This design comes from an exercise in tuning for small area on the open sky130 flow, not from production work. RTL that was checked went through simulation tests only; none was proved equivalent to the original. The series may have gaps, and a smaller design here may also do less where the tests do not look. Only the layout flow was run in runs 4 and 5; the RTL was not checked for function there. Power is estimated from default activity; no workload was simulated.

Figure 1. The metal 2 layer (run 1).
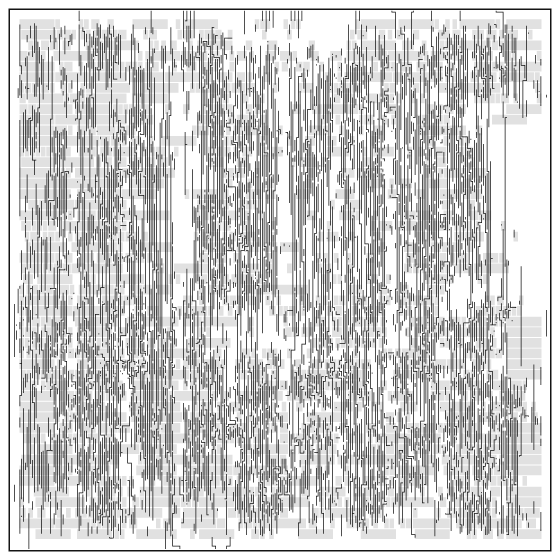
Figure 2. IR drop over the die (run 1).
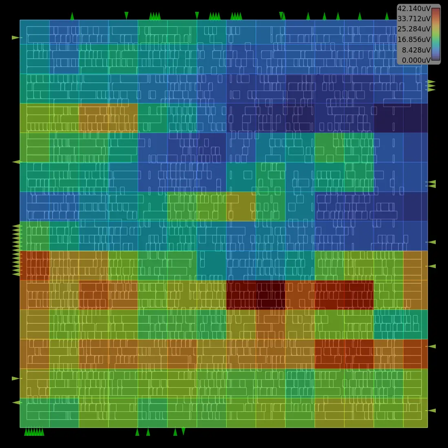
Figure 3. Placement by cell class (run 1).
Fill, decap, tap and diode cells in gray.
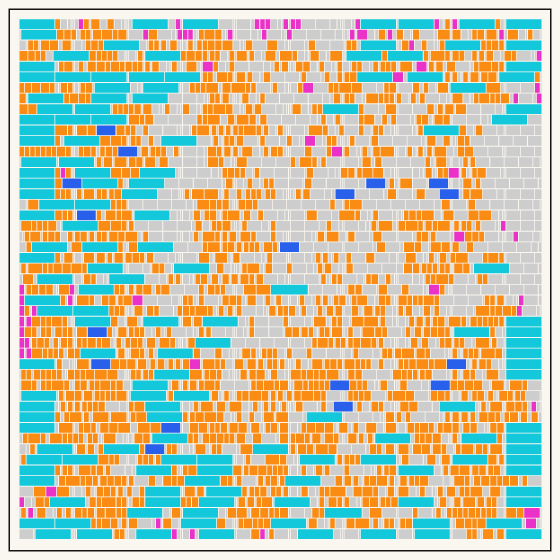
`flow/flow/run.sh`:
```
#!/bin/bash
# Own flow: the standard synthesis, then the same synthesis again with an
# area-oriented ABC script and without adder cells; if the registers of the
# two netlists agree (names and cell types) the second netlist is laid out
# by the standard flow, otherwise the standard one is.
set -u
W=$(pwd)
R=$W/orfs/results/$FLOW_PLATFORM/Final_Watch/base
bash standard.sh synth > std_synth.log 2>&1 || exit 1
cp $R/1_2_yosys.v $W/ref_1_2_yosys.v
make -C $FLOW_HOME DESIGN_CONFIG=$W/config.mk WORK_HOME=$W/orfs CLKGATE_MAP_FILE= \
  SYNTH_SCRIPT=$W/flow/my_synth.tcl ADDER_MAP_FILE= do-yosys > my_synth.log 2>&1
ok=0
if [ -s $R/1_2_yosys.v ] && grep -q "endmodule" $R/1_2_yosys.v; then
  cp $R/1_2_yosys.v $W/own_1_2_yosys.v
  python3 $W/flow/fixnames.py $W/ref_1_2_yosys.v $W/own_1_2_yosys.v $W/own_fixed_1_2_yosys.v > fixnames.log 2>&1 \
    && cp $W/own_fixed_1_2_yosys.v $R/1_2_yosys.v
  python3 $W/flow/regs.py $W/ref_1_2_yosys.v > regs_ref.txt
  python3 $W/flow/regs.py $R/1_2_yosys.v > regs_own.txt
  if [ -s regs_ref.txt ] && cmp -s regs_ref.txt regs_own.txt; then ok=1; fi
fi
if [ $ok = 1 ]; then
  echo "own synthesis used" > synth_choice.txt
else
  echo "registers differ or own synthesis failed: standard synthesis used" > synth_choice.txt
  cp $W/ref_1_2_yosys.v $R/1_2_yosys.v
fi
touch $R/1_2_yosys.v
CTS_ARGS="-sink_clustering_enable -repair_clock_nets -buf_list sky130_fd_sc_hd__clkbuf_8 -dont_use_dummy_load" BUFFER_PORTS_ARGS="-buffer_cell sky130_fd_sc_hd__buf_1" bash standard.sh > std_layout.log 2>&1
```
`flow/flow/area.abc`:
```
strash
&get -n
&deepsyn -J 100
&put
dch -f
amap
topo
```
`flow/flow/fixnames.py`:
```
# Gives the flip-flops of the own netlist (argv[2]) that have generated names
# (_NNNN_) the name that the standard netlist (argv[1]) gives the flip-flop
# driving the same Q net. Writes the result to argv[3].
import re, sys
FF = re.compile(r'^(\s*)(sky130_fd_sc_hd__(?:df|sdf|edf|dl)\w*)\s+(\S+)\s*\((.*?)\);', re.M | re.S)
def flops(text):
    out = {}
    for m in FF.finditer(text):
        q = re.search(r'\.Q\(\s*(.*?)\s*\)', m.group(4))
        if q:
            out[q.group(1)] = (m.group(3), m.group(2))
    return out
ref = open(sys.argv[1]).read()
own = open(sys.argv[2]).read()
rf, of = flops(ref), flops(own)
names = set(re.findall(r'(?<![\w\\$])(_\d+_)(?!\w)', own))
ren = {}
for q, (rn, rt) in rf.items():
    if q not in of:
        continue
    on, ot = of[q]
    if on != rn:
        if not re.fullmatch(r'_\d+_', on) or rn in names:
            sys.exit("cannot rename %s to %s" % (on, rn))
        ren[on] = rn
def sub(m):
    n = m.group(3)
    if n in ren:
        return m.group(0).replace(' ' + n + ' ', ' ' + ren[n] + ' ', 1)
    return m.group(0)
new = FF.sub(sub, own)
open(sys.argv[3], 'w').write(new)
print("renamed", ren)
```
`flow/flow/my_synth.tcl`:
```
# The standard synthesis (synth_recipe.tcl) with two changes: no adder-cell
# extraction (ADDER_MAP_FILE is empty on the make line) and an area-oriented
# ABC script for the combinational logic. Registers are mapped as before.
proc synth {args} { yosys synth -nofsm -noshare {*}$args }
set my_abc_script [file join [file dirname [file normalize [info script]]] area.abc]
proc abc {args} {
  global my_abc_script
  set out {}
  set skip 0
  foreach a $args {
    if {$skip} { set skip 0; continue }
    if {$a eq "-script"} { set skip 1; continue }
    lappend out $a
  }
  yosys abc -script $my_abc_script {*}$out
}
source $::env(SCRIPTS_DIR)/synth.tcl
# left out here: clear keep_hierarchy, flatten, clean up, hide names made inside functions, write 1_2_yosys.v
```
`flow/flow/regs.py`:
```
# Lists the flip-flop instances (name, cell type without drive strength) of a netlist.
import re, sys
s = open(sys.argv[1]).read()
regs = sorted((n, re.sub(r'_\d+$', '', t)) for t, n in
              re.findall(r'^\s*(sky130_fd_sc_hd__(?:df|sdf|edf|dl)\w*)\s+(\S+)\s*\(', s, re.M))
for n, t in regs:
    print(t, n)
```
`flow/standard.sh`:
```
#!/bin/bash
# synth_recipe.tcl (not shown) runs the flow's synth.tcl, then flattens the netlist and writes it again
# the make line also repeats each setting of config.mk as NAME=value (left out here)
make -C /OpenROAD-flow-scripts/flow DESIGN_CONFIG=/design/flow/config.mk WORK_HOME=/design/flow/orfs CLKGATE_MAP_FILE= SYNTH_SCRIPT=/design/flow/synth_recipe.tcl "${@:-finish}"
```
`flow/config.mk`:
```
export PLATFORM = sky130hd
export DESIGN_NAME = Final_Watch
export DESIGN_NICKNAME = Final_Watch
export VERILOG_FILES = /design/flow/design.v
export SDC_FILE = /design/flow/constraint.sdc
export NUM_CORES = 4
export LEC_CHECK = 0
export CAP_MARGIN = 20
export CORE_MARGIN = 2
export CORE_UTILIZATION = 60
export CTS_BUF_LIST = sky130_fd_sc_hd__clkbuf_8
export SLEW_MARGIN = 20
```
`flow/constraint.sdc`:
```
create_clock -name core_clock -period 22.0 [get_ports {clk}]
set_input_delay 4.4000 -clock core_clock [delete_from_list [all_inputs] [get_ports {clk}]]
set_output_delay 4.4000 -clock core_clock [all_outputs]
set_load 0.01 [all_outputs]
```
`flow/design.v`:
```
`timescale 1ns / 1ps
module Final_Watch(
    input clk,
    input rst_sw,
    input [7:1] dip_sw,
    input [11:0] key_pad,
    output [7:0] seg_data,
    output [7:0] seg_com,
    output [7:0] lcd_data,
    output lcd_rs, lcd_rw, lcd_e,
    output [3:0] led_r,
    output [3:0] led_g,
    output [3:0] led_b,
    output piezo
);
    wire rst = rst_sw;
    function [3:0] dec_inc;    
        input [3:0] d;
        dec_inc = {(d[3] & ~d[0]) | (d[2] & d[1] & d[0]),
                   d[2] ^ (d[1] & d[0]),
                   (d[1] ^ d[0]) & ~d[3],
                   ~d[0]};
    endfunction
    function [3:0] dec_dec;    
        input [3:0] d;
        dec_dec = {(~d[3] & ~d[2] & ~d[1] & ~d[0]) | (d[3] & d[0]),
                   (d[2] & (d[1] | d[0])) | (d[3] & ~d[0]),
                   (d[1] & d[0]) | (d[2] & ~d[1] & ~d[0]) | (d[3] & ~d[0]),
                   ~d[0]};
    endfunction
    function [2:0] sex_inc;    
        input [2:0] d;
        sex_inc = {(d[2] & ~d[0]) | (d[1] & d[0]),
                   (d[1] ^ d[0]) & ~d[2],
                   ~d[0]};
    endfunction
    function [2:0] sex_dec;    
        input [2:0] d;
        sex_dec = {(~d[2] & ~d[1] & ~d[0]) | (d[2] & d[0]),
                   (d[1] & d[0]) | (d[2] & ~d[0]),
                   ~d[0]};
    endfunction
    function [3:0] hex_inc;    
        input [3:0] d;
        hex_inc = d ^ {d[2] & d[1] & d[0], d[1] & d[0], d[0], 1'b1};
    endfunction
    function [3:0] hex_dec;    
        input [3:0] d;
        hex_dec = d ^ {~d[2] & ~d[1] & ~d[0], ~d[1] & ~d[0], ~d[0], 1'b1};
    endfunction
    reg [5:0] k_reg, k_trig;    
    wire [5:0] k_in = {key_pad[11], key_pad[10], key_pad[9], key_pad[2], key_pad[1], key_pad[0]};
    always @(posedge clk or negedge rst) begin
        if(!rst) begin
            k_reg  <= 6'd0;
            k_trig <= 6'd0;
        end else begin
            k_reg  <= k_in;
            k_trig <= k_in & ~k_reg;
        end
    end
    wire key1 = k_trig[0], key2 = k_trig[1], key3 = k_trig[2];
    wire kstar = k_trig[3], key0 = k_trig[4], ksharp = k_trig[5];
    reg [2:0] c5;
    always @(posedge clk or negedge rst) begin
        if(!rst) c5 <= 3'd0;
        else     c5 <= {(c5[1] & c5[0]) | (c5[2] & ~c5[0]), (c5[1] ^ c5[0]) & ~c5[2], ~c5[0] | c5[2]};
    end
    wire c5_is4 = (c5 == 3'd4);           
    wire tick_1khz = (c5 == 3'd5);
    reg [3:0] cnt_lcd;
    always @(posedge clk or negedge rst) begin
        if(!rst) cnt_lcd <= 4'd0;
        else     cnt_lcd <= hex_inc(cnt_lcd);
    end
    assign lcd_e = ((cnt_lcd[3] & (cnt_lcd[2] | cnt_lcd[1] | cnt_lcd[0])) | (cnt_lcd == 4'd0)) & (c5 != 3'd0);
    reg [6:0] k125;
    always @(posedge clk or negedge rst) begin
        if(!rst) k125 <= 7'd0;
        else if(c5_is4 && cnt_lcd[2:0] == 3'd7)
            k125 <= (k125 == 7'd124) ? 7'd0 : k125 ^ {&k125[5:0], &k125[4:0], &k125[3:0], &k125[2:0], &k125[1:0], k125[0], 1'b1};
    end
    wire tick_1hz = tick_1khz & (cnt_lcd[2:0] == 3'd0) & (k125 == 7'd0);
    wire lcd_step = (cnt_lcd == 4'd8);
    reg view_24h;
    always @(posedge clk or negedge rst) begin
        if(!rst) view_24h <= 1'b1;
        else if((dip_sw[1] | dip_sw[2] | dip_sw[3] | dip_sw[4]) && key0)
            view_24h <= ~view_24h;
    end
    reg [3:0] c_h10, c_h1, c_m1, c_s1;
    reg [2:0] c_m10, c_s10;
    reg [1:0] c_state;
    always @(posedge clk or negedge rst) begin
        if(!rst) begin
            c_h10 <= 4'd1; c_h1 <= 4'd2;
            c_m10 <= 3'd0; c_m1 <= 4'd0;
            c_s10 <= 3'd0; c_s1 <= 4'd0;
        end else begin
            if(tick_1hz) begin
                if(c_s1 == 4'd9) begin
                    c_s1 <= 4'd0;
                    if(c_s10 == 3'd5) begin
                        c_s10 <= 3'd0;
                        if(c_m1 == 4'd9) begin
                            c_m1 <= 4'd0;
                            if(c_m10 == 3'd5) begin
                                c_m10 <= 3'd0;
                                if(c_h10 == 4'd2 && c_h1 == 4'd3) begin
                                    c_h10 <= 4'd0; c_h1 <= 4'd0;
                                end
                                else if(c_h1 == 4'd9) begin
                                    c_h1 <= 4'd0; c_h10 <= hex_inc(c_h10);
                                end
                                else c_h1 <= dec_inc(c_h1);
                            end
                            else c_m10 <= sex_inc(c_m10);
                        end
                        else c_m1 <= dec_inc(c_m1);
                    end
                    else c_s10 <= sex_inc(c_s10);
                end
                else c_s1 <= dec_inc(c_s1);
            end
            if(dip_sw[1]) begin
                case(c_state)
                    2'd1: begin
                        if(key3) begin
                            if(c_h10 == 4'd2 && c_h1 == 4'd3) begin c_h10 <= 4'd0; c_h1 <= 4'd0; end
                            else if(c_h1 == 4'd9) begin c_h1 <= 4'd0; c_h10 <= hex_inc(c_h10); end
                            else c_h1 <= dec_inc(c_h1);
                        end
                        if(key1) begin
                            if(c_h10 == 4'd0 && c_h1 == 4'd0) begin c_h10 <= 4'd2; c_h1 <= 4'd3; end
                            else if(c_h1 == 4'd0) begin c_h1 <= 4'd9; c_h10 <= hex_dec(c_h10); end
                            else c_h1 <= dec_dec(c_h1);
                        end
                    end
                    2'd2: begin
                        if(key3) begin
                            if(c_m1 == 4'd9) begin
                                c_m1 <= 4'd0;
                                c_m10 <= sex_inc(c_m10);
                            end
                            else c_m1 <= dec_inc(c_m1);
                        end
                        if(key1) begin
                            if(c_m10 == 3'd0 && c_m1 == 4'd0) begin c_m10 <= 3'd5; c_m1 <= 4'd9; end
                            else if(c_m1 == 4'd0) begin
                                c_m1 <= 4'd9;
                                c_m10 <= sex_dec(c_m10);
                            end
                            else c_m1 <= dec_dec(c_m1);
                        end
                    end
                    2'd3: begin
                        if(key2) begin c_s10 <= 3'd0; c_s1 <= 4'd0; end
                    end
                    default: ;
                endcase
            end
        end
    end
    always @(posedge clk or negedge rst) begin
        if(!rst) c_state <= 2'd0;
        else if(dip_sw[1]) begin
            if(kstar)       c_state <= {c_state[1] ~^ c_state[0], ~c_state[0]};
            else if(ksharp) c_state <= {c_state[1] ^ c_state[0], ~c_state[0]};
        end
        else c_state <= 2'd0;
    end
    reg [2:0] a_state;
    reg [3:0] al_h10, al_h1, al_m1, al_s1;
    reg [2:0] al_m10, al_s10;
    reg is_ringing, alarm_set;
    reg [2:0] a_state_up, a_state_dn;
    always @(*) begin
        case(a_state)
            3'd0: begin a_state_up = 3'd1; a_state_dn = 3'd4; end
            3'd1: begin a_state_up = 3'd2; a_state_dn = 3'd0; end
            3'd2: begin a_state_up = 3'd3; a_state_dn = 3'd1; end
            3'd3: begin a_state_up = 3'd4; a_state_dn = 3'd2; end
            default: begin a_state_up = 3'd0; a_state_dn = 3'd3; end
        endcase
    end
    wire al_match = {c_h10, c_h1, c_m10, c_m1, c_s10, c_s1} ==
                    {al_h10, al_h1, al_m10, al_m1, al_s10, al_s1};
    always @(posedge clk or negedge rst) begin
        if(!rst) begin
            a_state <= 3'd0;
            {al_h10, al_h1, al_m10, al_m1, al_s10, al_s1} <= 22'd0;
            is_ringing <= 1'b0;
            alarm_set  <= 1'b0;
        end else begin
            if(is_ringing && key0) is_ringing <= 1'b0;
            if(a_state == 3'd4 && al_match) is_ringing <= 1'b1;
            if(dip_sw[5]) begin
                if(kstar)       a_state <= a_state_dn;
                else if(ksharp) a_state <= a_state_up;
                if(a_state == 3'd0 && key2) begin
                    {al_h10, al_h1, al_m10, al_m1, al_s10, al_s1} <= 22'd0;
                    alarm_set  <= 1'b0;
                    is_ringing <= 1'b0;
                end
                if(a_state == 3'd1) begin
                    if(key3) begin
                        alarm_set <= 1'b1;
                        if(al_h10 == 4'd2 && al_h1 == 4'd3) begin al_h10 <= 4'd0; al_h1 <= 4'd0; end
                        else if(al_h1 == 4'd9) begin al_h1 <= 4'd0; al_h10 <= hex_inc(al_h10); end
                        else al_h1 <= dec_inc(al_h1);
                    end
                    if(key1) begin
                        alarm_set <= 1'b1;
                        if(al_h10 == 4'd0 && al_h1 == 4'd0) begin al_h10 <= 4'd2; al_h1 <= 4'd3; end
                        else if(al_h1 == 4'd0) begin al_h1 <= 4'd9; al_h10 <= hex_dec(al_h10); end
                        else al_h1 <= dec_dec(al_h1);
                    end
                end
                else if(a_state == 3'd2) begin
                    if(key3) begin
                        alarm_set <= 1'b1;
                        if(al_m1 == 4'd9) begin
                            al_m1 <= 4'd0;
                            al_m10 <= sex_inc(al_m10);
                        end
                        else al_m1 <= dec_inc(al_m1);
                    end
                    if(key1) begin
                        alarm_set <= 1'b1;
                        if(al_m10 == 3'd0 && al_m1 == 4'd0) begin al_m10 <= 3'd5; al_m1 <= 4'd9; end
                        else if(al_m1 == 4'd0) begin
                            al_m1 <= 4'd9;
                            al_m10 <= sex_dec(al_m10);
                        end
                        else al_m1 <= dec_dec(al_m1);
                    end
                end
                else if(a_state == 3'd3) begin
                    if(key3) begin
                        alarm_set <= 1'b1;
                        if(al_s1 == 4'd9) begin
                            al_s1 <= 4'd0;
                            al_s10 <= sex_inc(al_s10);
                        end
                        else al_s1 <= dec_inc(al_s1);
                    end
                    if(key1) begin
                        alarm_set <= 1'b1;
                        if(al_s10 == 3'd0 && al_s1 == 4'd0) begin al_s10 <= 3'd5; al_s1 <= 4'd9; end
                        else if(al_s1 == 4'd0) begin
                            al_s1 <= 4'd9;
                            al_s10 <= sex_dec(al_s10);
                        end
                        else al_s1 <= dec_dec(al_s1);
                    end
                    if(key2) begin
                        alarm_set <= 1'b1;
                        al_s10 <= 3'd0;
                        al_s1  <= 4'd0;
                    end
                end
            end
        end
    end
    reg [3:0] tm_m1, tm_s1;
    reg [2:0] tm_m10, tm_s10;
    reg [1:0] t_state;
    reg is_run, is_end;
    always @(posedge clk or negedge rst) begin
        if(!rst) begin
            t_state <= 2'd0;
            is_run <= 1'b0;
            is_end <= 1'b0;
            {tm_m10, tm_m1, tm_s10, tm_s1} <= 14'd0;
        end else begin
            if(is_run && tick_1hz) begin
                if(tm_s1 == 4'd0) begin
                    if(tm_s10 == 3'd0) begin
                        if(tm_m1 == 4'd0) begin
                            if(tm_m10 == 3'd0) begin
                                is_run <= 1'b0;
                                is_end <= 1'b1;
                            end
                            else begin
                                tm_m10 <= sex_dec(tm_m10);
                                tm_m1  <= 4'd9;
                                tm_s10 <= 3'd5;
                                tm_s1  <= 4'd9;
                            end
                        end
                        else begin
                            tm_m1  <= dec_dec(tm_m1);
                            tm_s10 <= 3'd5;
                            tm_s1  <= 4'd9;
                        end
                    end
                    else begin
                        tm_s10 <= sex_dec(tm_s10);
                        tm_s1  <= 4'd9;
                    end
                end
                else tm_s1 <= dec_dec(tm_s1);
            end
            if(dip_sw[6]) begin
                if(kstar)       t_state <= {t_state[1] ~^ t_state[0], ~t_state[0]};
                else if(ksharp) t_state <= {t_state[1] ^ t_state[0], ~t_state[0]};
                if(t_state == 2'd3 && key0) begin
                    if(is_end) begin
                        is_end  <= 1'b0;
                        t_state <= 2'd0;
                    end
                    else is_run <= ~is_run;
                end
                if(t_state == 2'd1) begin
                    if(key3) begin
                        if(tm_m1 == 4'd9) begin
                            tm_m1 <= 4'd0;
                            tm_m10 <= sex_inc(tm_m10);
                        end
                        else tm_m1 <= dec_inc(tm_m1);
                    end
                    if(key1) begin
                        if(tm_m10 == 3'd0 && tm_m1 == 4'd0) begin tm_m10 <= 3'd5; tm_m1 <= 4'd9; end
                        else if(tm_m1 == 4'd0) begin
                            tm_m1 <= 4'd9;
                            tm_m10 <= sex_dec(tm_m10);
                        end
                        else tm_m1 <= dec_dec(tm_m1);
                    end
                end
                if(t_state == 2'd2) begin
                    if(key3) begin
                        if(tm_s1 == 4'd9) begin
                            tm_s1 <= 4'd0;
                            tm_s10 <= sex_inc(tm_s10);
                        end
                        else tm_s1 <= dec_inc(tm_s1);
                    end
                    if(key1) begin
                        if(tm_s10 == 3'd0 && tm_s1 == 4'd0) begin tm_s10 <= 3'd5; tm_s1 <= 4'd9; end
                        else if(tm_s1 == 4'd0) begin
                            tm_s1 <= 4'd9;
                            tm_s10 <= sex_dec(tm_s10);
                        end
                        else tm_s1 <= dec_dec(tm_s1);
                    end
                end
                if(t_state == 2'd0) begin
                    {tm_m10, tm_m1, tm_s10, tm_s1} <= 14'd0;
                    is_run <= 1'b0;
                    is_end <= 1'b0;
                end
            end
        end
    end
    reg [1:0] g_state;
    reg [3:0] g_d3, g_d2, g_d1, g_d0;
    reg g_valid, g_stale;
    wire g_all9 = (g_d3 == 4'd9) && (g_d2 == 4'd9) && (g_d1 == 4'd9) && (g_d0 == 4'd9);
    wire g_wait_done = (g_d3 == 4'd3);
    wire g_inc = tick_1khz && !key0 &&
                 ((g_state == 2'd1 && !g_wait_done) || (g_state == 2'd2 && !g_all9));
    wire g_go2 = (g_state == 2'd1) && !key0 && tick_1khz && g_wait_done;
    always @(posedge clk or negedge rst) begin
        if(!rst) begin
            g_state <= 2'd0;
            {g_d3, g_d2, g_d1, g_d0} <= 16'd0;
            g_valid <= 1'b0;
            g_stale <= 1'b0;
        end else if(dip_sw[7]) begin
            g_stale <= key0 | g_go2;
            if(g_state == 2'd0 || g_go2) begin
                {g_d3, g_d2, g_d1, g_d0} <= 16'd0;
            end else if(g_inc) begin
                g_d0 <= dec_inc(g_d0);
                if(g_d0 == 4'd9) begin
                    g_d1 <= dec_inc(g_d1);
                    if(g_d1 == 4'd9) begin
                        g_d2 <= dec_inc(g_d2);
                        if(g_d2 == 4'd9) g_d3 <= dec_inc(g_d3);
                    end
                end
            end
            case(g_state)
                2'd0: begin
                    g_valid <= 1'b0;
                    if(key0) g_state <= 2'd1;
                end
                2'd1: begin
                    if(key0) g_state <= 2'd3;
                    else if(g_go2) g_state <= 2'd2;
                end
                2'd2: begin
                    if(key0) begin
                        g_state <= 2'd3;
                        g_valid <= 1'b1;
                    end
                end
                2'd3: begin
                    if(key0) g_state <= 2'd0;
                end
            endcase
        end
    end
    reg g_r, g_g, g_b;
    always @(*) begin
        case(g_state)
            2'd0: {g_r, g_g, g_b} = g_stale ? {1'b1, g_valid, g_valid} : 3'b000;
            2'd1: {g_r, g_g, g_b} = g_stale ? 3'b000 : 3'b001;
            2'd2: {g_r, g_g, g_b} = g_stale ? 3'b001 : 3'b010;
            default: {g_r, g_g, g_b} = {1'b1, g_valid, g_valid};
        endcase
    end
    assign led_r = {4{dip_sw[7] & g_r}};
    assign led_g = {4{dip_sw[7] & g_g}};
    assign led_b = {4{dip_sw[7] & g_b}};
    reg [4:0] base_hour_24, off_h, city_hour_24;
    reg [3:0] city_h10_24, city_h1_24, disp_h10, disp_h1;
    always @(*) begin
        base_hour_24 = (c_h10 * 5'd10) + c_h1;
        if(dip_sw[2])      off_h = 5'd10;
        else if(dip_sw[3]) off_h = 5'd15;
        else if(dip_sw[4]) off_h = 5'd16;
        else               off_h = 5'd0;
        city_hour_24 = base_hour_24 + off_h;
        if(city_hour_24 >= 5'd24) city_hour_24 = city_hour_24 - 5'd24;
        if(city_hour_24 >= 5'd20) begin
            city_h10_24 = 4'd2; city_h1_24 = city_hour_24 - 5'd20;
        end else if(city_hour_24 >= 5'd10) begin
            city_h10_24 = 4'd1; city_h1_24 = city_hour_24 - 5'd10;
        end else begin
            city_h10_24 = 4'd0; city_h1_24 = city_hour_24[3:0];
        end
        if(view_24h) begin
            disp_h10 = city_h10_24; disp_h1 = city_h1_24;
        end else if(city_h10_24 == 0 && city_h1_24 == 0) begin
            disp_h10 = 4'd1; disp_h1 = 4'd2;
        end else if(city_h10_24 == 1 && city_h1_24 > 4'd2) begin
            disp_h10 = 4'd0; disp_h1 = city_h1_24 - 4'd2;
        end else if(city_h10_24 == 2) begin
            disp_h10 = (city_h1_24 >= 4'd2) ? 4'd1 : 4'd0;
            if(city_h1_24 == 4'd0)      disp_h1 = 4'd8;
            else if(city_h1_24 == 4'd1) disp_h1 = 4'd9;
            else                        disp_h1 = city_h1_24 - 4'd2;
        end else begin
            disp_h10 = city_h10_24; disp_h1 = city_h1_24;
        end
    end
    reg [2:0] digit_sel;
    always @(posedge clk or negedge rst) begin
        if(!rst) digit_sel <= 3'd0;
        else if(c5_is4) digit_sel <= sex_inc(digit_sel);
    end
    reg [3:0] hex_in;
    reg [7:0] com;
    always @(*) begin
        case(digit_sel)
            3'd0: com = 8'b1111_1110;
            3'd1: com = 8'b1111_1101;
            3'd2: com = 8'b1111_1011;
            3'd3: com = 8'b1111_0111;
            3'd4: com = 8'b1110_1111;
            default: com = 8'b1101_1111;
        endcase
        if(dip_sw[7]) begin
            if(!g_valid) hex_in = 4'hE;
            else case(digit_sel)
                3'd0: hex_in = g_d0;
                3'd1: hex_in = g_d1;
                3'd2: hex_in = g_d2;
                3'd3: hex_in = g_d3;
                default: hex_in = 4'h0;
            endcase
        end else if(dip_sw[6]) begin
            case(digit_sel)
                3'd0: hex_in = tm_s1;
                3'd1: hex_in = {1'b0, tm_s10};
                3'd2: hex_in = tm_m1;
                3'd3: hex_in = {1'b0, tm_m10};
                default: hex_in = 4'h0;
            endcase
        end else begin
            case(digit_sel)
                3'd0: hex_in = c_s1;
                3'd1: hex_in = {1'b0, c_s10};
                3'd2: hex_in = c_m1;
                3'd3: hex_in = {1'b0, c_m10};
                3'd4: hex_in = dip_sw[5] ? c_h1 : disp_h1;
                default: hex_in = dip_sw[5] ? c_h10 : disp_h10;
            endcase
        end
    end
    assign seg_com = com;
    reg [6:0] seg7;
    always @(*) begin
        case(hex_in)
            4'h0: seg7 = 7'b1111110;
            4'h1: seg7 = 7'b0110000;
            4'h2: seg7 = 7'b1101101;
            4'h3: seg7 = 7'b1111001;
            4'h4: seg7 = 7'b0110011;
            4'h5: seg7 = 7'b1011011;
            4'h6: seg7 = 7'b1011111;
            4'h7: seg7 = 7'b1110000;
            4'h8: seg7 = 7'b1111111;
            4'h9: seg7 = 7'b1111011;
            4'hA: seg7 = 7'b1110111;
            4'hB: seg7 = 7'b0011111;
            4'hC: seg7 = 7'b1001110;
            4'hD: seg7 = 7'b0111101;
            4'hE: seg7 = 7'b1001111;
            default: seg7 = 7'b1000111;
        endcase
    end
    assign seg_data = {seg7, ~dip_sw[7] & (digit_sel == 3'd2 || digit_sel == 3'd4)};
    wire pz_en = ~dip_sw[7] & (dip_sw[6] ? is_end : is_ringing);
    reg [2:0] pz_lo;       
    reg [5:0] pz_hi;       
    reg [4:0] pz_p;        
    wire pz_tick = pz_hi[5] & pz_hi[4] & pz_hi[1];
    reg pz_on;
    always @(*) begin
        case(pz_p)
            5'd0, 5'd1, 5'd3, 5'd4, 5'd6, 5'd7, 5'd8, 5'd9, 5'd10, 5'd11, 5'd18, 5'd19: pz_on = 1'b1;
            default: pz_on = 1'b0;
        endcase
    end
    always @(posedge clk or negedge rst) begin
        if(!rst) begin
            pz_lo <= 3'd0; pz_hi <= 6'd0; pz_p <= 5'd0;
        end else if(!pz_en) begin
            pz_lo <= 3'd0; pz_hi <= 6'd0; pz_p <= 5'd0;
        end else begin
            pz_lo <= {pz_lo[1] & pz_lo[0], pz_lo[1] ^ pz_lo[0], ~pz_lo[0] & ~pz_lo[2]};
            if(pz_tick) pz_hi <= 6'd0;
            else if(pz_lo[2]) pz_hi <= pz_hi ^ {&pz_hi[4:0], &pz_hi[3:0], &pz_hi[2:0], &pz_hi[1:0], pz_hi[0], 1'b1};
            if(pz_tick) pz_p <= (pz_p == 5'd19) ? 5'd2 : pz_p ^ {&pz_p[3:0], &pz_p[2:0], &pz_p[1:0], pz_p[0], 1'b1};
        end
    end
    wire pz_late = |pz_p[4:1];
    assign piezo = pz_on & (pz_hi[0] ^ (pz_late & ~(pz_lo[2] | pz_lo[1] | pz_lo[0])));
    localparam DELAY = 3'b000, FUNCTION_SET = 3'b001, ENTRY_MODE = 3'b010,
               DISP_ONOFF = 3'b011, LINE1 = 3'b100, LINE2 = 3'b101, DELAY_T = 3'b110;
    reg [2:0] l_state;
    reg [6:0] l_cnt;
    reg [7:0] l_data;
    wire [3:0] ci = l_cnt[3:0];
    wire [6:0] l_cnt_inc = l_cnt ^ {&l_cnt[5:0], &l_cnt[4:0], &l_cnt[3:0], &l_cnt[2:0], &l_cnt[1:0], l_cnt[0], 1'b1};
    wire line2 = l_state[0];
    reg [7:0] ch;
    always @(*) begin
        ch = 8'h20;
        if(!line2) begin
            if(dip_sw[7]) begin
                case(ci)
                    4'd2: ch = 8'h52;
                    4'd3: ch = 8'h65;
                    4'd4: ch = 8'h61;
                    4'd5: ch = 8'h63;
                    4'd6: ch = 8'h74;
                    4'd7: ch = 8'h69;
                    4'd8: ch = 8'h6F;
                    4'd9: ch = 8'h6E;
                    4'd11: ch = 8'h54;
                    4'd12: ch = 8'h65;
                    4'd13: ch = 8'h73;
                    4'd14: ch = 8'h74;
                    default: ch = 8'h20;
                endcase
            end
            else if(dip_sw[6]) begin
                case(ci)
                    4'd3: ch = 8'h54;
                    4'd4: ch = 8'h69;
                    4'd5: ch = 8'h6D;
                    4'd6: ch = 8'h65;
                    4'd7: ch = 8'h72;
                    4'd9: ch = 8'h4D;
                    4'd10: ch = 8'h6F;
                    4'd11: ch = 8'h64;
                    4'd12: ch = 8'h65;
                    default: ch = 8'h20;
                endcase
            end
            else if(dip_sw[5]) begin
                case(ci)
                    4'd3: ch = 8'h41;
                    4'd4: ch = 8'h6C;
                    4'd5: ch = 8'h61;
                    4'd6: ch = 8'h72;
                    4'd7: ch = 8'h6D;
                    4'd9: ch = 8'h4D;
                    4'd10: ch = 8'h6F;
                    4'd11: ch = 8'h64;
                    4'd12: ch = 8'h65;
                    default: ch = 8'h20;
                endcase
            end
            else if(dip_sw[1]) begin
                case(ci)
                    4'd5: ch = 8'h53;
                    4'd6: ch = 8'h65;
                    4'd7: ch = 8'h6F;
                    4'd8: ch = 8'h75;
                    4'd9: ch = 8'h6C;
                    default: ch = 8'h20;
                endcase
            end
            else if(dip_sw[2]) begin
                case(ci)
                    4'd4: ch = 8'h4E;
                    4'd5: ch = 8'h65;
                    4'd6: ch = 8'h77;
                    4'd8: ch = 8'h59;
                    4'd9: ch = 8'h6F;
                    4'd10: ch = 8'h72;
                    4'd11: ch = 8'h6B;
                    default: ch = 8'h20;
                endcase
            end
            else if(dip_sw[3]) begin
                case(ci)
                    4'd5: ch = 8'h4C;
                    4'd6: ch = 8'h6F;
                    4'd7: ch = 8'h6E;
                    4'd8: ch = 8'h64;
                    4'd9: ch = 8'h6F;
                    4'd10: ch = 8'h6E;
                    default: ch = 8'h20;
                endcase
            end
            else if(dip_sw[4]) begin
                case(ci)
                    4'd5: ch = 8'h50;
                    4'd6: ch = 8'h61;
                    4'd7: ch = 8'h72;
                    4'd8: ch = 8'h69;
                    4'd9: ch = 8'h73;
                    default: ch = 8'h20;
                endcase
            end
        end else begin
            if(dip_sw[7]) begin
                case(g_state)
                    2'd0: begin
                        case(ci)
                            4'd5: ch = 8'h53;
                            4'd6: ch = 8'h74;
                            4'd7: ch = 8'h61;
                            4'd8: ch = 8'h72;
                            4'd9: ch = 8'h74;
                            default: ch = 8'h20;
                        endcase
                    end
                    2'd1: begin
                        case(ci)
                            4'd5: ch = 8'h52;
                            4'd6: ch = 8'h65;
                            4'd7: ch = 8'h61;
                            4'd8: ch = 8'h64;
                            4'd9: ch = 8'h79;
                            default: ch = 8'h20;
                        endcase
                    end
                    2'd2: begin
                        case(ci)
                            4'd1: ch = 8'h57;
                            4'd2: ch = 8'h61;
                            4'd3: ch = 8'h69;
                            4'd4: ch = 8'h74;
                            4'd6: ch = 8'h66;
                            4'd7: ch = 8'h6F;
                            4'd8: ch = 8'h72;
                            4'd10: ch = 8'h47;
                            4'd11: ch = 8'h72;
                            4'd12: ch = 8'h65;
                            4'd13: ch = 8'h65;
                            4'd14: ch = 8'h6E;
                            default: ch = 8'h20;
                        endcase
                    end
                    default: begin
                        if(!g_valid) begin
                            case(ci)
                                4'd4: ch = 8'h54;
                                4'd5: ch = 8'h6F;
                                4'd6: ch = 8'h6F;
                                4'd8: ch = 8'h46;
                                4'd9: ch = 8'h61;
                                4'd10: ch = 8'h73;
                                4'd11: ch = 8'h74;
                                default: ch = 8'h20;
                            endcase
                        end
                        else if(g_d3 == 4'd0 && g_d2[3:1] == 3'd0) begin
                            case(ci)
                                4'd4: ch = 8'h47;
                                4'd5: ch = 8'h72;
                                4'd6: ch = 8'h65;
                                4'd7: ch = 8'h61;
                                4'd8: ch = 8'h74;
                                default: ch = 8'h20;
                            endcase
                        end
                        else if(g_d3 == 4'd0 && g_d2[3:2] == 2'd0 && !(g_d2[1] & g_d2[0])) begin
                            case(ci)
                                4'd5: ch = 8'h47;
                                4'd6: ch = 8'h6F;
                                4'd7: ch = 8'h6F;
                                4'd8: ch = 8'h64;
                                default: ch = 8'h20;
                            endcase
                        end
                        else begin
                            case(ci)
                                4'd5: ch = 8'h53;
                                4'd6: ch = 8'h6C;
                                4'd7: ch = 8'h6F;
                                4'd8: ch = 8'h77;
                                default: ch = 8'h20;
                            endcase
                        end
                    end
                endcase
            end else if(dip_sw[6]) begin
                case(t_state)
                    2'd0: begin
                        case(ci)
                            4'd3: ch = 8'h52;
                            4'd4: ch = 8'h65;
                            4'd5: ch = 8'h73;
                            4'd6: ch = 8'h65;
                            4'd7: ch = 8'h74;
                            4'd9: ch = 8'h4D;
                            4'd10: ch = 8'h6F;
                            4'd11: ch = 8'h64;
                            4'd12: ch = 8'h65;
                            default: ch = 8'h20;
                        endcase
                    end
                    2'd1: begin
                        case(ci)
                            4'd3: ch = 8'h53;
                            4'd4: ch = 8'h65;
                            4'd5: ch = 8'h74;
                            4'd7: ch = 8'h4D;
                            4'd8: ch = 8'h69;
                            4'd9: ch = 8'h6E;
                            4'd10: ch = 8'h75;
                            4'd11: ch = 8'h74;
                            4'd12: ch = 8'h65;
                            default: ch = 8'h20;
                        endcase
                    end
                    2'd2: begin
                        case(ci)
                            4'd3: ch = 8'h53;
                            4'd4: ch = 8'h65;
                            4'd5: ch = 8'h74;
                            4'd7: ch = 8'h53;
                            4'd8: ch = 8'h65;
                            4'd9: ch = 8'h63;
                            4'd10: ch = 8'h6F;
                            4'd11: ch = 8'h6E;
                            4'd12: ch = 8'h64;
                            default: ch = 8'h20;
                        endcase
                    end
                    default: begin
                        if(is_end) begin
                            case(ci)
                                4'd3: ch = 8'h54;
                                4'd4: ch = 8'h69;
                                4'd5: ch = 8'h6D;
                                4'd6: ch = 8'h65;
                                4'd8: ch = 8'h4F;
                                4'd9: ch = 8'h56;
                                4'd10: ch = 8'h45;
                                4'd11: ch = 8'h52;
                                4'd12: ch = 8'h21;
                                4'd13: ch = 8'h21;
                                4'd14: ch = 8'h21;
                                default: ch = 8'h20;
                            endcase
                        end
                        else if(is_run) begin
                            case(ci)
                                4'd3: ch = 8'h52;
                                4'd4: ch = 8'h75;
                                4'd5: ch = 8'h6E;
                                4'd6: ch = 8'h6E;
                                4'd7: ch = 8'h69;
                                4'd8: ch = 8'h6E;
                                4'd9: ch = 8'h67;
                                4'd10: ch = 8'h2E;
                                4'd11: ch = 8'h2E;
                                4'd12: ch = 8'h2E;
                                default: ch = 8'h20;
                            endcase
                        end
                        else begin
                            case(ci)
                                4'd3: ch = 8'h50;
                                4'd4: ch = 8'h61;
                                4'd5: ch = 8'h75;
                                4'd6: ch = 8'h73;
                                4'd7: ch = 8'h65;
                                4'd8: ch = 8'h2F;
                                4'd9: ch = 8'h52;
                                4'd10: ch = 8'h65;
                                4'd11: ch = 8'h61;
                                4'd12: ch = 8'h64;
                                4'd13: ch = 8'h79;
                                default: ch = 8'h20;
                            endcase
                        end
                    end
                endcase
            end else if(dip_sw[5]) begin
                case(a_state)
                    3'd0: begin
                        if(!alarm_set) begin
                            case(ci)
                                4'd0: ch = 8'h41;
                                4'd1: ch = 8'h6C;
                                4'd2: ch = 8'h61;
                                4'd3: ch = 8'h72;
                                4'd4: ch = 8'h6D;
                                4'd5: ch = 8'h3A;
                                4'd6: ch = 8'h4E;
                                4'd7: ch = 8'h6F;
                                4'd8: ch = 8'h6E;
                                default: ch = 8'h20;
                            endcase
                        end
                        else begin
                            case(ci)
                                4'd0: ch = 8'h41;
                                4'd1: ch = 8'h6C;
                                4'd2: ch = 8'h61;
                                4'd3: ch = 8'h72;
                                4'd4: ch = 8'h6D;
                                4'd5: ch = 8'h3A;
                                4'd6: ch = 8'h4F;
                                4'd7: ch = 8'h46;
                                4'd8: ch = 8'h46;
                                default: ch = 8'h20;
                            endcase
                        end
                    end
                    3'd1: begin
                        case(ci)
                            4'd0: ch = 8'h53;
                            4'd1: ch = 8'h65;
                            4'd2: ch = 8'h74;
                            4'd4: ch = 8'h48;
                            4'd6: ch = {4'h3, al_h10};
                            4'd7: ch = {4'h3, al_h1};
                            4'd8: ch = 8'h3A;
                            4'd9: ch = {4'h3, {1'b0, al_m10}};
                            4'd10: ch = {4'h3, al_m1};
                            4'd11: ch = 8'h3A;
                            4'd12: ch = {4'h3, {1'b0, al_s10}};
                            4'd13: ch = {4'h3, al_s1};
                            default: ch = 8'h20;
                        endcase
                    end
                    3'd2: begin
                        case(ci)
                            4'd0: ch = 8'h53;
                            4'd1: ch = 8'h65;
                            4'd2: ch = 8'h74;
                            4'd4: ch = 8'h4D;
                            4'd6: ch = {4'h3, al_h10};
                            4'd7: ch = {4'h3, al_h1};
                            4'd8: ch = 8'h3A;
                            4'd9: ch = {4'h3, {1'b0, al_m10}};
                            4'd10: ch = {4'h3, al_m1};
                            4'd11: ch = 8'h3A;
                            4'd12: ch = {4'h3, {1'b0, al_s10}};
                            4'd13: ch = {4'h3, al_s1};
                            default: ch = 8'h20;
                        endcase
                    end
                    3'd3: begin
                        case(ci)
                            4'd0: ch = 8'h53;
                            4'd1: ch = 8'h65;
                            4'd2: ch = 8'h74;
                            4'd4: ch = 8'h53;
                            4'd6: ch = {4'h3, al_h10};
                            4'd7: ch = {4'h3, al_h1};
                            4'd8: ch = 8'h3A;
                            4'd9: ch = {4'h3, {1'b0, al_m10}};
                            4'd10: ch = {4'h3, al_m1};
                            4'd11: ch = 8'h3A;
                            4'd12: ch = {4'h3, {1'b0, al_s10}};
                            4'd13: ch = {4'h3, al_s1};
                            default: ch = 8'h20;
                        endcase
                    end
                    default: begin
                        if(is_ringing) begin
                            case(ci)
                                4'd0: ch = 8'h41;
                                4'd1: ch = 8'h6C;
                                4'd2: ch = 8'h61;
                                4'd3: ch = 8'h72;
                                4'd4: ch = 8'h6D;
                                4'd6: ch = 8'h52;
                                4'd7: ch = 8'h69;
                                4'd8: ch = 8'h6E;
                                4'd9: ch = 8'h67;
                                4'd10: ch = 8'h69;
                                4'd11: ch = 8'h6E;
                                4'd12: ch = 8'h67;
                                4'd13: ch = 8'h21;
                                4'd14: ch = 8'h21;
                                default: ch = 8'h20;
                            endcase
                        end
                        else begin
                            case(ci)
                                4'd0: ch = 8'h41;
                                4'd1: ch = 8'h6C;
                                4'd2: ch = 8'h61;
                                4'd3: ch = 8'h72;
                                4'd4: ch = 8'h6D;
                                4'd6: ch = {4'h3, al_h10};
                                4'd7: ch = {4'h3, al_h1};
                                4'd8: ch = 8'h3A;
                                4'd9: ch = {4'h3, {1'b0, al_m10}};
                                4'd10: ch = {4'h3, al_m1};
                                4'd11: ch = 8'h3A;
                                4'd12: ch = {4'h3, {1'b0, al_s10}};
                                4'd13: ch = {4'h3, al_s1};
                                default: ch = 8'h20;
                            endcase
                        end
                    end
                endcase
            end else if(dip_sw[1]) begin
                case(c_state)
                    2'd0: begin
                        if(view_24h) begin
                            case(ci)
                                4'd4: ch = 8'h4D;
                                4'd5: ch = 8'h6F;
                                4'd6: ch = 8'h64;
                                4'd7: ch = 8'h65;
                                4'd8: ch = 8'h3A;
                                4'd9: ch = 8'h32;
                                4'd10: ch = 8'h34;
                                4'd11: ch = 8'h48;
                                default: ch = 8'h20;
                            endcase
                        end
                        else begin
                            case(ci)
                                4'd4: ch = 8'h4D;
                                4'd5: ch = 8'h6F;
                                4'd6: ch = 8'h64;
                                4'd7: ch = 8'h65;
                                4'd8: ch = 8'h3A;
                                4'd9: ch = 8'h31;
                                4'd10: ch = 8'h32;
                                4'd11: ch = 8'h48;
                                default: ch = 8'h20;
                            endcase
                        end
                    end
                    2'd1: begin
                        case(ci)
                            4'd3: ch = 8'h41;
                            4'd4: ch = 8'h64;
                            4'd5: ch = 8'h6A;
                            4'd6: ch = 8'h75;
                            4'd7: ch = 8'h73;
                            4'd8: ch = 8'h74;
                            4'd10: ch = 8'h48;
                            4'd11: ch = 8'h6F;
                            4'd12: ch = 8'h75;
                            4'd13: ch = 8'h72;
                            default: ch = 8'h20;
                        endcase
                    end
                    2'd2: begin
                        case(ci)
                            4'd3: ch = 8'h41;
                            4'd4: ch = 8'h64;
                            4'd5: ch = 8'h6A;
                            4'd6: ch = 8'h75;
                            4'd7: ch = 8'h73;
                            4'd8: ch = 8'h74;
                            4'd10: ch = 8'h4D;
                            4'd11: ch = 8'h69;
                            4'd12: ch = 8'h6E;
                            default: ch = 8'h20;
                        endcase
                    end
                    default: begin
                        case(ci)
                            4'd4: ch = 8'h52;
                            4'd5: ch = 8'h65;
                            4'd6: ch = 8'h73;
                            4'd7: ch = 8'h65;
                            4'd8: ch = 8'h74;
                            4'd10: ch = 8'h53;
                            4'd11: ch = 8'h65;
                            4'd12: ch = 8'h63;
                            default: ch = 8'h20;
                        endcase
                    end
                endcase
            end else if(dip_sw[2] | dip_sw[3] | dip_sw[4]) begin
                if(view_24h) begin
                    case(ci)
                        4'd4: ch = 8'h4D;
                        4'd5: ch = 8'h6F;
                        4'd6: ch = 8'h64;
                        4'd7: ch = 8'h65;
                        4'd8: ch = 8'h3A;
                        4'd9: ch = 8'h32;
                        4'd10: ch = 8'h34;
                        4'd11: ch = 8'h48;
                        default: ch = 8'h20;
                    endcase
                end
                else begin
                    case(ci)
                        4'd4: ch = 8'h4D;
                        4'd5: ch = 8'h6F;
                        4'd6: ch = 8'h64;
                        4'd7: ch = 8'h65;
                        4'd8: ch = 8'h3A;
                        4'd9: ch = 8'h31;
                        4'd10: ch = 8'h32;
                        4'd11: ch = 8'h48;
                        default: ch = 8'h20;
                    endcase
                end
            end
        end
    end
    always @(posedge clk or negedge rst) begin
        if(!rst) begin
            l_state <= DELAY;
            l_cnt <= 7'd0;
        end else if(lcd_step) begin
            case(l_state)
                DELAY: begin
                    if(l_cnt == 7'd70) begin l_state <= FUNCTION_SET; l_cnt <= 7'd0; end
                    else l_cnt <= l_cnt_inc;
                end
                FUNCTION_SET: begin
                    if(l_cnt == 7'd30) begin l_state <= DISP_ONOFF; l_cnt <= 7'd0; end
                    else l_cnt <= l_cnt_inc;
                end
                DISP_ONOFF: begin
                    if(l_cnt == 7'd30) begin l_state <= ENTRY_MODE; l_cnt <= 7'd0; end
                    else l_cnt <= l_cnt_inc;
                end
                ENTRY_MODE: begin
                    if(l_cnt == 7'd30) begin l_state <= LINE1; l_cnt <= 7'd0; end
                    else l_cnt <= l_cnt_inc;
                end
                LINE1: begin
                    if(l_cnt == 7'd16) begin l_state <= LINE2; l_cnt <= 7'd0; end
                    else l_cnt <= l_cnt_inc;
                end
                LINE2: begin
                    if(l_cnt == 7'd16) begin l_state <= DELAY_T; l_cnt <= 7'd0; end
                    else l_cnt <= l_cnt_inc;
                end
                default: begin
                    if(l_cnt == 7'd5) begin l_state <= LINE1; l_cnt <= 7'd0; end
                    else l_cnt <= l_cnt_inc;
                end
            endcase
        end
    end
    always @(posedge clk or negedge rst) begin
        if(!rst) begin
            l_data <= 8'h00;
        end else if(lcd_step) begin
            case(l_state)
                DELAY:        l_data <= 8'h00;
                FUNCTION_SET: l_data <= 8'h38;
                DISP_ONOFF:   l_data <= 8'h0C;
                ENTRY_MODE:   l_data <= 8'h06;
                LINE1, LINE2: l_data <= !l_cnt[4] ? ch : (line2 ? 8'h80 : 8'hC0);
                default:      l_data <= 8'h02;
            endcase
        end
    end
    wire l_first = (l_state == DELAY) || (l_state == FUNCTION_SET && l_cnt == 7'd0);
    assign lcd_rw = l_first;
    assign lcd_rs = l_first || (l_state[2:1] == 2'b10 && l_cnt != 7'd0);
    assign lcd_data = l_data;
endmodule
```
==> impl_metrics.tcl, run 1 <==
set metrics [dict create \
    postPlaceCellArea_sq_mm 0.0113 \
    grt_use_total 0.444 \
    post-place-ws_ns 8.31 \
    min_period_over_period 0.644 \
    synth_cell_types 51 \
    synth_top_cell_by_area "dfrtp_1" \
    max_flop_register "l_data" \
    multiInputGateArea_sq_mm 0.00608 \
    setup_slack_ns 7.82 \
    routed_wl_microns 43000 \
    final_cell_mix "nor2_1 (399), clkinv_1 (232), dfrtp_1 (148)" \
    fin_hold_ws_ns 0.390 \
    crit_required_ns 17.60 \
    remaining_drc_errors 0 \
    final_cell_count_no_fill 1869 \
    wl_per_cell_microns 23.0 \
    hold_path_class "reg2reg" \
    setup_violations 0 \
    rows 49 \
    drt_first_iter_violations 2028 \
    netlist_area_sq_mm 0.0108 \
    first_global_vias 12318 \
    nets 1663 \
    grt-ovfl-total 0 \
    tightestPinTransition_ns 1.16 \
    synthArstFlopShare 1.00 \
    clock_latency_ns 0.49 \
    slew_headroom 0.222 \
    cp_slowest_cell "a2111oi_0" \
    largest_register_ffs 8 \
    synthCells 1567 \
    start_kind "input pin" \
    cp_max_fo 6 \
    whs_path_depth 1 \
    yosysSeqAreaShare 0.350 \
    largestRegisters "l_data (8), k125 (7), l_cnt (7)" \
    synth_edf_count 0 \
    postRouteAntennaNets 0 \
    status "finished clean" \
    yosys_warnings 1 \
    cts_buffers 17 \
    hold_violations 0 \
]
## Picture notes: Figure 1
nets with wire on the layer: 1426
longest straight run: 62.0 microns
wire length on this layer: 17900 microns

## Picture notes: Figure 2
switching power: 0.526 mW
Final Power: 1.08 mW
power per cell area: 93.2 mW/mm^2
Pint: 0.552 mW

## Picture notes: Figure 3
[cyan] registers | cells: 151
[blue] clock-net drivers | cells: 17
[magenta] remaining buffers and delay cells | cells: 66
[orange] remaining logic cells | cells: 1406

[run 1: Yosys cell counts, types with 11 or more instances]
library cell and n:
a2111oi_0 17, a211oi_1 40, a21oi_1 72, a22oi_1 12, a31oi_1 19, buf_4 11
clkinv_1 232, dfrtp_1 148, nand2_1 115, nand3_1 39, nor2_1 399, nor2b_1 13
nor3_1 77, nor4_1 28, o21a_1 14, o21ai_0 108, o22ai_1 71
[run 1: where the power goes]
part | internal (mW) | leakage, nW | total [mW] | switching, mW
sequential | 0.335 | 1.95 | 0.431 | 0.0965
combinational | 0.149 | 2.24 | 0.478 | 0.328
clock | 0.0682 | 0.122 | 0.169 | 0.101
[run 1: worst max-delay path, delay by kind of cell]
kind	cells	cell delay (ns)
compound gates	10	1.86
buf+inv	7	1.28
simple gates	16	2.22
[run 1: worst max-delay path by stage]
stage	slack, ns	cells past startpoint	endpoint
final	7.82	33	seg_data[5]
after detailed placement	8.31	33	seg_data[5]
after CTS	8.15	33	seg_data[5]
after floorplan	9.71	28	seg_data[5]
after global placement	8.38	33	seg_data[5]
after global routing	7.32	33	seg_data[5]
[run 1: routing by layer]
| layer | GRT usage | up-vias | wire length, microns |
|---|---|---|---|
| met2 | 0.663 | 1115 | 17900 |
| met3 | 0.144 | 256 | 6230 |
| met5 | 0 | - | 0 |
| met4 | 0.240 | 0 | 2890 |
| met1 | 0.576 | 5907 | 16000 |
| li1 | - | 5748 | - |
[run 1: cell families after synthesis]
family	Yosys count	synth area share
compound gates	451	0.276
buf+inv	243	0.0882
flops	151	0.350
other cells	1	0.000347
simple gates	721	0.286
[run 1: final cells by class]
class	count	share of cell area
sequential	151	0.327
timing repair buffer	66	0.0266
tap	229	0.0248
inverter	232	0.0753
clock buffer	17	0.0202
multi-input combinational	1174	0.526
==> inputs of run 2 (changes only) <==
--- a/flow/config.mk
+++ b/flow/config.mk
@@ -8,5 +8,5 @@
 export CAP_MARGIN = 20
 export CORE_MARGIN = 2
-export CORE_UTILIZATION = 60
+export CORE_UTILIZATION = 40
 export CTS_BUF_LIST = sky130_fd_sc_hd__clkbuf_8
 export SLEW_MARGIN = 20
==> run 2 against run 1 <==
  * Still clean
  * Die area rose by 48%
  * Via count fell by 4.9%
  * Synthesized cell count did not move
  * Clock-buffer cell count did not move
  * Critical path type unchanged
  * Largest cell class unchanged
  * Largest power group unchanged
==> impl_metrics.tcl, run 2 <==
set metrics [dict create \
    status "finished clean" \
    setup_violations 0 \
    drt_first_iter_violations 1568 \
    postRouteAntennaNets 0 \
    finalPower_mw 1.08 \
    cp_max_fo 6 \
    synth_fa_ha_area_frac 0 \
    clk_path_buf_depth 2 \
    clock_latency_ns 0.47 \
    post-place-ws_ns 8.27 \
    largest_register_ffs 8 \
    grt-ovfl-total 0 \
    nets 1666 \
    cp_slowest_cell "a2111oi_0" \
    slew_headroom 0.238 \
    grt_use_total 0.315 \
    yosysSeqAreaShare 0.350 \
    synth_top_family_by_area "simple AND/OR/NAND/NOR gates" \
    grt_pass1_wl_microns 68300 \
    synth.most_common_cell "nor2_1" \
    muxShareOfSynthArea 0 \
    crit_required_ns 17.60 \
    synth_compound_area_frac 0.276 \
    dr.pass1.iters 8 \
    hold_buffers 0 \
    synth_cell_types 51 \
    remaining_drc_errors 0 \
    postPlaceCellArea_sq_mm 0.0115 \
    final_cell_mix "nor2_1 (399), clkinv_1 (232), dfrtp_1 (148)" \
    fin_hold_ws_ns 0.396 \
    min_period_over_period 0.627 \
    setup_slack_ns 8.21 \
    largestRegisters "l_data (8), k125 (7), l_cnt (7)" \
    start_kind "input pin" \
    synthCells 1567 \
    synthXorXnorAreaFrac 0 \
    h-tree-depth 4 \
    yosys_warnings 1 \
    hold_violations 0 \
    whs_path_depth 1 \
    synthTopCellsByCount "nor2_1 (399), clkinv_1 (232), dfrtp_1 (148)" \
    tightestPinTransition_ns 1.13 \
    power_density_mw_per_mm2 91.9 \
    max_flop_register "l_data" \
    synthArstFlopShare 1.00 \
    hold_path_class "reg2reg" \
    yosys.area_share.simple 0.286 \
    synth_edf_count 0 \
    wl_per_cell_microns 22.5 \
    netlist_area_sq_mm 0.0108 \
    cts_buffers 17 \
    first_global_vias 11560 \
    synth_top_cell_by_area "dfrtp_1" \
]
[run 2: cell types whose count changed in the layout (fill, tap and decap cells not counted)]
cell / change
buf_6: -1
buf_4: +4
[run 2: worst max path at each step]
stage,start,endpoint,slack (ns)
6_report,dip_sw[2],seg_data[5],8.21
5_1_grt,dip_sw[2],seg_data[5],7.50
4_1_cts,dip_sw[2],seg_data[5],8.23
3_5_place_dp,dip_sw[2],seg_data[5],8.27
3_3_place_gp,dip_sw[2],seg_data[5],8.35
2_1_floorplan,dip_sw[2],seg_data[5],9.71
[run 2: cell families (layout without fill, tap and decap cells)]
logic type,Yosys count,after routing
AOI/OAI and AO/OA,451,451
buffers and inverters,243,318
DFF,151,151
other,1,2
and+or+nand+nor,721,721
[run 2: layer usage]
layer | vias to the layer above | global-route usage | part of all wire
met5 | - | 0 | 0.00036
met4 | 2 | 0.143 | 0.047
met3 | 146 | 0.0712 | 0.093
met2 | 653 | 0.480 | 0.43
met1 | 5825 | 0.427 | 0.43
li1 | 5759 | - | -
[run 2: layout make-up]
| class | instances | area (sq um) |
|---|---|---|
| Multi-Input combinational cell | 1174 | 6080 |
| Tap cell | 341 | 427 |
| Timing Repair Buffer | 69 | 327 |
| Inverter | 232 | 871 |
| Fill cell | 2841 | 15000 |
| Sequential cell | 151 | 3780 |
| Clock buffer | 17 | 234 |
[run 2: worst max-delay path: cells and delay by family]
kind / cells / cell delay, ns
and+or+nand+nor: 16 / 2.11
AOI/OAI and AO/OA: 10 / 1.69
buffers and inverters: 7 / 1.18
[run 2: through the flow]
step           cells  utilization
2_1_floorplan   1568            -
3_3_place_gp    1967        0.430
3_5_place_dp    1967        0.430
4_1_cts         1984        0.439
5_1_grt         1984        0.439
6_report        1984        0.439
[run 2: where the power goes]
part           switching, mW  internal [mW]  total (mW)
Clock                  0.104         0.0684       0.172
Sequential            0.0995          0.335       0.434
Combinational          0.322          0.149       0.471
Figure 4. The metal 2 layer (run 2).
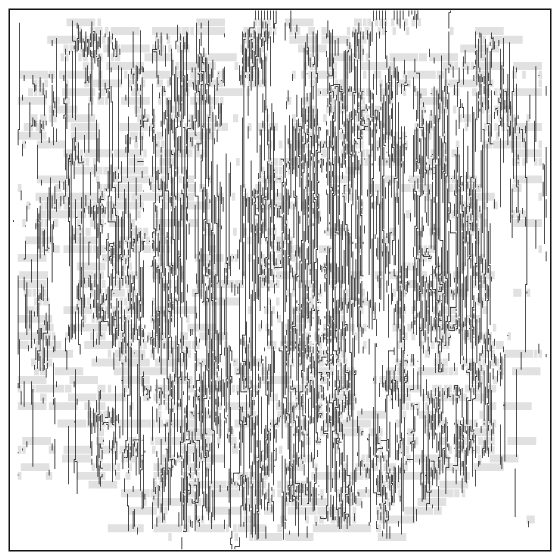
main direction: vertical
share of all routed wire: 43%
longest straight run: 58.8 microns
wire length on this layer: 19300 microns
nets with wire on the layer: 1391

Figure 5. Selected gate families (run 2).
The bar under the picture is 50 microns long.
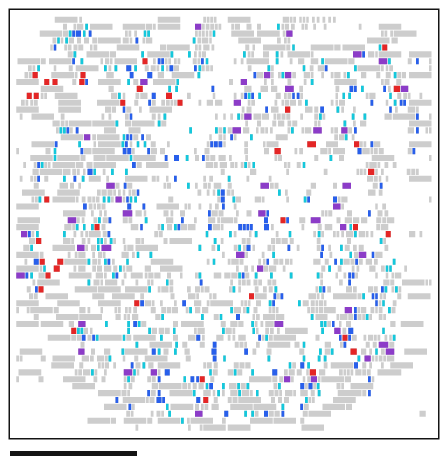
[red] and/or cells | cells: 38 | where: spread over the die
[blue] nand cells | cells: 166 | where: spread over the die
[purple] non-inverting ao/oa cells | cells: 46 | where: spread over the die
[cyan] inv cells | cells: 232 | where: spread over the die

Figure 6. Drive-strength map (run 2).
The bar under the picture is 50 microns long.
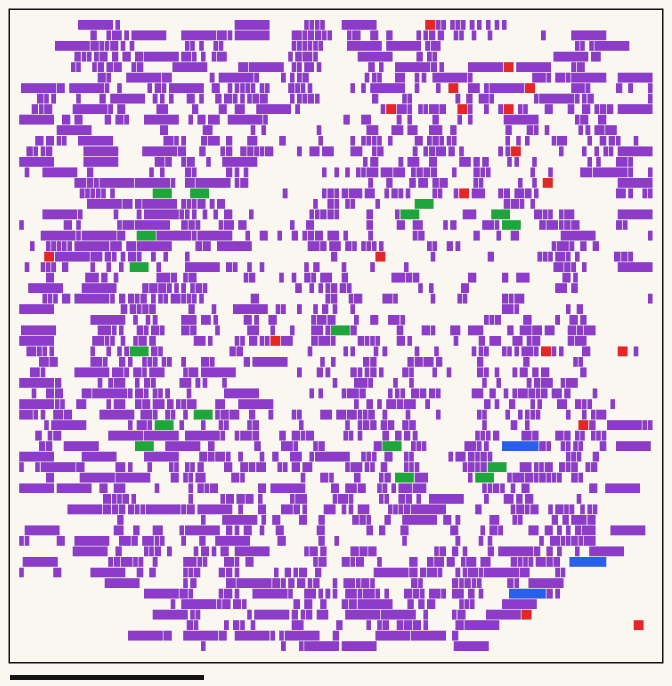
[purple] x1 and smaller | cells: 1605 | share: 98%
[green] x6 and larger | cells: 17 | share: 1.0%
[red] x3 and x4 | cells: 18 | share: 1.1%
[blue] x2 | cells: 3 | share: 0.18%

Figure 7. Finished layout with every layer on (run 2).
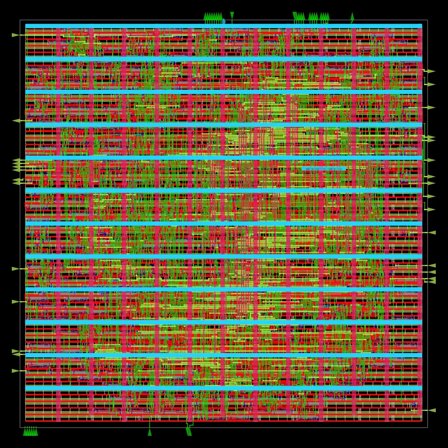
row count: 60
num ports: 61
total wire length: 44600 microns

==> inputs of run 3 (changes only) <==
--- a/flow/flow/run.sh
+++ b/flow/flow/run.sh
@@ -27,3 +27,3 @@
 fi
 touch $R/1_2_yosys.v
-CTS_ARGS="-sink_clustering_enable -repair_clock_nets -buf_list sky130_fd_sc_hd__clkbuf_8 -dont_use_dummy_load" BUFFER_PORTS_ARGS="-buffer_cell sky130_fd_sc_hd__buf_1" bash standard.sh > std_layout.log 2>&1
+CTS_ARGS="-sink_clustering_enable -repair_clock_nets -buf_list sky130_fd_sc_hd__clkbuf_8 -root_buf sky130_fd_sc_hd__clkbuf_16 -sink_clustering_buffer sky130_fd_sc_hd__clkbuf_4 -dont_use_dummy_load" BUFFER_PORTS_ARGS="-buffer_cell sky130_fd_sc_hd__buf_1" bash standard.sh > std_layout.log 2>&1
==> run 3 against run 2 <==
  * Hold slack hardly changed
  * Cell area increased by 0.12%
  * Register-to-register slack barely moved
  * Clock skew shrank 0.0010 ns
  * Synthesized cell count stayed put
  * Worst setup slack worse by 0.0013 ns
  * Sequential cell count stayed put
  * Total power up 0.51%
  * Clock-buffer cell count did not move
  * Global-route usage is essentially flat
  * Clock power up 3%
  * Critical path type unchanged
==> impl_metrics.tcl, run 3 <==
set metrics [dict create \
    yosysSeqAreaShare 0.350 \
    maxSlewViolCount 0 \
    hold_violations 0 \
    max_flop_register "l_data" \
    grtUsageMet3 0.0759 \
    synthArstFlopShare 1.00 \
    synth_fa_ha_area_frac 0 \
    yosys.area_share.simple 0.286 \
    worst_r2r_path_depth 13 \
    cp_max_fo 6 \
    clock_latency_ns 0.39 \
    remaining_drc_errors 0 \
    fin_util 0.439 \
    synth_cell_types 51 \
    dr.pass1.iters 6 \
    drt_first_iter_violations 1488 \
    tightestPinTransition_ns 1.14 \
    whs_path_depth 1 \
    postRouteAntennaNets 0 \
    use_met1 0.426 \
    grt_pass1_wl_microns 68400 \
    clk_path_buf_depth 2 \
    synth_top_cell_by_area "dfrtp_1" \
    grt-ovfl-total 0 \
    rows 60 \
    start_kind "input pin" \
    largest_register_ffs 8 \
    hold_path_class "reg2reg" \
    setup_slack_ns 8.21 \
    synthTopCellsByCount "nor2_1 (399), clkinv_1 (232), dfrtp_1 (148)" \
    synth.most_common_cell "nor2_1" \
    grt_use_total 0.315 \
    routed_wl_microns 44700 \
    wl_per_cell_microns 22.5 \
    cp_slowest_cell "a2111oi_0" \
    met2_usage 0.483 \
    h-tree-depth 4 \
    crit_start "dip_sw[2]" \
    nets 1666 \
    grt-busiest-layer "met2" \
    crit_path_end "seg_data[5]" \
    synth_top_family_by_area "simple AND/OR/NAND/NOR gates" \
    first_global_vias 11557 \
    min_period_over_period 0.627 \
    power_density_mw_per_mm2 92.2 \
    synthXorXnorAreaFrac 0 \
    slew_headroom 0.236 \
    postPlaceCellArea_sq_mm 0.0115 \
    hold_buffers 0 \
    largestRegisters "l_data (8), k125 (7), l_cnt (7)" \
    final_cell_mix "nor2_1 (399), clkinv_1 (232), dfrtp_1 (148)" \
    synth_edf_count 0 \
    synth_compound_area_frac 0.276 \
    cts_buffers 17 \
    muxShareOfSynthArea 0 \
    netlist_area_sq_mm 0.0108 \
    setup_violations 0 \
    status "finished clean" \
    post-place-ws_ns 8.27 \
]
[run 3: cell count changes in the layout (fill, tap and decap cells not counted)]
cell and delta:
clkbuf_16 +1, diode_2 +1, clkbuf_8 -1
[run 3: layer usage]
layer | part of all wire | routed length (microns)
met1 | 0.43 | 19000
met2 | 0.43 | 19400
met3 | 0.096 | 4310
met4 | 0.044 | 1950
met5 | 0.00036 | 16
[run 3: power by group]
group	switching (mW)	leakage (nW)	internal, mW	total (mW)
clock network	0.104	0.127	0.0733	0.178
registers	0.0990	1.95	0.335	0.434
logic	0.322	2.26	0.149	0.471
[run 3: cell type report]
cell class	count	area (sq um)	area share
inverter	232	871	0.0742
clock buffer	17	245	0.0209
multi-input combinational	1174	6080	0.518
sequential	151	3780	0.322
antenna	1	2.50	0.000213
timing repair buffer	69	327	0.0278
tap	341	427	0.0364
[run 3: critical path: cells and delay by family]
kind	cells	cell delay, ns
buffers and inverters	7	1.19
AND/OR/NAND/NOR	16	2.13
AO/OA/AOI/OAI	10	1.69
[run 3: worst min-delay path by stage]
stage	from	to	slack (ns)
after floorplan	k_reg[0]$_DFF_PN0_	k_trig[0]$_DFF_PN0_	0.38
after global placement	k_reg[0]$_DFF_PN0_	k_trig[0]$_DFF_PN0_	0.38
after detailed placement	k_reg[5]$_DFF_PN0_	k_trig[5]$_DFF_PN0_	0.38
after CTS	k_reg[5]$_DFF_PN0_	k_trig[5]$_DFF_PN0_	0.40
after global routing	k_reg[5]$_DFF_PN0_	k_trig[5]$_DFF_PN0_	0.41
final	k_reg[5]$_DFF_PN0_	k_trig[5]$_DFF_PN0_	0.40
[run 3: kinds of logic (layout without fill, tap and decap cells)]
group,after synthesis,after routing
AOI/OAI and AO/OA,451,451
buffers and inverters,243,318
DFF,151,151
other,1,3
and+or+nand+nor,721,721
[run 3: metrics by stage]
stage	std cells	hold WS [ns]
after CTS	1984	0.397
after global placement	1967	0.382
after global routing	1984	0.407
after detailed placement	1967	0.383
after floorplan	1568	0.378
final	1985	0.396
Figure 8. Placement by cell class (run 3).
Fill, decap, tap and diode cells in gray.
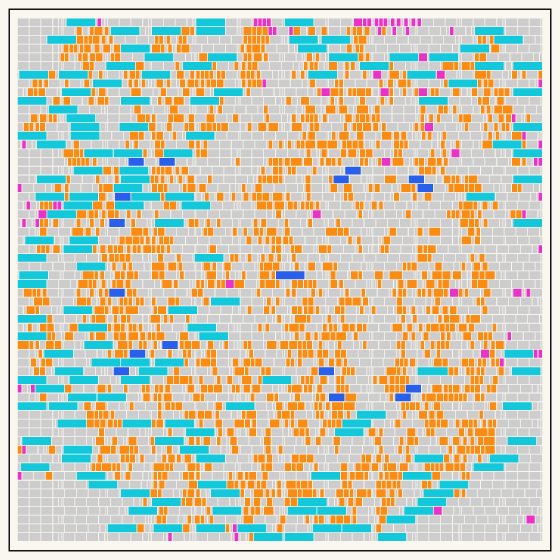
[cyan] registers | cells: 151
[magenta] remaining buffers and delay cells | cells: 69
[orange] remaining logic cells | cells: 1406
[blue] clock-net drivers | cells: 17

Figure 9. Selected gate families (run 3).
The bar under the picture is 50 microns long.
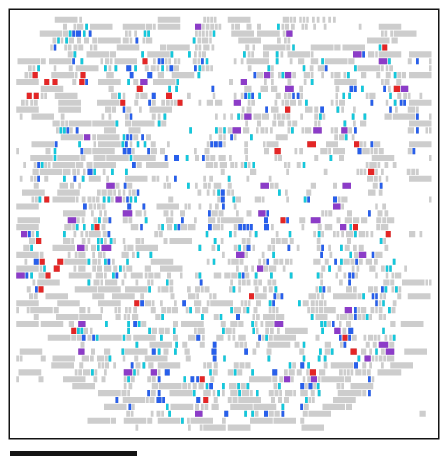
[purple] non-inverting ao/oa cells | cells: 46 | where: spread over the die
[cyan] inv cells | cells: 232 | where: spread over the die
[red] and/or cells | cells: 38 | where: spread over the die
[blue] nand cells | cells: 166 | where: spread over the die

Figure 10. IR drop over the die (run 3).
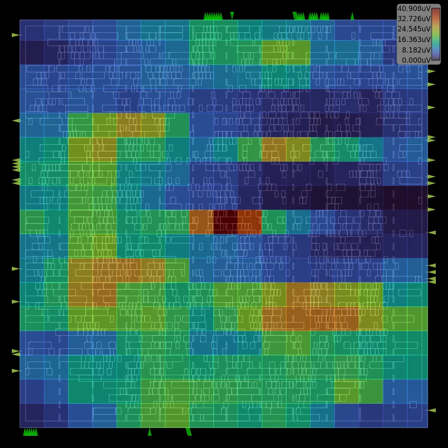
switching power: 0.526 mW
Final Power: 1.08 mW

Figure 11. The metal 2 layer (run 3).
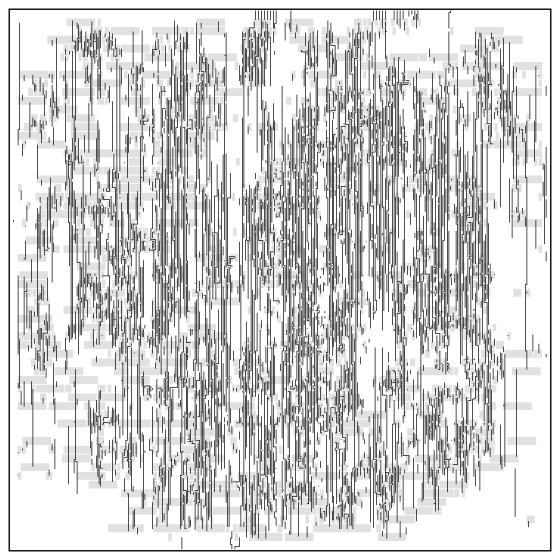
share of all routed wire: 43%
main direction: vertical

==> inputs of run 4 (changes only) <==
--- a/flow/design.v
+++ b/flow/design.v
@@ -544,5 +544,5 @@
     reg [2:0] l_state;
     reg [6:0] l_cnt;
-    reg [7:0] l_data;
+    reg [6:0] l_data;    
     wire [3:0] ci = l_cnt[3:0];
     wire [6:0] l_cnt_inc = l_cnt ^ {&l_cnt[5:0], &l_cnt[4:0], &l_cnt[3:0], &l_cnt[2:0], &l_cnt[1:0], l_cnt[0], 1'b1};
@@ -1082,13 +1082,13 @@
     always @(posedge clk or negedge rst) begin
         if(!rst) begin
-            l_data <= 8'h00;
+            l_data <= 7'h00;
         end else if(lcd_step) begin
             case(l_state)
-                DELAY:        l_data <= 8'h00;
-                FUNCTION_SET: l_data <= 8'h38;
-                DISP_ONOFF:   l_data <= 8'h0C;
-                ENTRY_MODE:   l_data <= 8'h06;
-                LINE1, LINE2: l_data <= !l_cnt[4] ? ch : (line2 ? 8'h80 : 8'hC0);
-                default:      l_data <= 8'h02;
+                DELAY:        l_data <= 7'h00;
+                FUNCTION_SET: l_data <= 7'h38;
+                DISP_ONOFF:   l_data <= 7'h0C;
+                ENTRY_MODE:   l_data <= 7'h06;
+                LINE1, LINE2: l_data <= !l_cnt[4] ? ch[6:0] : (line2 ? 7'h00 : 7'h40);
+                default:      l_data <= 7'h02;
             endcase
         end
@@ -1097,4 +1097,4 @@
     assign lcd_rw = l_first;
     assign lcd_rs = l_first || (l_state[2:1] == 2'b10 && l_cnt != 7'd0);
-    assign lcd_data = l_data;
+    assign lcd_data = {(l_state == LINE2 || l_state == DELAY_T) && l_cnt == 7'd0, l_data};
 endmodule
--- a/flow/flow/run.sh
+++ b/flow/flow/run.sh
@@ -27,3 +27,3 @@
 fi
 touch $R/1_2_yosys.v
-CTS_ARGS="-sink_clustering_enable -repair_clock_nets -buf_list sky130_fd_sc_hd__clkbuf_8 -root_buf sky130_fd_sc_hd__clkbuf_16 -sink_clustering_buffer sky130_fd_sc_hd__clkbuf_4 -dont_use_dummy_load" BUFFER_PORTS_ARGS="-buffer_cell sky130_fd_sc_hd__buf_1" bash standard.sh > std_layout.log 2>&1
+CTS_ARGS="-sink_clustering_enable -repair_clock_nets -buf_list sky130_fd_sc_hd__clkbuf_8 -dont_use_dummy_load" BUFFER_PORTS_ARGS="-buffer_cell sky130_fd_sc_hd__buf_1" bash standard.sh > std_layout.log 2>&1
==> run 4 against run 3 <==
  * Clock power hardly changed
  * Clock-buffer cell count is the same
  * Total power decreased by 2.2%
  * Largest cell class unchanged
  * Largest power group unchanged
==> impl_metrics.tcl, run 4 <==
set metrics [dict create \
    clock_latency_ns 0.48 \
    synthTopCellsByCount "nor2_1 (368), clkinv_1 (245), dfrtp_1 (147)" \
    final_cell_mix "nor2_1 (368), clkinv_1 (245), dfrtp_1 (147)" \
    clk-power_mw 0.175 \
    slew_headroom 0.319 \
    reg2reg_from "l_cnt[3]$_DFFE_PN0N_" \
    hold_path_class "reg2reg" \
    min_period_ns 13.01 \
    power_leader "combinational logic" \
    cts_buffers 17 \
    tightestPinTransition_ns 1.02 \
    netSwitchingFraction 0.481 \
    hold_violations 0 \
    remaining_drc_errors 0 \
    min_period_over_period 0.592 \
    p_comb_mw 0.459 \
    h-tree-depth 4 \
    hold_start "k_reg[4]$_DFF_PN0_" \
    synth_edf_count 0 \
    layout-drive-gt1-share 0.0225 \
    power_frac_clock 0.165 \
    synth_top_cell_by_area "dfrtp_1" \
    synth_cell_types 50 \
    hold_path_end "k_trig[4]$_DFF_PN0_" \
    fin_setup_tns_ns 0 \
    largestRegisters "k125 (7), l_cnt (7), l_data (7)" \
    p_comb_frac 0.434 \
    cp_max_fo 5 \
    synthArstFlopShare 1.00 \
    cp_slowest_cell "nor3_1" \
    clk_path_buf_depth 2 \
    rows 60 \
    postRouteAntennaNets 0 \
    nets 1665 \
    hold_buffers 0 \
    seq_cell_power_mw 0.424 \
    grt_use_total 0.321 \
    grt-ovfl-total 0 \
    routed_wl_microns 45700 \
    maxSlewViolCount 0 \
    worst_r2r_path_depth 16 \
    dr.pass1.iters 9 \
    first_global_vias 11892 \
    setup_violations 0 \
    fin_hold_ws_ns 0.368 \
    synth_top_area_frac 0.338 \
    yosysSeqAreaShare 0.345 \
    drt_first_iter_violations 1552 \
    start_kind "input pin" \
    synth.most_common_cell "nor2_1" \
    status "finished clean" \
    core_sq_mm 0.0268 \
    wl_per_cell_microns 23.0 \
    avgViaCountPerCell 6.43 \
    whs_path_depth 1 \
    p_seq_frac 0.401 \
    max_stage_delay_ns 0.57 \
    grt_pass1_wl_microns 70100 \
    portBuffers 52 \
    netlist_area_sq_mm 0.0109 \
]
==> run 4: cell types whose count changed in the layout (fill, tap and decap cells not counted), sizes merged, moves of 10 or more <==
cell,previous run,this run
nor2,399,368
a21oi,72,99
o22ai,71,48
nand2,115,137
o21ai,108,88
clkinv,232,245
a211oi,40,28
a31oi,19,31
o32ai,10,21
o221ai,9,19
==> run 4: stage by stage <==
step / total power [mW] / worst slack (ns) / instance area [sq um] / cells / utilization
after floorplan: 0.721 / 10.08 / 10900 / 1568 / -
after global placement: 0.865 / 9.12 / 11600 / 1966 / 0.431
after detailed placement: 0.870 / 9.04 / 11600 / 1966 / 0.431
after CTS: 1.05 / 9.02 / 11800 / 1983 / 0.440
after global routing: 1.12 / 8.54 / 11800 / 1983 / 0.440
final: 1.06 / 8.99 / 11800 / 1984 / 0.440
==> run 4: layer usage <==
layer  vias up  track usage  routed length (microns)
met2       751        0.489                    19800
met4         0        0.160                     2280
met3       149       0.0514                     4370
li1       5827            -                        -
met5         -            0                        0
met1      6032        0.443                    19300
==> run 4: cell families after synthesis <==
kind of cell / share of synthesized area
compound gates: 0.291
buf+inv: 0.0921
flops: 0.345
other cells: 0.000345
simple gates: 0.271
==> run 4: how the worst max path moves through the flow <==
| stage | from | endpoint | slack, ns | cells past startpoint |
|---|---|---|---|---|
| finish | dip_sw[3] | seg_data[4] | 8.99 | 24 |
| global route | dip_sw[3] | seg_data[6] | 8.54 | 21 |
| CTS | dip_sw[3] | seg_data[6] | 9.02 | 21 |
| detailed placement | dip_sw[3] | seg_data[6] | 9.04 | 21 |
| global placement | dip_sw[3] | seg_data[4] | 9.12 | 24 |
| floorplan | dip_sw[2] | seg_data[6] | 10.08 | 19 |
==> run 4: final cells by class <==
type,instances,area [sq um]
clock buffer,17,234
tap,341,427
timing repair buffer,68,319
antenna,1,2.50
inverter,245,920
multi-input combinational,1162,6130
fill,2861,15000
sequential,150,3760
==> run 4: worst max-delay path, delay by kind of cell <==
| family | cells | cell delay [ns] |
|---|---|---|
| AOI/OAI and AO/OA | 9 | 1.42 |
| buffers and inverters | 7 | 1.22 |
| and+or+nand+nor | 8 | 1.58 |
Figure 12. Selected gate families (run 4).
The bar under the picture is 50 microns long.
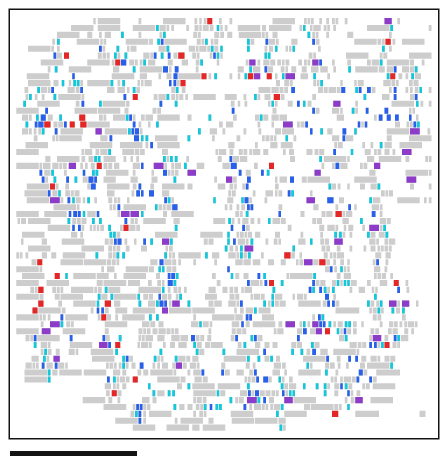
[cyan] inv cells | cells: 245 | where: spread over the die
[purple] non-inverting ao/oa cells | cells: 42 | where: spread over the die
[blue] nand cells | cells: 180 | where: spread over the die
[red] and/or cells | cells: 38 | where: spread over the die

Figure 13. IR drop over the die (run 4).
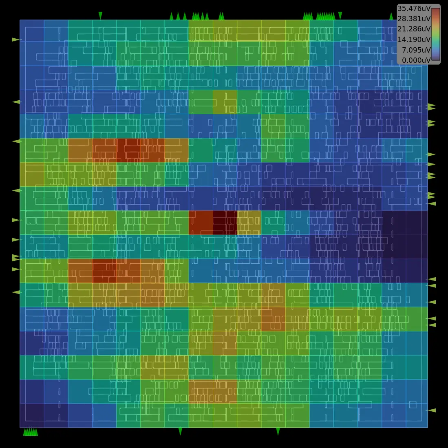
switching power: 0.509 mW
Final Power: 1.06 mW
Pint: 0.549 mW
power per cell area: 89.8 mW/mm^2

Figure 14. The metal 2 layer (run 4).
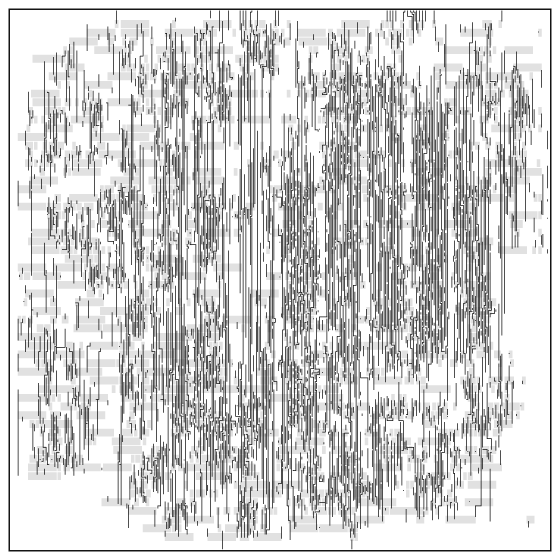
longest straight run: 82.3 microns
wire length on this layer: 19800 microns
share of all routed wire: 43%

Figure 15. Placement by cell class (run 4).
Fill, decap, tap and diode cells in gray.
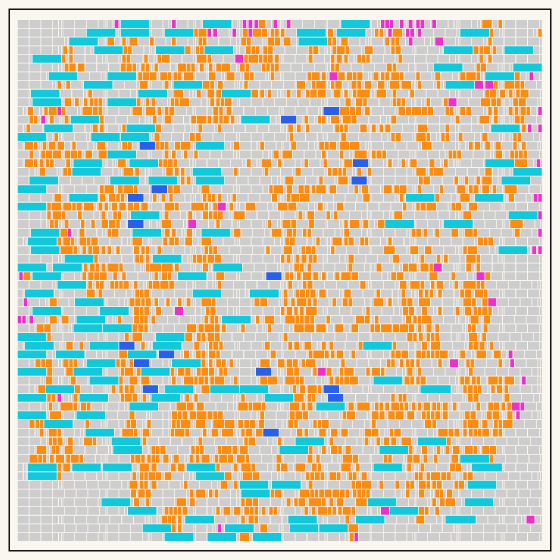
[orange] remaining logic cells | cells: 1407
[cyan] registers | cells: 150
[magenta] remaining buffers and delay cells | cells: 68
[blue] clock-net drivers | cells: 17

==> inputs of run 5 (changes only) <==
--- a/flow/design.v
+++ b/flow/design.v
@@ -543,8 +543,9 @@
                DISP_ONOFF = 3'b011, LINE1 = 3'b100, LINE2 = 3'b101, DELAY_T = 3'b110;
     reg [2:0] l_state;
-    reg [6:0] l_cnt;
-    reg [6:0] l_data;    
+    reg [4:0] l_cnt;
+    reg [7:0] l_data;
     wire [3:0] ci = l_cnt[3:0];
-    wire [6:0] l_cnt_inc = l_cnt ^ {&l_cnt[5:0], &l_cnt[4:0], &l_cnt[3:0], &l_cnt[2:0], &l_cnt[1:0], l_cnt[0], 1'b1};
+    wire [4:0] l_cnt_inc = l_cnt ^ {&l_cnt[3:0], &l_cnt[2:0], &l_cnt[1:0], l_cnt[0], 1'b1};
+    wire l_delay_end = (k125 == 7'd28) && (c5 == 3'd3);
     wire line2 = l_state[0];
     reg [7:0] ch;
@@ -1046,33 +1047,32 @@
         if(!rst) begin
             l_state <= DELAY;
-            l_cnt <= 7'd0;
+            l_cnt <= 5'd0;
         end else if(lcd_step) begin
             case(l_state)
                 DELAY: begin
-                    if(l_cnt == 7'd70) begin l_state <= FUNCTION_SET; l_cnt <= 7'd0; end
-                    else l_cnt <= l_cnt_inc;
+                    if(l_delay_end) l_state <= FUNCTION_SET;
                 end
                 FUNCTION_SET: begin
-                    if(l_cnt == 7'd30) begin l_state <= DISP_ONOFF; l_cnt <= 7'd0; end
+                    if(l_cnt == 5'd30) begin l_state <= DISP_ONOFF; l_cnt <= 5'd0; end
                     else l_cnt <= l_cnt_inc;
                 end
                 DISP_ONOFF: begin
-                    if(l_cnt == 7'd30) begin l_state <= ENTRY_MODE; l_cnt <= 7'd0; end
+                    if(l_cnt == 5'd30) begin l_state <= ENTRY_MODE; l_cnt <= 5'd0; end
                     else l_cnt <= l_cnt_inc;
                 end
                 ENTRY_MODE: begin
-                    if(l_cnt == 7'd30) begin l_state <= LINE1; l_cnt <= 7'd0; end
+                    if(l_cnt == 5'd30) begin l_state <= LINE1; l_cnt <= 5'd0; end
                     else l_cnt <= l_cnt_inc;
                 end
                 LINE1: begin
-                    if(l_cnt == 7'd16) begin l_state <= LINE2; l_cnt <= 7'd0; end
+                    if(l_cnt == 5'd16) begin l_state <= LINE2; l_cnt <= 5'd0; end
                     else l_cnt <= l_cnt_inc;
                 end
                 LINE2: begin
-                    if(l_cnt == 7'd16) begin l_state <= DELAY_T; l_cnt <= 7'd0; end
+                    if(l_cnt == 5'd16) begin l_state <= DELAY_T; l_cnt <= 5'd0; end
                     else l_cnt <= l_cnt_inc;
                 end
                 default: begin
-                    if(l_cnt == 7'd5) begin l_state <= LINE1; l_cnt <= 7'd0; end
+                    if(l_cnt == 5'd5) begin l_state <= LINE1; l_cnt <= 5'd0; end
                     else l_cnt <= l_cnt_inc;
                 end
@@ -1082,19 +1082,19 @@
     always @(posedge clk or negedge rst) begin
         if(!rst) begin
-            l_data <= 7'h00;
+            l_data <= 8'h00;
         end else if(lcd_step) begin
             case(l_state)
-                DELAY:        l_data <= 7'h00;
-                FUNCTION_SET: l_data <= 7'h38;
-                DISP_ONOFF:   l_data <= 7'h0C;
-                ENTRY_MODE:   l_data <= 7'h06;
-                LINE1, LINE2: l_data <= !l_cnt[4] ? ch[6:0] : (line2 ? 7'h00 : 7'h40);
-                default:      l_data <= 7'h02;
+                DELAY:        l_data <= 8'h00;
+                FUNCTION_SET: l_data <= 8'h38;
+                DISP_ONOFF:   l_data <= 8'h0C;
+                ENTRY_MODE:   l_data <= 8'h06;
+                LINE1, LINE2: l_data <= !l_cnt[4] ? ch : (line2 ? 8'h80 : 8'hC0);
+                default:      l_data <= 8'h02;
             endcase
         end
     end
-    wire l_first = (l_state == DELAY) || (l_state == FUNCTION_SET && l_cnt == 7'd0);
+    wire l_first = (l_state == DELAY) || (l_state == FUNCTION_SET && l_cnt == 5'd0);
     assign lcd_rw = l_first;
-    assign lcd_rs = l_first || (l_state[2:1] == 2'b10 && l_cnt != 7'd0);
-    assign lcd_data = {(l_state == LINE2 || l_state == DELAY_T) && l_cnt == 7'd0, l_data};
+    assign lcd_rs = l_first || (l_state[2:1] == 2'b10 && l_cnt != 5'd0);
+    assign lcd_data = l_data;
 endmodule
==> run 5 against run 4 <==
  * Still clean
  * Die area is 0.16% higher
  * Via count rose by 0.16%
  * Synthesized cell count rose by 0.38%
  * Cell area up 0.15%
  * Hold slack gained 0.029 ns
  * Critical path depth is 3 lower
  * Global-route usage grew 0.42 points
  * Synthesized area increased by 0.16%
  * Sequential cell count is 1 lower
  * Sequential power about the same
  * Critical endpoint is now seg_data[6]
==> impl_metrics.tcl, run 5 <==
set metrics [dict create \
    synth_top_area_frac 0.335 \
    grt_pass1_wl_microns 70900 \
    synthTopCellsByCount "nor2_1 (384), clkinv_1 (235), dfrtp_1 (146)" \
    synth.most_common_cell "nor2_1" \
    avgViaCountPerCell 6.42 \
    slew_headroom 0.373 \
    setup_violations 0 \
    synth_cell_types 53 \
    muxShareOfSynthArea 0 \
    synth_compound_area_frac 0.290 \
    nets 1671 \
    netlist_area_sq_mm 0.0109 \
    routed_wl_microns 45900 \
    cts_buffers 17 \
    synth_top_family_by_area "compound AO/OA/AOI/OAI gates" \
    yosysSeqAreaShare 0.342 \
    fin_setup_tns_ns 0 \
    largestRegisters "l_data (8), k125 (7)" \
    final_cell_count_no_fill 1990 \
    hold_buffers 0 \
    synth_edf_count 0 \
    status "finished clean" \
    grt-ovfl-total 0 \
    final_cell_mix "nor2_1 (384), clkinv_1 (235), dfrtp_1 (146)" \
    synthArstFlopShare 1.00 \
    layout-drive-gt1-share 0.0225 \
    grt_use_total 0.325 \
    dp_cells 1972 \
    yosys.area_share.simple 0.279 \
    remaining_drc_errors 0 \
    maxSlewViolCount 0 \
    postRouteAntennaNets 0 \
    first_global_vias 11952 \
    cp_max_fo 6 \
    synthXorXnorAreaFrac 0 \
    postPlaceCellArea_sq_mm 0.0116 \
    clk_path_buf_depth 2 \
    min_period_over_period 0.637 \
    wl_per_cell_microns 23.1 \
]
## run 5: cell types whose count changed after synthesis, sizes merged, moves of 11 or more
cell,change
nor3,+11
nor2,+16
o21ai,+16
o22ai,+19
a21oi,-33
nand2,-12
## run 5: logic make-up after synthesis
| logic type | count (synthesis) |
|---|---|
| AOI/OAI and AO/OA | 466 |
| buffers and inverters | 246 |
| DFF | 149 |
| other | 1 |
| and+or+nand+nor | 711 |
## run 5: worst paths after layout
check / startpoint / endpoint / depth (start not counted)
worst max-delay path: dip_sw[3] / seg_data[6] / 21
worst min-delay path: k_reg[2]$_DFF_PN0_ / k_trig[2]$_DFF_PN0_ / 1
worst max register to register: l_cnt[2]$_DFFE_PN0P_ / l_data[3]$_DFFE_PN0N_ / 15
worst min register to register: k_reg[2]$_DFF_PN0_ / k_trig[2]$_DFF_PN0_ / 1
max in group asynchronous: rst_sw / al_h1[0]$_DFFE_PN0P_ / 2
min in group asynchronous: rst_sw / k_reg[3]$_DFF_PN0_ / 1
## run 5: critical path, delay by kind of cell
kind	cells	cell delay, ns
AO/OA/AOI/OAI	10	2.76
buffers and inverters	5	1.06
AND/OR/NAND/NOR	6	1.37
## run 5: metrics by stage
stage	hold slack (ns)	power, mW	worst slack, ns
2_1_floorplan	0.378	0.750	9.55
3_3_place_gp	0.383	0.900	8.30
3_5_place_dp	0.387	0.907	8.24
4_1_cts	0.398	1.08	8.22
5_1_grt	0.407	1.17	7.51
6_report	0.396	1.09	8.00
## run 5: per-layer routing
| layer | GRT usage | share of wire | routed length (microns) |
|---|---|---|---|
| met5 | 0 | 0 | 0 |
| met4 | 0.127 | 0.041 | 1900 |
| met2 | 0.487 | 0.42 | 19400 |
| met3 | 0.0881 | 0.11 | 5200 |
| met1 | 0.447 | 0.42 | 19400 |
## run 5: power breakdown
| group | leakage (nW) | switching [mW] | internal, mW |
|---|---|---|---|
| logic | 2.28 | 0.339 | 0.162 |
| registers | 1.92 | 0.0920 | 0.329 |
| clock network | 0.122 | 0.100 | 0.0682 |
| total | 4.32 | 0.532 | 0.560 |
## run 5: area by class of cell
class	count	share of cell area
Clock buffer	17	0.0198
Antenna cell	1	0.000212
Sequential cell	149	0.316
Timing Repair Buffer	68	0.0270
Inverter	235	0.0747
Tap cell	341	0.0361
Multi-Input combinational cell	1179	0.526
Figure 16. The metal 2 layer (run 5).
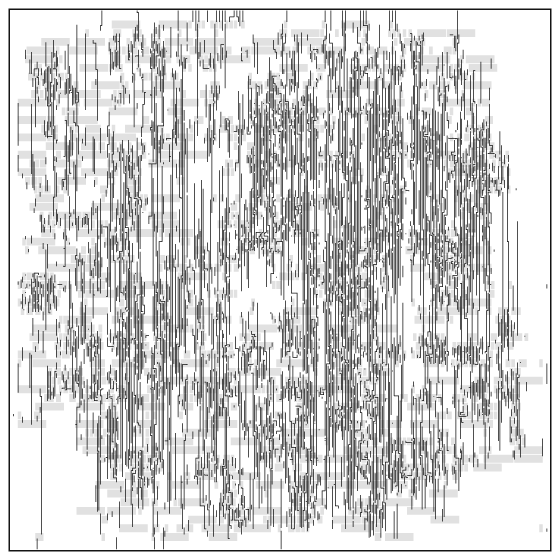
share of all routed wire: 42%
longest straight run: 81.4 microns
wire length on this layer: 19400 microns

Figure 17. Finished layout with every layer on (run 5).
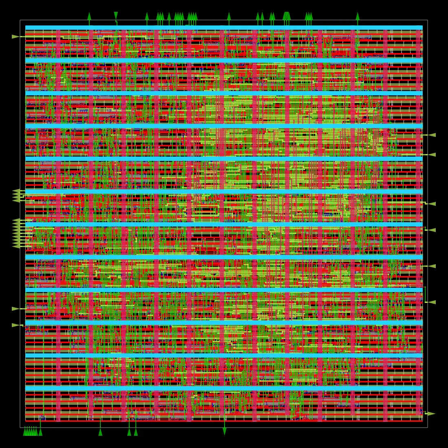
final core utilization: 0.439
die area: 0.0286 sq mm

Figure 18. Placement by cell class (run 5).
Fill, decap, tap and diode cells in gray.
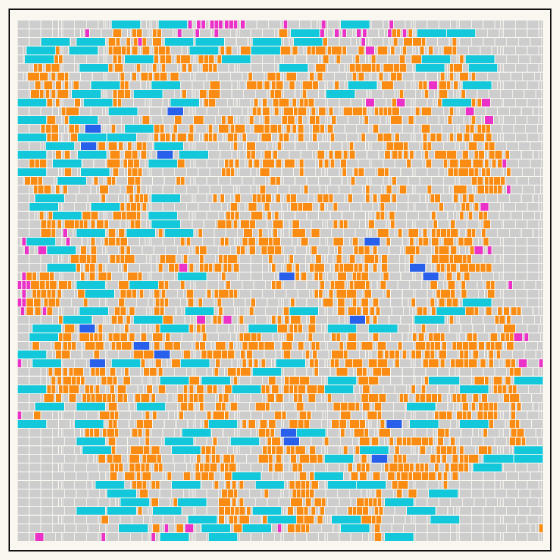
[cyan] registers | cells: 149
[blue] clock-net drivers | cells: 17
[magenta] remaining buffers and delay cells | cells: 68
[orange] remaining logic cells | cells: 1414

Figure 19. IR drop over the die (run 5).
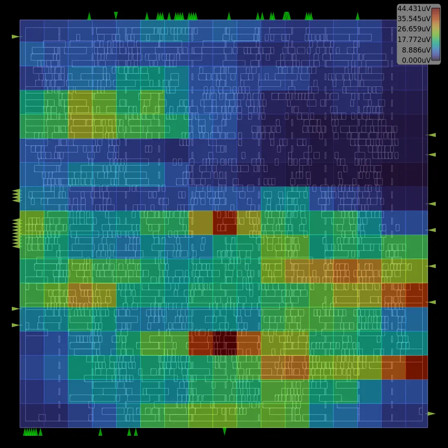
Pint: 0.560 mW
power per cell area: 92.5 mW/mm^2

==> inputs of run 6 (changes only) <==
--- a/flow/design.v
+++ b/flow/design.v
@@ -447,8 +447,20 @@
         end
     end
-    reg [2:0] digit_sel;
+    reg [1:0] dig3;
     always @(posedge clk or negedge rst) begin
-        if(!rst) digit_sel <= 3'd0;
-        else if(c5_is4) digit_sel <= sex_inc(digit_sel);
+        if(!rst) dig3 <= 2'd0;
+        else if(c5_is4) dig3 <= {dig3[0], ~dig3[1] & ~dig3[0]};
+    end
+    wire dig_odd = cnt_lcd[0] ^ (c5[0] & ~c5[2]);
+    reg [2:0] digit_sel;
+    always @(*) begin
+        case({dig_odd, dig3})
+            3'b0_00: digit_sel = 3'd0;
+            3'b1_01: digit_sel = 3'd1;
+            3'b0_10: digit_sel = 3'd2;
+            3'b1_00: digit_sel = 3'd3;
+            3'b0_01: digit_sel = 3'd4;
+            default: digit_sel = 3'd5;
+        endcase
     end
     reg [3:0] hex_in;
--- a/flow/config.mk
+++ b/flow/config.mk
@@ -8,5 +8,5 @@
 export CAP_MARGIN = 20
 export CORE_MARGIN = 2
-export CORE_UTILIZATION = 40
+export CORE_UTILIZATION = 60
 export CTS_BUF_LIST = sky130_fd_sc_hd__clkbuf_8
 export SLEW_MARGIN = 20
==> run 6 against run 5 <==
  * Largest cell class unchanged
  * Core utilization up 22 points
  * Critical path type unchanged
  * Largest power group unchanged
  * Worst setup slack lost 0.49 ns
  * Synthesized cell count down 0.70%
  * Maximum frequency decreased by 3.4%
  * Total power shrank 3.4%
  * Global-route usage grew 13 points
  * Sequential power grew 1%
==> impl_metrics.tcl, run 6 <==
set metrics [dict create \
    status "finished clean" \
    die_area_sq_mm 0.0189 \
    clk_path_buf_depth 2 \
    fin_hold_ws_ns 0.397 \
    layout-drive-gt1-share 0.0232 \
    fill_cells 1561 \
    hold_start "k_reg[1]$_DFF_PN0_" \
    first_global_vias 11694 \
    setup_violations 0 \
    p_int_mw 0.542 \
    synth_top_area_frac 0.340 \
    wl_per_cell_microns 22.8 \
    largestRegisters "l_data (8), k125 (7)" \
    synthArstFlopShare 1.00 \
    worst_r2r_path_depth 14 \
    gp_congestion 1.15 \
    avgViaCountPerCell 6.96 \
    maxSlewViolCount 0 \
    nets 1660 \
    grt-ovfl-total 0 \
    diodes 0 \
    hold_path_end "k_trig[1]$_DFF_PN0_" \
    finalPower_mw 1.05 \
    postRouteAntennaNets 0 \
    switching_power_mw 0.512 \
    netSwitchingFraction 0.486 \
    yosysSeqAreaShare 0.348 \
    grt_pass1_wl_microns 63900 \
    synth_edf_count 0 \
    p_seq_frac 0.405 \
    critPathBufInv 8 \
    cts_buffers 17 \
    netlist_area_sq_mm 0.0107 \
    slew_headroom 0.279 \
    cp_max_fo 6 \
    fin_setup_tns_ns 0 \
    dr_total_vias 12957 \
    worst-path-stages 27 \
    power_frac_clock 0.160 \
    p_comb_frac 0.435 \
    fin_util 0.658 \
    grt_use_total 0.451 \
    whs_path_depth 1 \
    cp_slowest_cell "a2111oi_0" \
    final_cell_count_no_fill 1862 \
    reg2reg_from "l_cnt[2]$_DFFE_PN0P_" \
    power_density_mw_per_mm2 92.3 \
    dp_cells 1844 \
    synth_cell_types 50 \
    r2r_end "l_data[0]$_DFFE_PN0N_" \
    vdd_ir_drop_max_uv 77.2 \
    synth.most_common_cell "nor2_1" \
    synthTopCellsByCount "nor2_1 (392), clkinv_1 (239), dfrtp_1 (145)" \
]
==> run 6: cell type report <==
class                   count  share of cell area
inverters                 239              0.0785
well taps                 225              0.0246
flip-flops and latches    148               0.325
multi-input cells        1165               0.524
clock buffers              17              0.0205
repair buffers             68              0.0277
==> run 6: worst max path at each step <==
stage	slack (ns)	startpoint	end
floorplan	8.91	dip_sw[3]	seg_data[2]
global placement	7.81	dip_sw[2]	seg_data[2]
detailed placement	7.39	dip_sw[2]	seg_data[2]
CTS	7.35	dip_sw[2]	seg_data[2]
global route	7.00	dip_sw[2]	seg_data[2]
finish	7.51	dip_sw[2]	seg_data[2]
==> run 6: stage by stage <==
step,setup slack (ns),instance area (sq um)
after detailed placement,7.39,11200
after global placement,7.81,11200
final,7.51,11400
after floorplan,8.91,10700
after global routing,7.00,11400
after CTS,7.35,11400
==> run 6: layer usage <==
metal / routed length [microns] / global-route usage
met5: 0 / 0
met4: 2420 / 0.210
met3: 6600 / 0.168
met2: 17700 / 0.668
met1: 15700 / 0.584
==> run 6: kinds of logic after synthesis <==
family / synth area share
AO/OA/AOI/OAI: 0.283
flip-flops: 0.348
buffers and inverters: 0.0919
AND/OR/NAND/NOR: 0.277
other: 0.000352
==> run 6: power groups by stage <==
stage               sequential (mW)  clock [mW]  combinational [mW]
finish                        0.427       0.169               0.459
global placement              0.421           0               0.420
CTS                           0.417       0.167               0.438
global route                  0.429       0.176               0.503
detailed placement            0.422           0               0.435
floorplan                     0.388           0               0.332
Figure 20. Placement by cell class (run 6).
Fill, decap, tap and diode cells in gray.
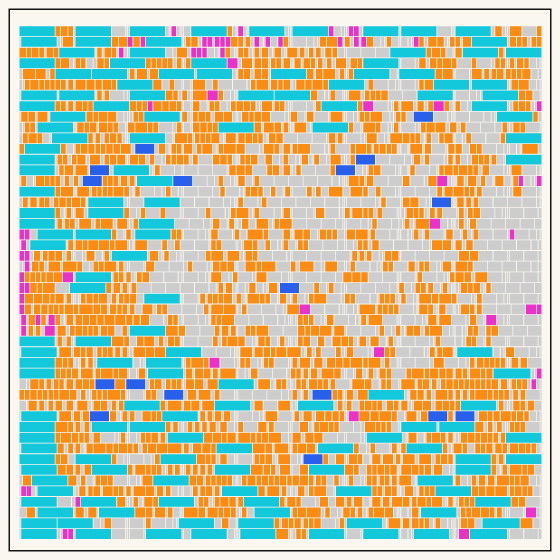
[cyan] registers | cells: 148
[magenta] remaining buffers and delay cells | cells: 68
[orange] remaining logic cells | cells: 1404
[blue] clock-net drivers | cells: 17

Figure 21. Selected gate families (run 6).
The bar under the picture is 50 microns long.
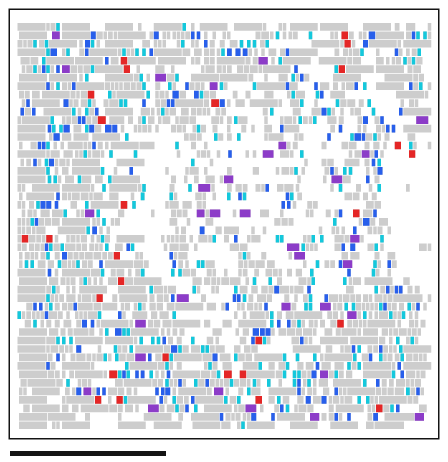
[red] and/or cells | cells: 27 | where: spread over the die
[purple] non-inverting ao/oa cells | cells: 33
[blue] nand cells | cells: 173 | where: spread over the die
[cyan] inv cells | cells: 239 | where: spread over the die

Figure 22. Finished layout with every layer on (run 6).
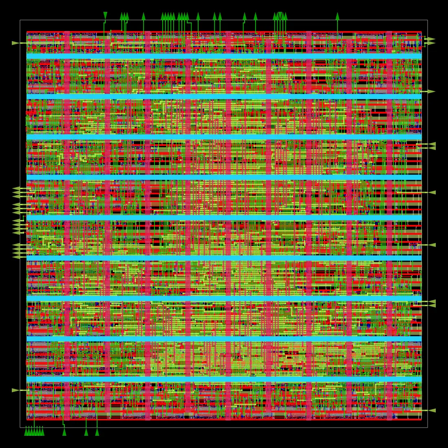
total wire length: 42400 microns
Die Width: 137 microns

Figure 23. Drive-strength map (run 6).
The bar under the picture is 50 microns long.
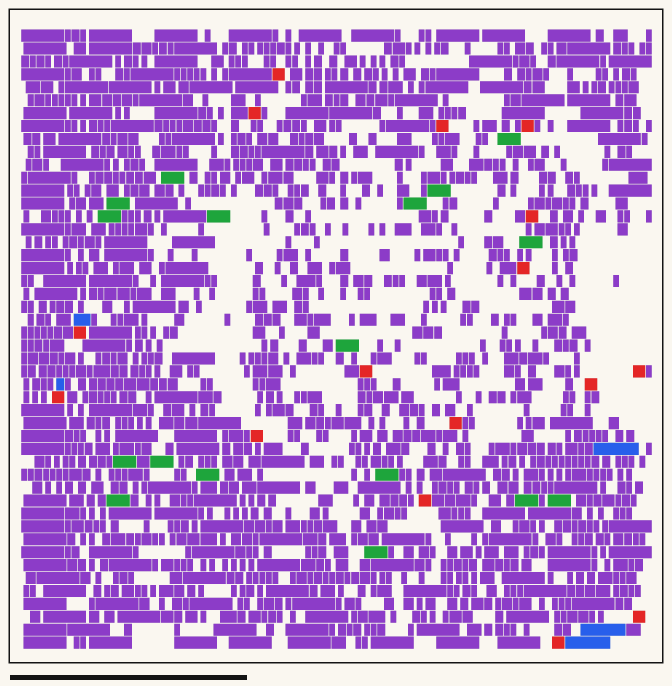
[purple] x1 and smaller | cells: 1599 | share: 98%
[red] x3 and x4 | cells: 16 | share: 0.98%
[blue] x2 | cells: 5 | share: 0.31%
[green] x6 and larger | cells: 17 | share: 1.0%

==> inputs of run 7 (changes only) <==
--- a/flow/config.mk
+++ b/flow/config.mk
@@ -8,5 +8,5 @@
 export CAP_MARGIN = 20
 export CORE_MARGIN = 2
-export CORE_UTILIZATION = 60
+export CORE_UTILIZATION = 40
 export CTS_BUF_LIST = sky130_fd_sc_hd__clkbuf_8
 export SLEW_MARGIN = 20
==> run 7 against run 6 <==
  * Still clean on timing, DRC and antenna
  * Total power rose by 0.13%
  * Maximum frequency is essentially flat
  * Combinational power shrank 1%
  * Synthesized area unchanged
  * Sequential cell count unchanged
  * Clock-buffer cell count stayed put
  * Critical endpoint unchanged
  * Largest cell class unchanged
==> impl_metrics.tcl, run 7 <==
set metrics [dict create \
    synthArstFlopShare 1.00 \
    start_util 0.408 \
    crit_path_end_kind "output pin" \
    diodes 0 \
    avgViaCountPerCell 6.28 \
    grt-ovfl-total 0 \
    clk_path_buf_depth 2 \
    layout-drive-gt1-share 0.0244 \
    die_w_microns 167 \
    post-place-ws_ns 7.69 \
    cp_slowest_cell "a2111oi_1" \
    netlist_area_sq_mm 0.0107 \
    yosysSeqAreaShare 0.348 \
    synth_top_area_frac 0.340 \
    synthTopCellsByCount "nor2_1 (392), clkinv_1 (239), dfrtp_1 (145)" \
    drt_first_iter_violations 1301 \
    finalPower_mw 1.06 \
    dp_cells 1958 \
    fill_cells 2812 \
    largestRegisters "l_data (8), k125 (7)" \
    synth_cell_types 50 \
    dr.pass1.iters 17 \
    maxSlewViolCount 0 \
    status "finished clean" \
    slew_headroom 0.219 \
    cp_max_fo 6 \
    grt_use_total 0.336 \
    setup_violations 0 \
    fin_util 0.443 \
    cts_buffers 17 \
    fin_setup_tns_ns 0 \
    cts_tree "yes" \
    tightestPinTransition_ns 1.14 \
    setup_slack_ns 7.51 \
    wl_per_cell_microns 23.6 \
    grt_pass1_wl_microns 71500 \
    vdd_ir_drop_max_uv 51.8 \
    gp_congestion 1.02 \
    synth.most_common_cell "nor2_1" \
    dr_total_vias 12395 \
    synth_edf_count 0 \
    postRouteAntennaNets 0 \
    first_global_vias 11839 \
    final_cell_count_no_fill 1975 \
    die_area_sq_mm 0.0280 \
    power_density_mw_per_mm2 91.2 \
]
## run 7: cell count changes in the layout (fill, tap and decap cells not counted), sizes merged
cell and change:
buf +4, clkbuf -1
## run 7: metal layers
layer  track usage  wire, microns
met1         0.462          19800
met2         0.521          20400
met3        0.0778           4860
met4         0.114           1490
met5             0              0
## run 7: stage by stage
| stage | hold slack, ns | cell area, sq um |
|---|---|---|
| 3_3_place_gp | 0.382 | 11300 |
| 5_1_grt | 0.383 | 11600 |
| 3_5_place_dp | 0.384 | 11300 |
| 6_report | 0.381 | 11600 |
| 2_1_floorplan | 0.378 | 10700 |
| 4_1_cts | 0.373 | 11600 |
## run 7: path summary, 6_finish.rpt
| check | startpoint | endpoint | depth (start not counted) |
|---|---|---|---|
| setup / recovery | dip_sw[3] | seg_data[2] | 28 |
| max in group asynchronous | rst_sw | g_d1[2]$_DFFE_PN0P_ | 2 |
| hold reg to reg | k_reg[5]$_DFF_PN0_ | k_trig[5]$_DFF_PN0_ | 1 |
| setup reg to reg | l_cnt[2]$_DFFE_PN0P_ | l_data[0]$_DFFE_PN0N_ | 13 |
| hold / removal | k_reg[5]$_DFF_PN0_ | k_trig[5]$_DFF_PN0_ | 1 |
| min in group asynchronous | rst_sw | tm_m1[3]$_DFF_PN0_ | 1 |
## run 7: final cells by class
cell class | count | area [sq um] | share of cell area
Tap cell | 335 | 419 | 0.0362
Timing Repair Buffer | 71 | 342 | 0.0295
Inverter | 239 | 897 | 0.0775
Multi-Input combinational cell | 1165 | 5980 | 0.517
Clock buffer | 17 | 234 | 0.0202
Sequential cell | 148 | 3710 | 0.320
## run 7: cell families after synthesis
family,Yosys count,synth area share
flip-flops,148,0.348
other,1,0.000352
AO/OA/AOI/OAI,463,0.283
buffers and inverters,250,0.0919
AND/OR/NAND/NOR,700,0.277
## run 7: report_power, final
group          internal, mW  total [mW]  switching (mW)  leakage (nW)
Clock                0.0684       0.174           0.105         0.122
Combinational         0.147       0.454           0.307          2.25
Sequential            0.326       0.429           0.102          1.94
## run 7: critical path, delay by kind of cell
kind,cells,cell delay [ns]
buffers and inverters,7,0.89
AND/OR/NAND/NOR,9,1.19
AO/OA/AOI/OAI,12,3.60
Figure 24. Placement by cell class (run 7).
Fill, decap, tap and diode cells in gray.
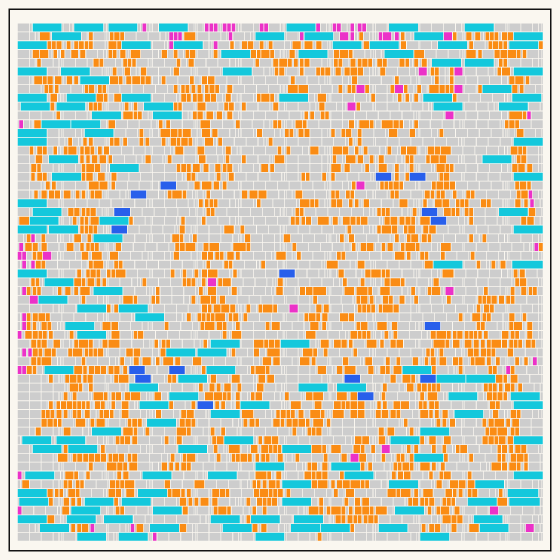
[magenta] remaining buffers and delay cells | cells: 71
[blue] clock-net drivers | cells: 17
[cyan] registers | cells: 148
[orange] remaining logic cells | cells: 1404

Figure 25. The metal 2 layer (run 7).
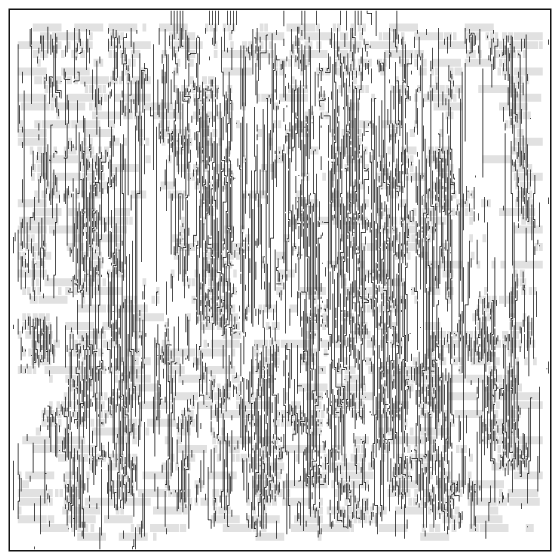
wire length on this layer: 20.4 mm
main direction: vertical
nets with wire on the layer: 1387
share of all routed wire: 44%
longest straight run: 71.1 microns

Figure 26. Finished layout with every layer on (run 7).
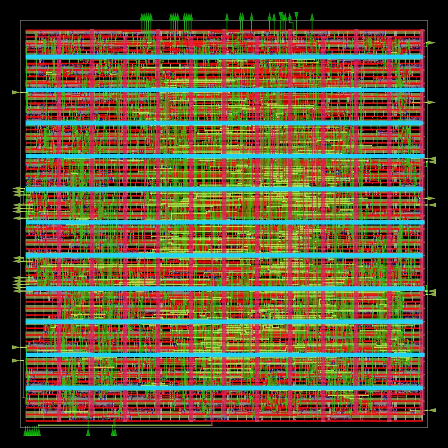
die outline height: 167 microns
total wire length: 46500 microns
row count: 59

Figure 27. Drive-strength map (run 7).
The bar under the picture is 50 microns long.
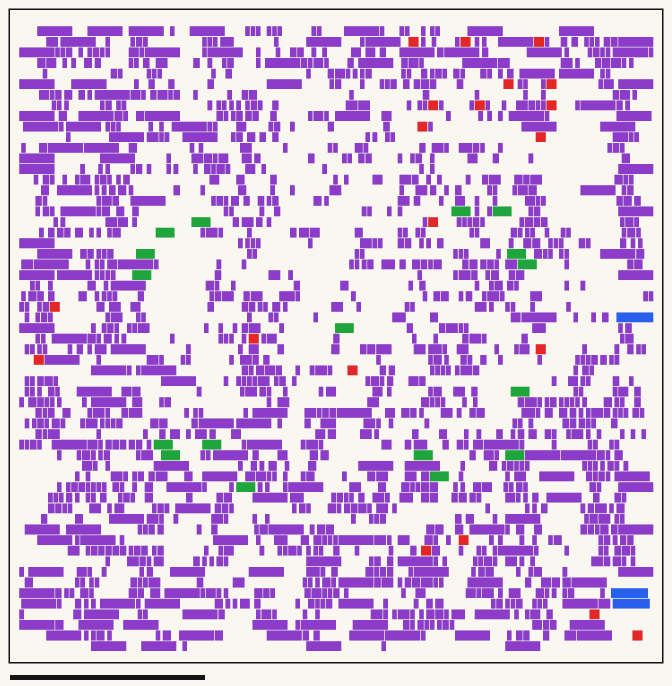
[green] x6 and larger | cells: 17 | share: 1.0%
[purple] x1 and smaller | cells: 1600 | share: 98%
[blue] x2 | cells: 3 | share: 0.18%
[red] x3 and x4 | cells: 20 | share: 1.2%

==> inputs of run 8 (changes only) <==
--- a/flow/design.v
+++ b/flow/design.v
@@ -556,5 +556,5 @@
     reg [2:0] l_state;
     reg [4:0] l_cnt;
-    reg [7:0] l_data;
+    reg [6:0] l_data;    
     wire [3:0] ci = l_cnt[3:0];
     wire [4:0] l_cnt_inc = l_cnt ^ {&l_cnt[3:0], &l_cnt[2:0], &l_cnt[1:0], l_cnt[0], 1'b1};
@@ -953,6 +953,6 @@
                     end
                 endcase
-            end else if(dip_sw[1]) begin
-                case(c_state)
+            end else if(dip_sw[1] | dip_sw[2] | dip_sw[3] | dip_sw[4]) begin
+                case(dip_sw[1] ? c_state : 2'd0)
                     2'd0: begin
                         if(view_24h) begin
@@ -1026,31 +1026,4 @@
                     end
                 endcase
-            end else if(dip_sw[2] | dip_sw[3] | dip_sw[4]) begin
-                if(view_24h) begin
-                    case(ci)
-                        4'd4: ch = 8'h4D;
-                        4'd5: ch = 8'h6F;
-                        4'd6: ch = 8'h64;
-                        4'd7: ch = 8'h65;
-                        4'd8: ch = 8'h3A;
-                        4'd9: ch = 8'h32;
-                        4'd10: ch = 8'h34;
-                        4'd11: ch = 8'h48;
-                        default: ch = 8'h20;
-                    endcase
-                end
-                else begin
-                    case(ci)
-                        4'd4: ch = 8'h4D;
-                        4'd5: ch = 8'h6F;
-                        4'd6: ch = 8'h64;
-                        4'd7: ch = 8'h65;
-                        4'd8: ch = 8'h3A;
-                        4'd9: ch = 8'h31;
-                        4'd10: ch = 8'h32;
-                        4'd11: ch = 8'h48;
-                        default: ch = 8'h20;
-                    endcase
-                end
             end
         end
@@ -1094,13 +1067,13 @@
     always @(posedge clk or negedge rst) begin
         if(!rst) begin
-            l_data <= 8'h00;
+            l_data <= 7'h00;
         end else if(lcd_step) begin
             case(l_state)
-                DELAY:        l_data <= 8'h00;
-                FUNCTION_SET: l_data <= 8'h38;
-                DISP_ONOFF:   l_data <= 8'h0C;
-                ENTRY_MODE:   l_data <= 8'h06;
-                LINE1, LINE2: l_data <= !l_cnt[4] ? ch : (line2 ? 8'h80 : 8'hC0);
-                default:      l_data <= 8'h02;
+                DELAY:        l_data <= 7'h00;
+                FUNCTION_SET: l_data <= 7'h38;
+                DISP_ONOFF:   l_data <= 7'h0C;
+                ENTRY_MODE:   l_data <= 7'h06;
+                LINE1, LINE2: l_data <= !l_cnt[4] ? ch[6:0] : (line2 ? 7'h00 : 7'h40);
+                default:      l_data <= 7'h02;
             endcase
         end
@@ -1109,4 +1082,4 @@
     assign lcd_rw = l_first;
     assign lcd_rs = l_first || (l_state[2:1] == 2'b10 && l_cnt != 5'd0);
-    assign lcd_data = l_data;
+    assign lcd_data = {(l_state == LINE2 || l_state == DELAY_T) && l_cnt == 5'd0, l_data};
 endmodule
==> run 8 against run 7 <==
  * Combinational power rose by 3%
  * Sequential share of layout area down 0.24 points
  * Still clean
  * Clock-buffer cell count did not move
  * Synthesized area rose by 0.39%
  * Non-clock buffer count shrank 4
  * Critical endpoint is now seg_data[5]
==> impl_metrics.tcl, run 8 <==
set metrics [dict create \
    fin_setup_tns_ns 0 \
    synthXorXnorAreaFrac 0 \
    dr_total_vias 12371 \
    gp_congestion 1.03 \
    synth_top_area_frac 0.337 \
    synthTopCellsByCount "nor2_1 (349), clkinv_1 (242), dfrtp_1 (144)" \
    fill_cells 2783 \
    synth_cell_types 54 \
    cts_buffers 17 \
    worst-path-stages 33 \
    synth_top_family_by_area "compound AO/OA/AOI/OAI gates" \
    drt_first_iter_violations 1778 \
    worst_r2r_path_depth 18 \
    synthArstFlopShare 1.00 \
    muxShareOfSynthArea 0 \
    first_global_vias 11467 \
    synth_compound_area_frac 0.294 \
    vdd_ir_drop_max_uv 62.8 \
    critPathBufInv 9 \
    crit_start "dip_sw[2]" \
    dr.pass1.iters 8 \
    hold_start "k_reg[3]$_DFF_PN0_" \
    largestRegisters "k125 (7), l_data (7)" \
    maxSlewViolCount 0 \
    tightestPinTransition_ns 1.08 \
    die_y_microns 168 \
    avgViaCountPerCell 6.35 \
    grt-ovfl-total 0 \
    setup_violations 0 \
    die_w_microns 168 \
    whs_path_depth 1 \
    clk_path_buf_depth 2 \
    yosys_warnings 1 \
    cp_slowest_cell "a221oi_1" \
    yosysSeqAreaShare 0.344 \
    diodes 0 \
    cp_max_fo 11 \
    rows 59 \
    final_cell_mix "nor2_1 (349), clkinv_1 (242), dfrtp_1 (144)" \
    path_delay_family "compound AO/OA/AOI/OAI gates" \
    wl_per_cell_microns 22.1 \
    slew_headroom 0.260 \
    layout-drive-gt1-share 0.0223 \
    synth_edf_count 0 \
    synth.most_common_cell "nor2_1" \
    grt_use_total 0.308 \
    reg2reg_from "l_cnt[0]$_DFFE_PN0P_" \
    status "finished clean" \
    grt_pass1_wl_microns 67300 \
    yosys.area_share.simple 0.269 \
    postRouteAntennaNets 0 \
]
run 8: layout make-up:
cell class	instances	area [sq um]	share of cell area
clock buffers	17	234	0.0202
inverters	242	908	0.0784
multi-input cells	1139	6040	0.521
flip-flops and latches	147	3680	0.318
well taps	335	419	0.0362
repair buffers	67	312	0.0269
run 8: final timing paths:
path                       slack [ns]               endpoint
max                              7.08            seg_data[5]
min                              0.39    k_trig[3]$_DFF_PN0_
max reg2reg                     16.80  l_data[0]$_DFFE_PN0N_
min reg2reg                      0.39    k_trig[3]$_DFF_PN0_
max in group asynchronous       16.85    k125[1]$_DFFE_PN0P_
min in group asynchronous        3.85  al_m10[0]$_DFFE_PN0P_
run 8: cells by family after synthesis:
kind of cell | count (synthesis)
simple gates | 666
compound gates | 471
buf+inv | 253
flops | 147
other cells | 1
run 8: power breakdown:
group          internal [mW]  switching [mW]  leakage, nW
clock                 0.0682           0.101        0.122
combinational          0.155           0.313         2.25
sequential             0.328          0.0999         1.92
total                  0.552           0.514         4.29
run 8: through the flow:
step / instance area [sq um] / setup WS, ns / total power, mW / instances / hold WS (ns)
global route: 11600 / 6.39 / 1.14 / 1947 / 0.401
finish: 11600 / 7.08 / 1.07 / 1947 / 0.391
detailed placement: 11400 / 7.35 / 0.884 / 1930 / 0.383
floorplan: 10700 / 8.57 / 0.737 / 1539 / 0.378
CTS: 11600 / 7.30 / 1.05 / 1947 / 0.392
global placement: 11400 / 7.46 / 0.881 / 1930 / 0.381
run 8: layer usage:
| metal | GRT usage | part of all wire |
|---|---|---|
| met5 | 0 | 0 |
| met4 | 0.130 | 0.045 |
| met2 | 0.472 | 0.43 |
| met1 | 0.432 | 0.43 |
| met3 | 0.0520 | 0.093 |
run 8: worst register-to-register path: stages (launching register included):
cell      delay [ns]
dfrtp_1         0.97
clkinv_1        0.21
nor2_1          0.47
clkinv_1        0.35
nor2_1          0.16
buf_4           0.25
clkinv_1        0.26
a222oi_1        0.46
clkinv_1        0.19
nor2_1          0.12
o22ai_1         0.12
a21oi_1         0.36
nor2_1          0.09
a21oi_1         0.13
nor3_1          0.09
nor3_1          0.25
a21oi_1         0.11
or4_1           0.45
o21ai_0         0.10
Figure 28. Drive-strength map (run 8).
The bar under the picture is 50 microns long.
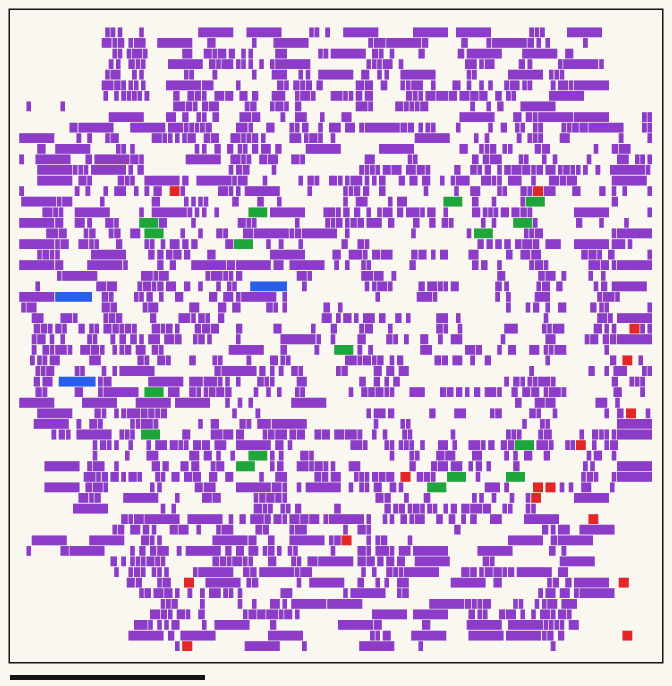
[blue] x2 | cells: 3 | share: 0.19%
[purple] x1 and smaller | cells: 1576 | share: 98%
[red] x3 and x4 | cells: 16 | share: 0.99%
[green] x6 and larger | cells: 17 | share: 1.1%

Figure 29. Placement by cell class (run 8).
Fill, decap, tap and diode cells in gray.
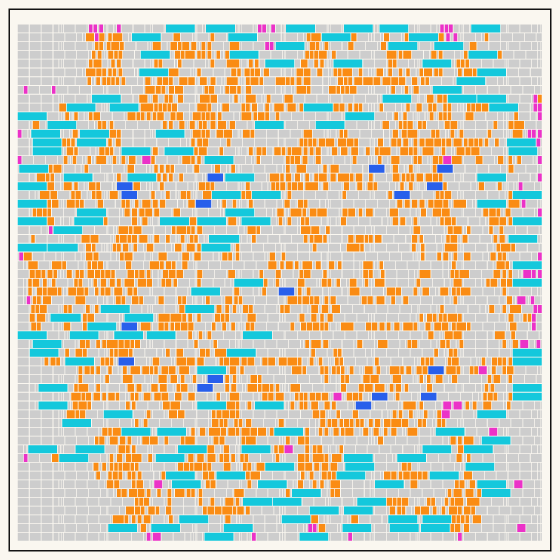
[blue] clock-net drivers | cells: 17
[orange] remaining logic cells | cells: 1381
[cyan] registers | cells: 147
[magenta] remaining buffers and delay cells | cells: 67

Figure 30. Finished layout with every layer on (run 8).
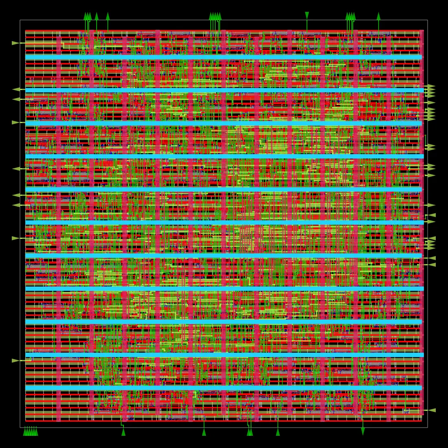
die area: 0.0281 sq mm
final core utilization: 0.444
total wire length: 43000 microns

Figure 31. The metal 2 layer (run 8).
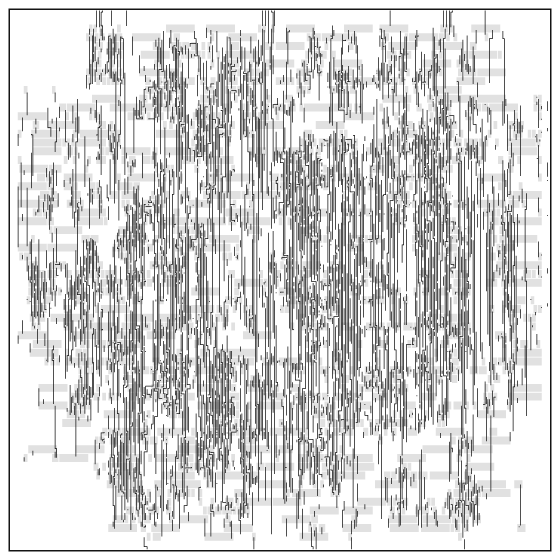
nets with wire on the layer: 1380
longest straight run: 72.1 microns
share of all routed wire: 43%
main direction: vertical
wire length on this layer: 18600 microns

-- re-timing with driven ports --
How much do the figures lean on ideal ports? The routed layouts below were timed once more, with nothing changed but the port constraints.
Step 1 sets driving cells, clkbuf_16 on the clock port and buf_2 on the other inputs (assumed; they add their load-dependent delay and slew).
Step 2 also shifts input and output timing later by t, the mid clock arrival at the registers, as if the neighbouring blocks saw the same clock.
a / b / c = ideal ports / drivers / drivers and shift; a / b = the first two.
run	shift t [ns]	slack for setup (ns)	worst hold slack (ns)	worst slew at a driven data input, ns	pins driven straight from the clock port
run 1	0.512	7.822 / 7.791 / 7.791	0.390 / 0.390 / 0.390	0.03	1
run 2	0.499	8.213 / 8.178 / 8.178	0.396 / 0.396 / 0.396	0.04	1
run 3	0.430	8.212 / 8.176 / 8.176	0.396 / 0.396 / 0.396	0.04	1
run 4	0.505	8.986 / 8.961 / 8.961	0.368 / 0.368 / 0.368	0.03	1
run 5	0.515	7.995 / 7.967 / 7.967	0.396 / 0.396 / 0.396	0.03	1
run 6	0.512	7.509 / 7.488 / 7.488	0.397 / 0.397 / 0.397	0.04	1
run 7	0.512	7.515 / 7.489 / 7.489	0.381 / 0.381 / 0.381	0.03	1
run 8	0.510	7.083 / 7.060 / 7.060	0.391 / 0.391 / 0.391	0.04	1
After both steps every run listed still meets setup and hold. For run 3, which loses most, drivers alone change the setup slack by -0.036 ns; drivers and shift together by -0.036 ns.
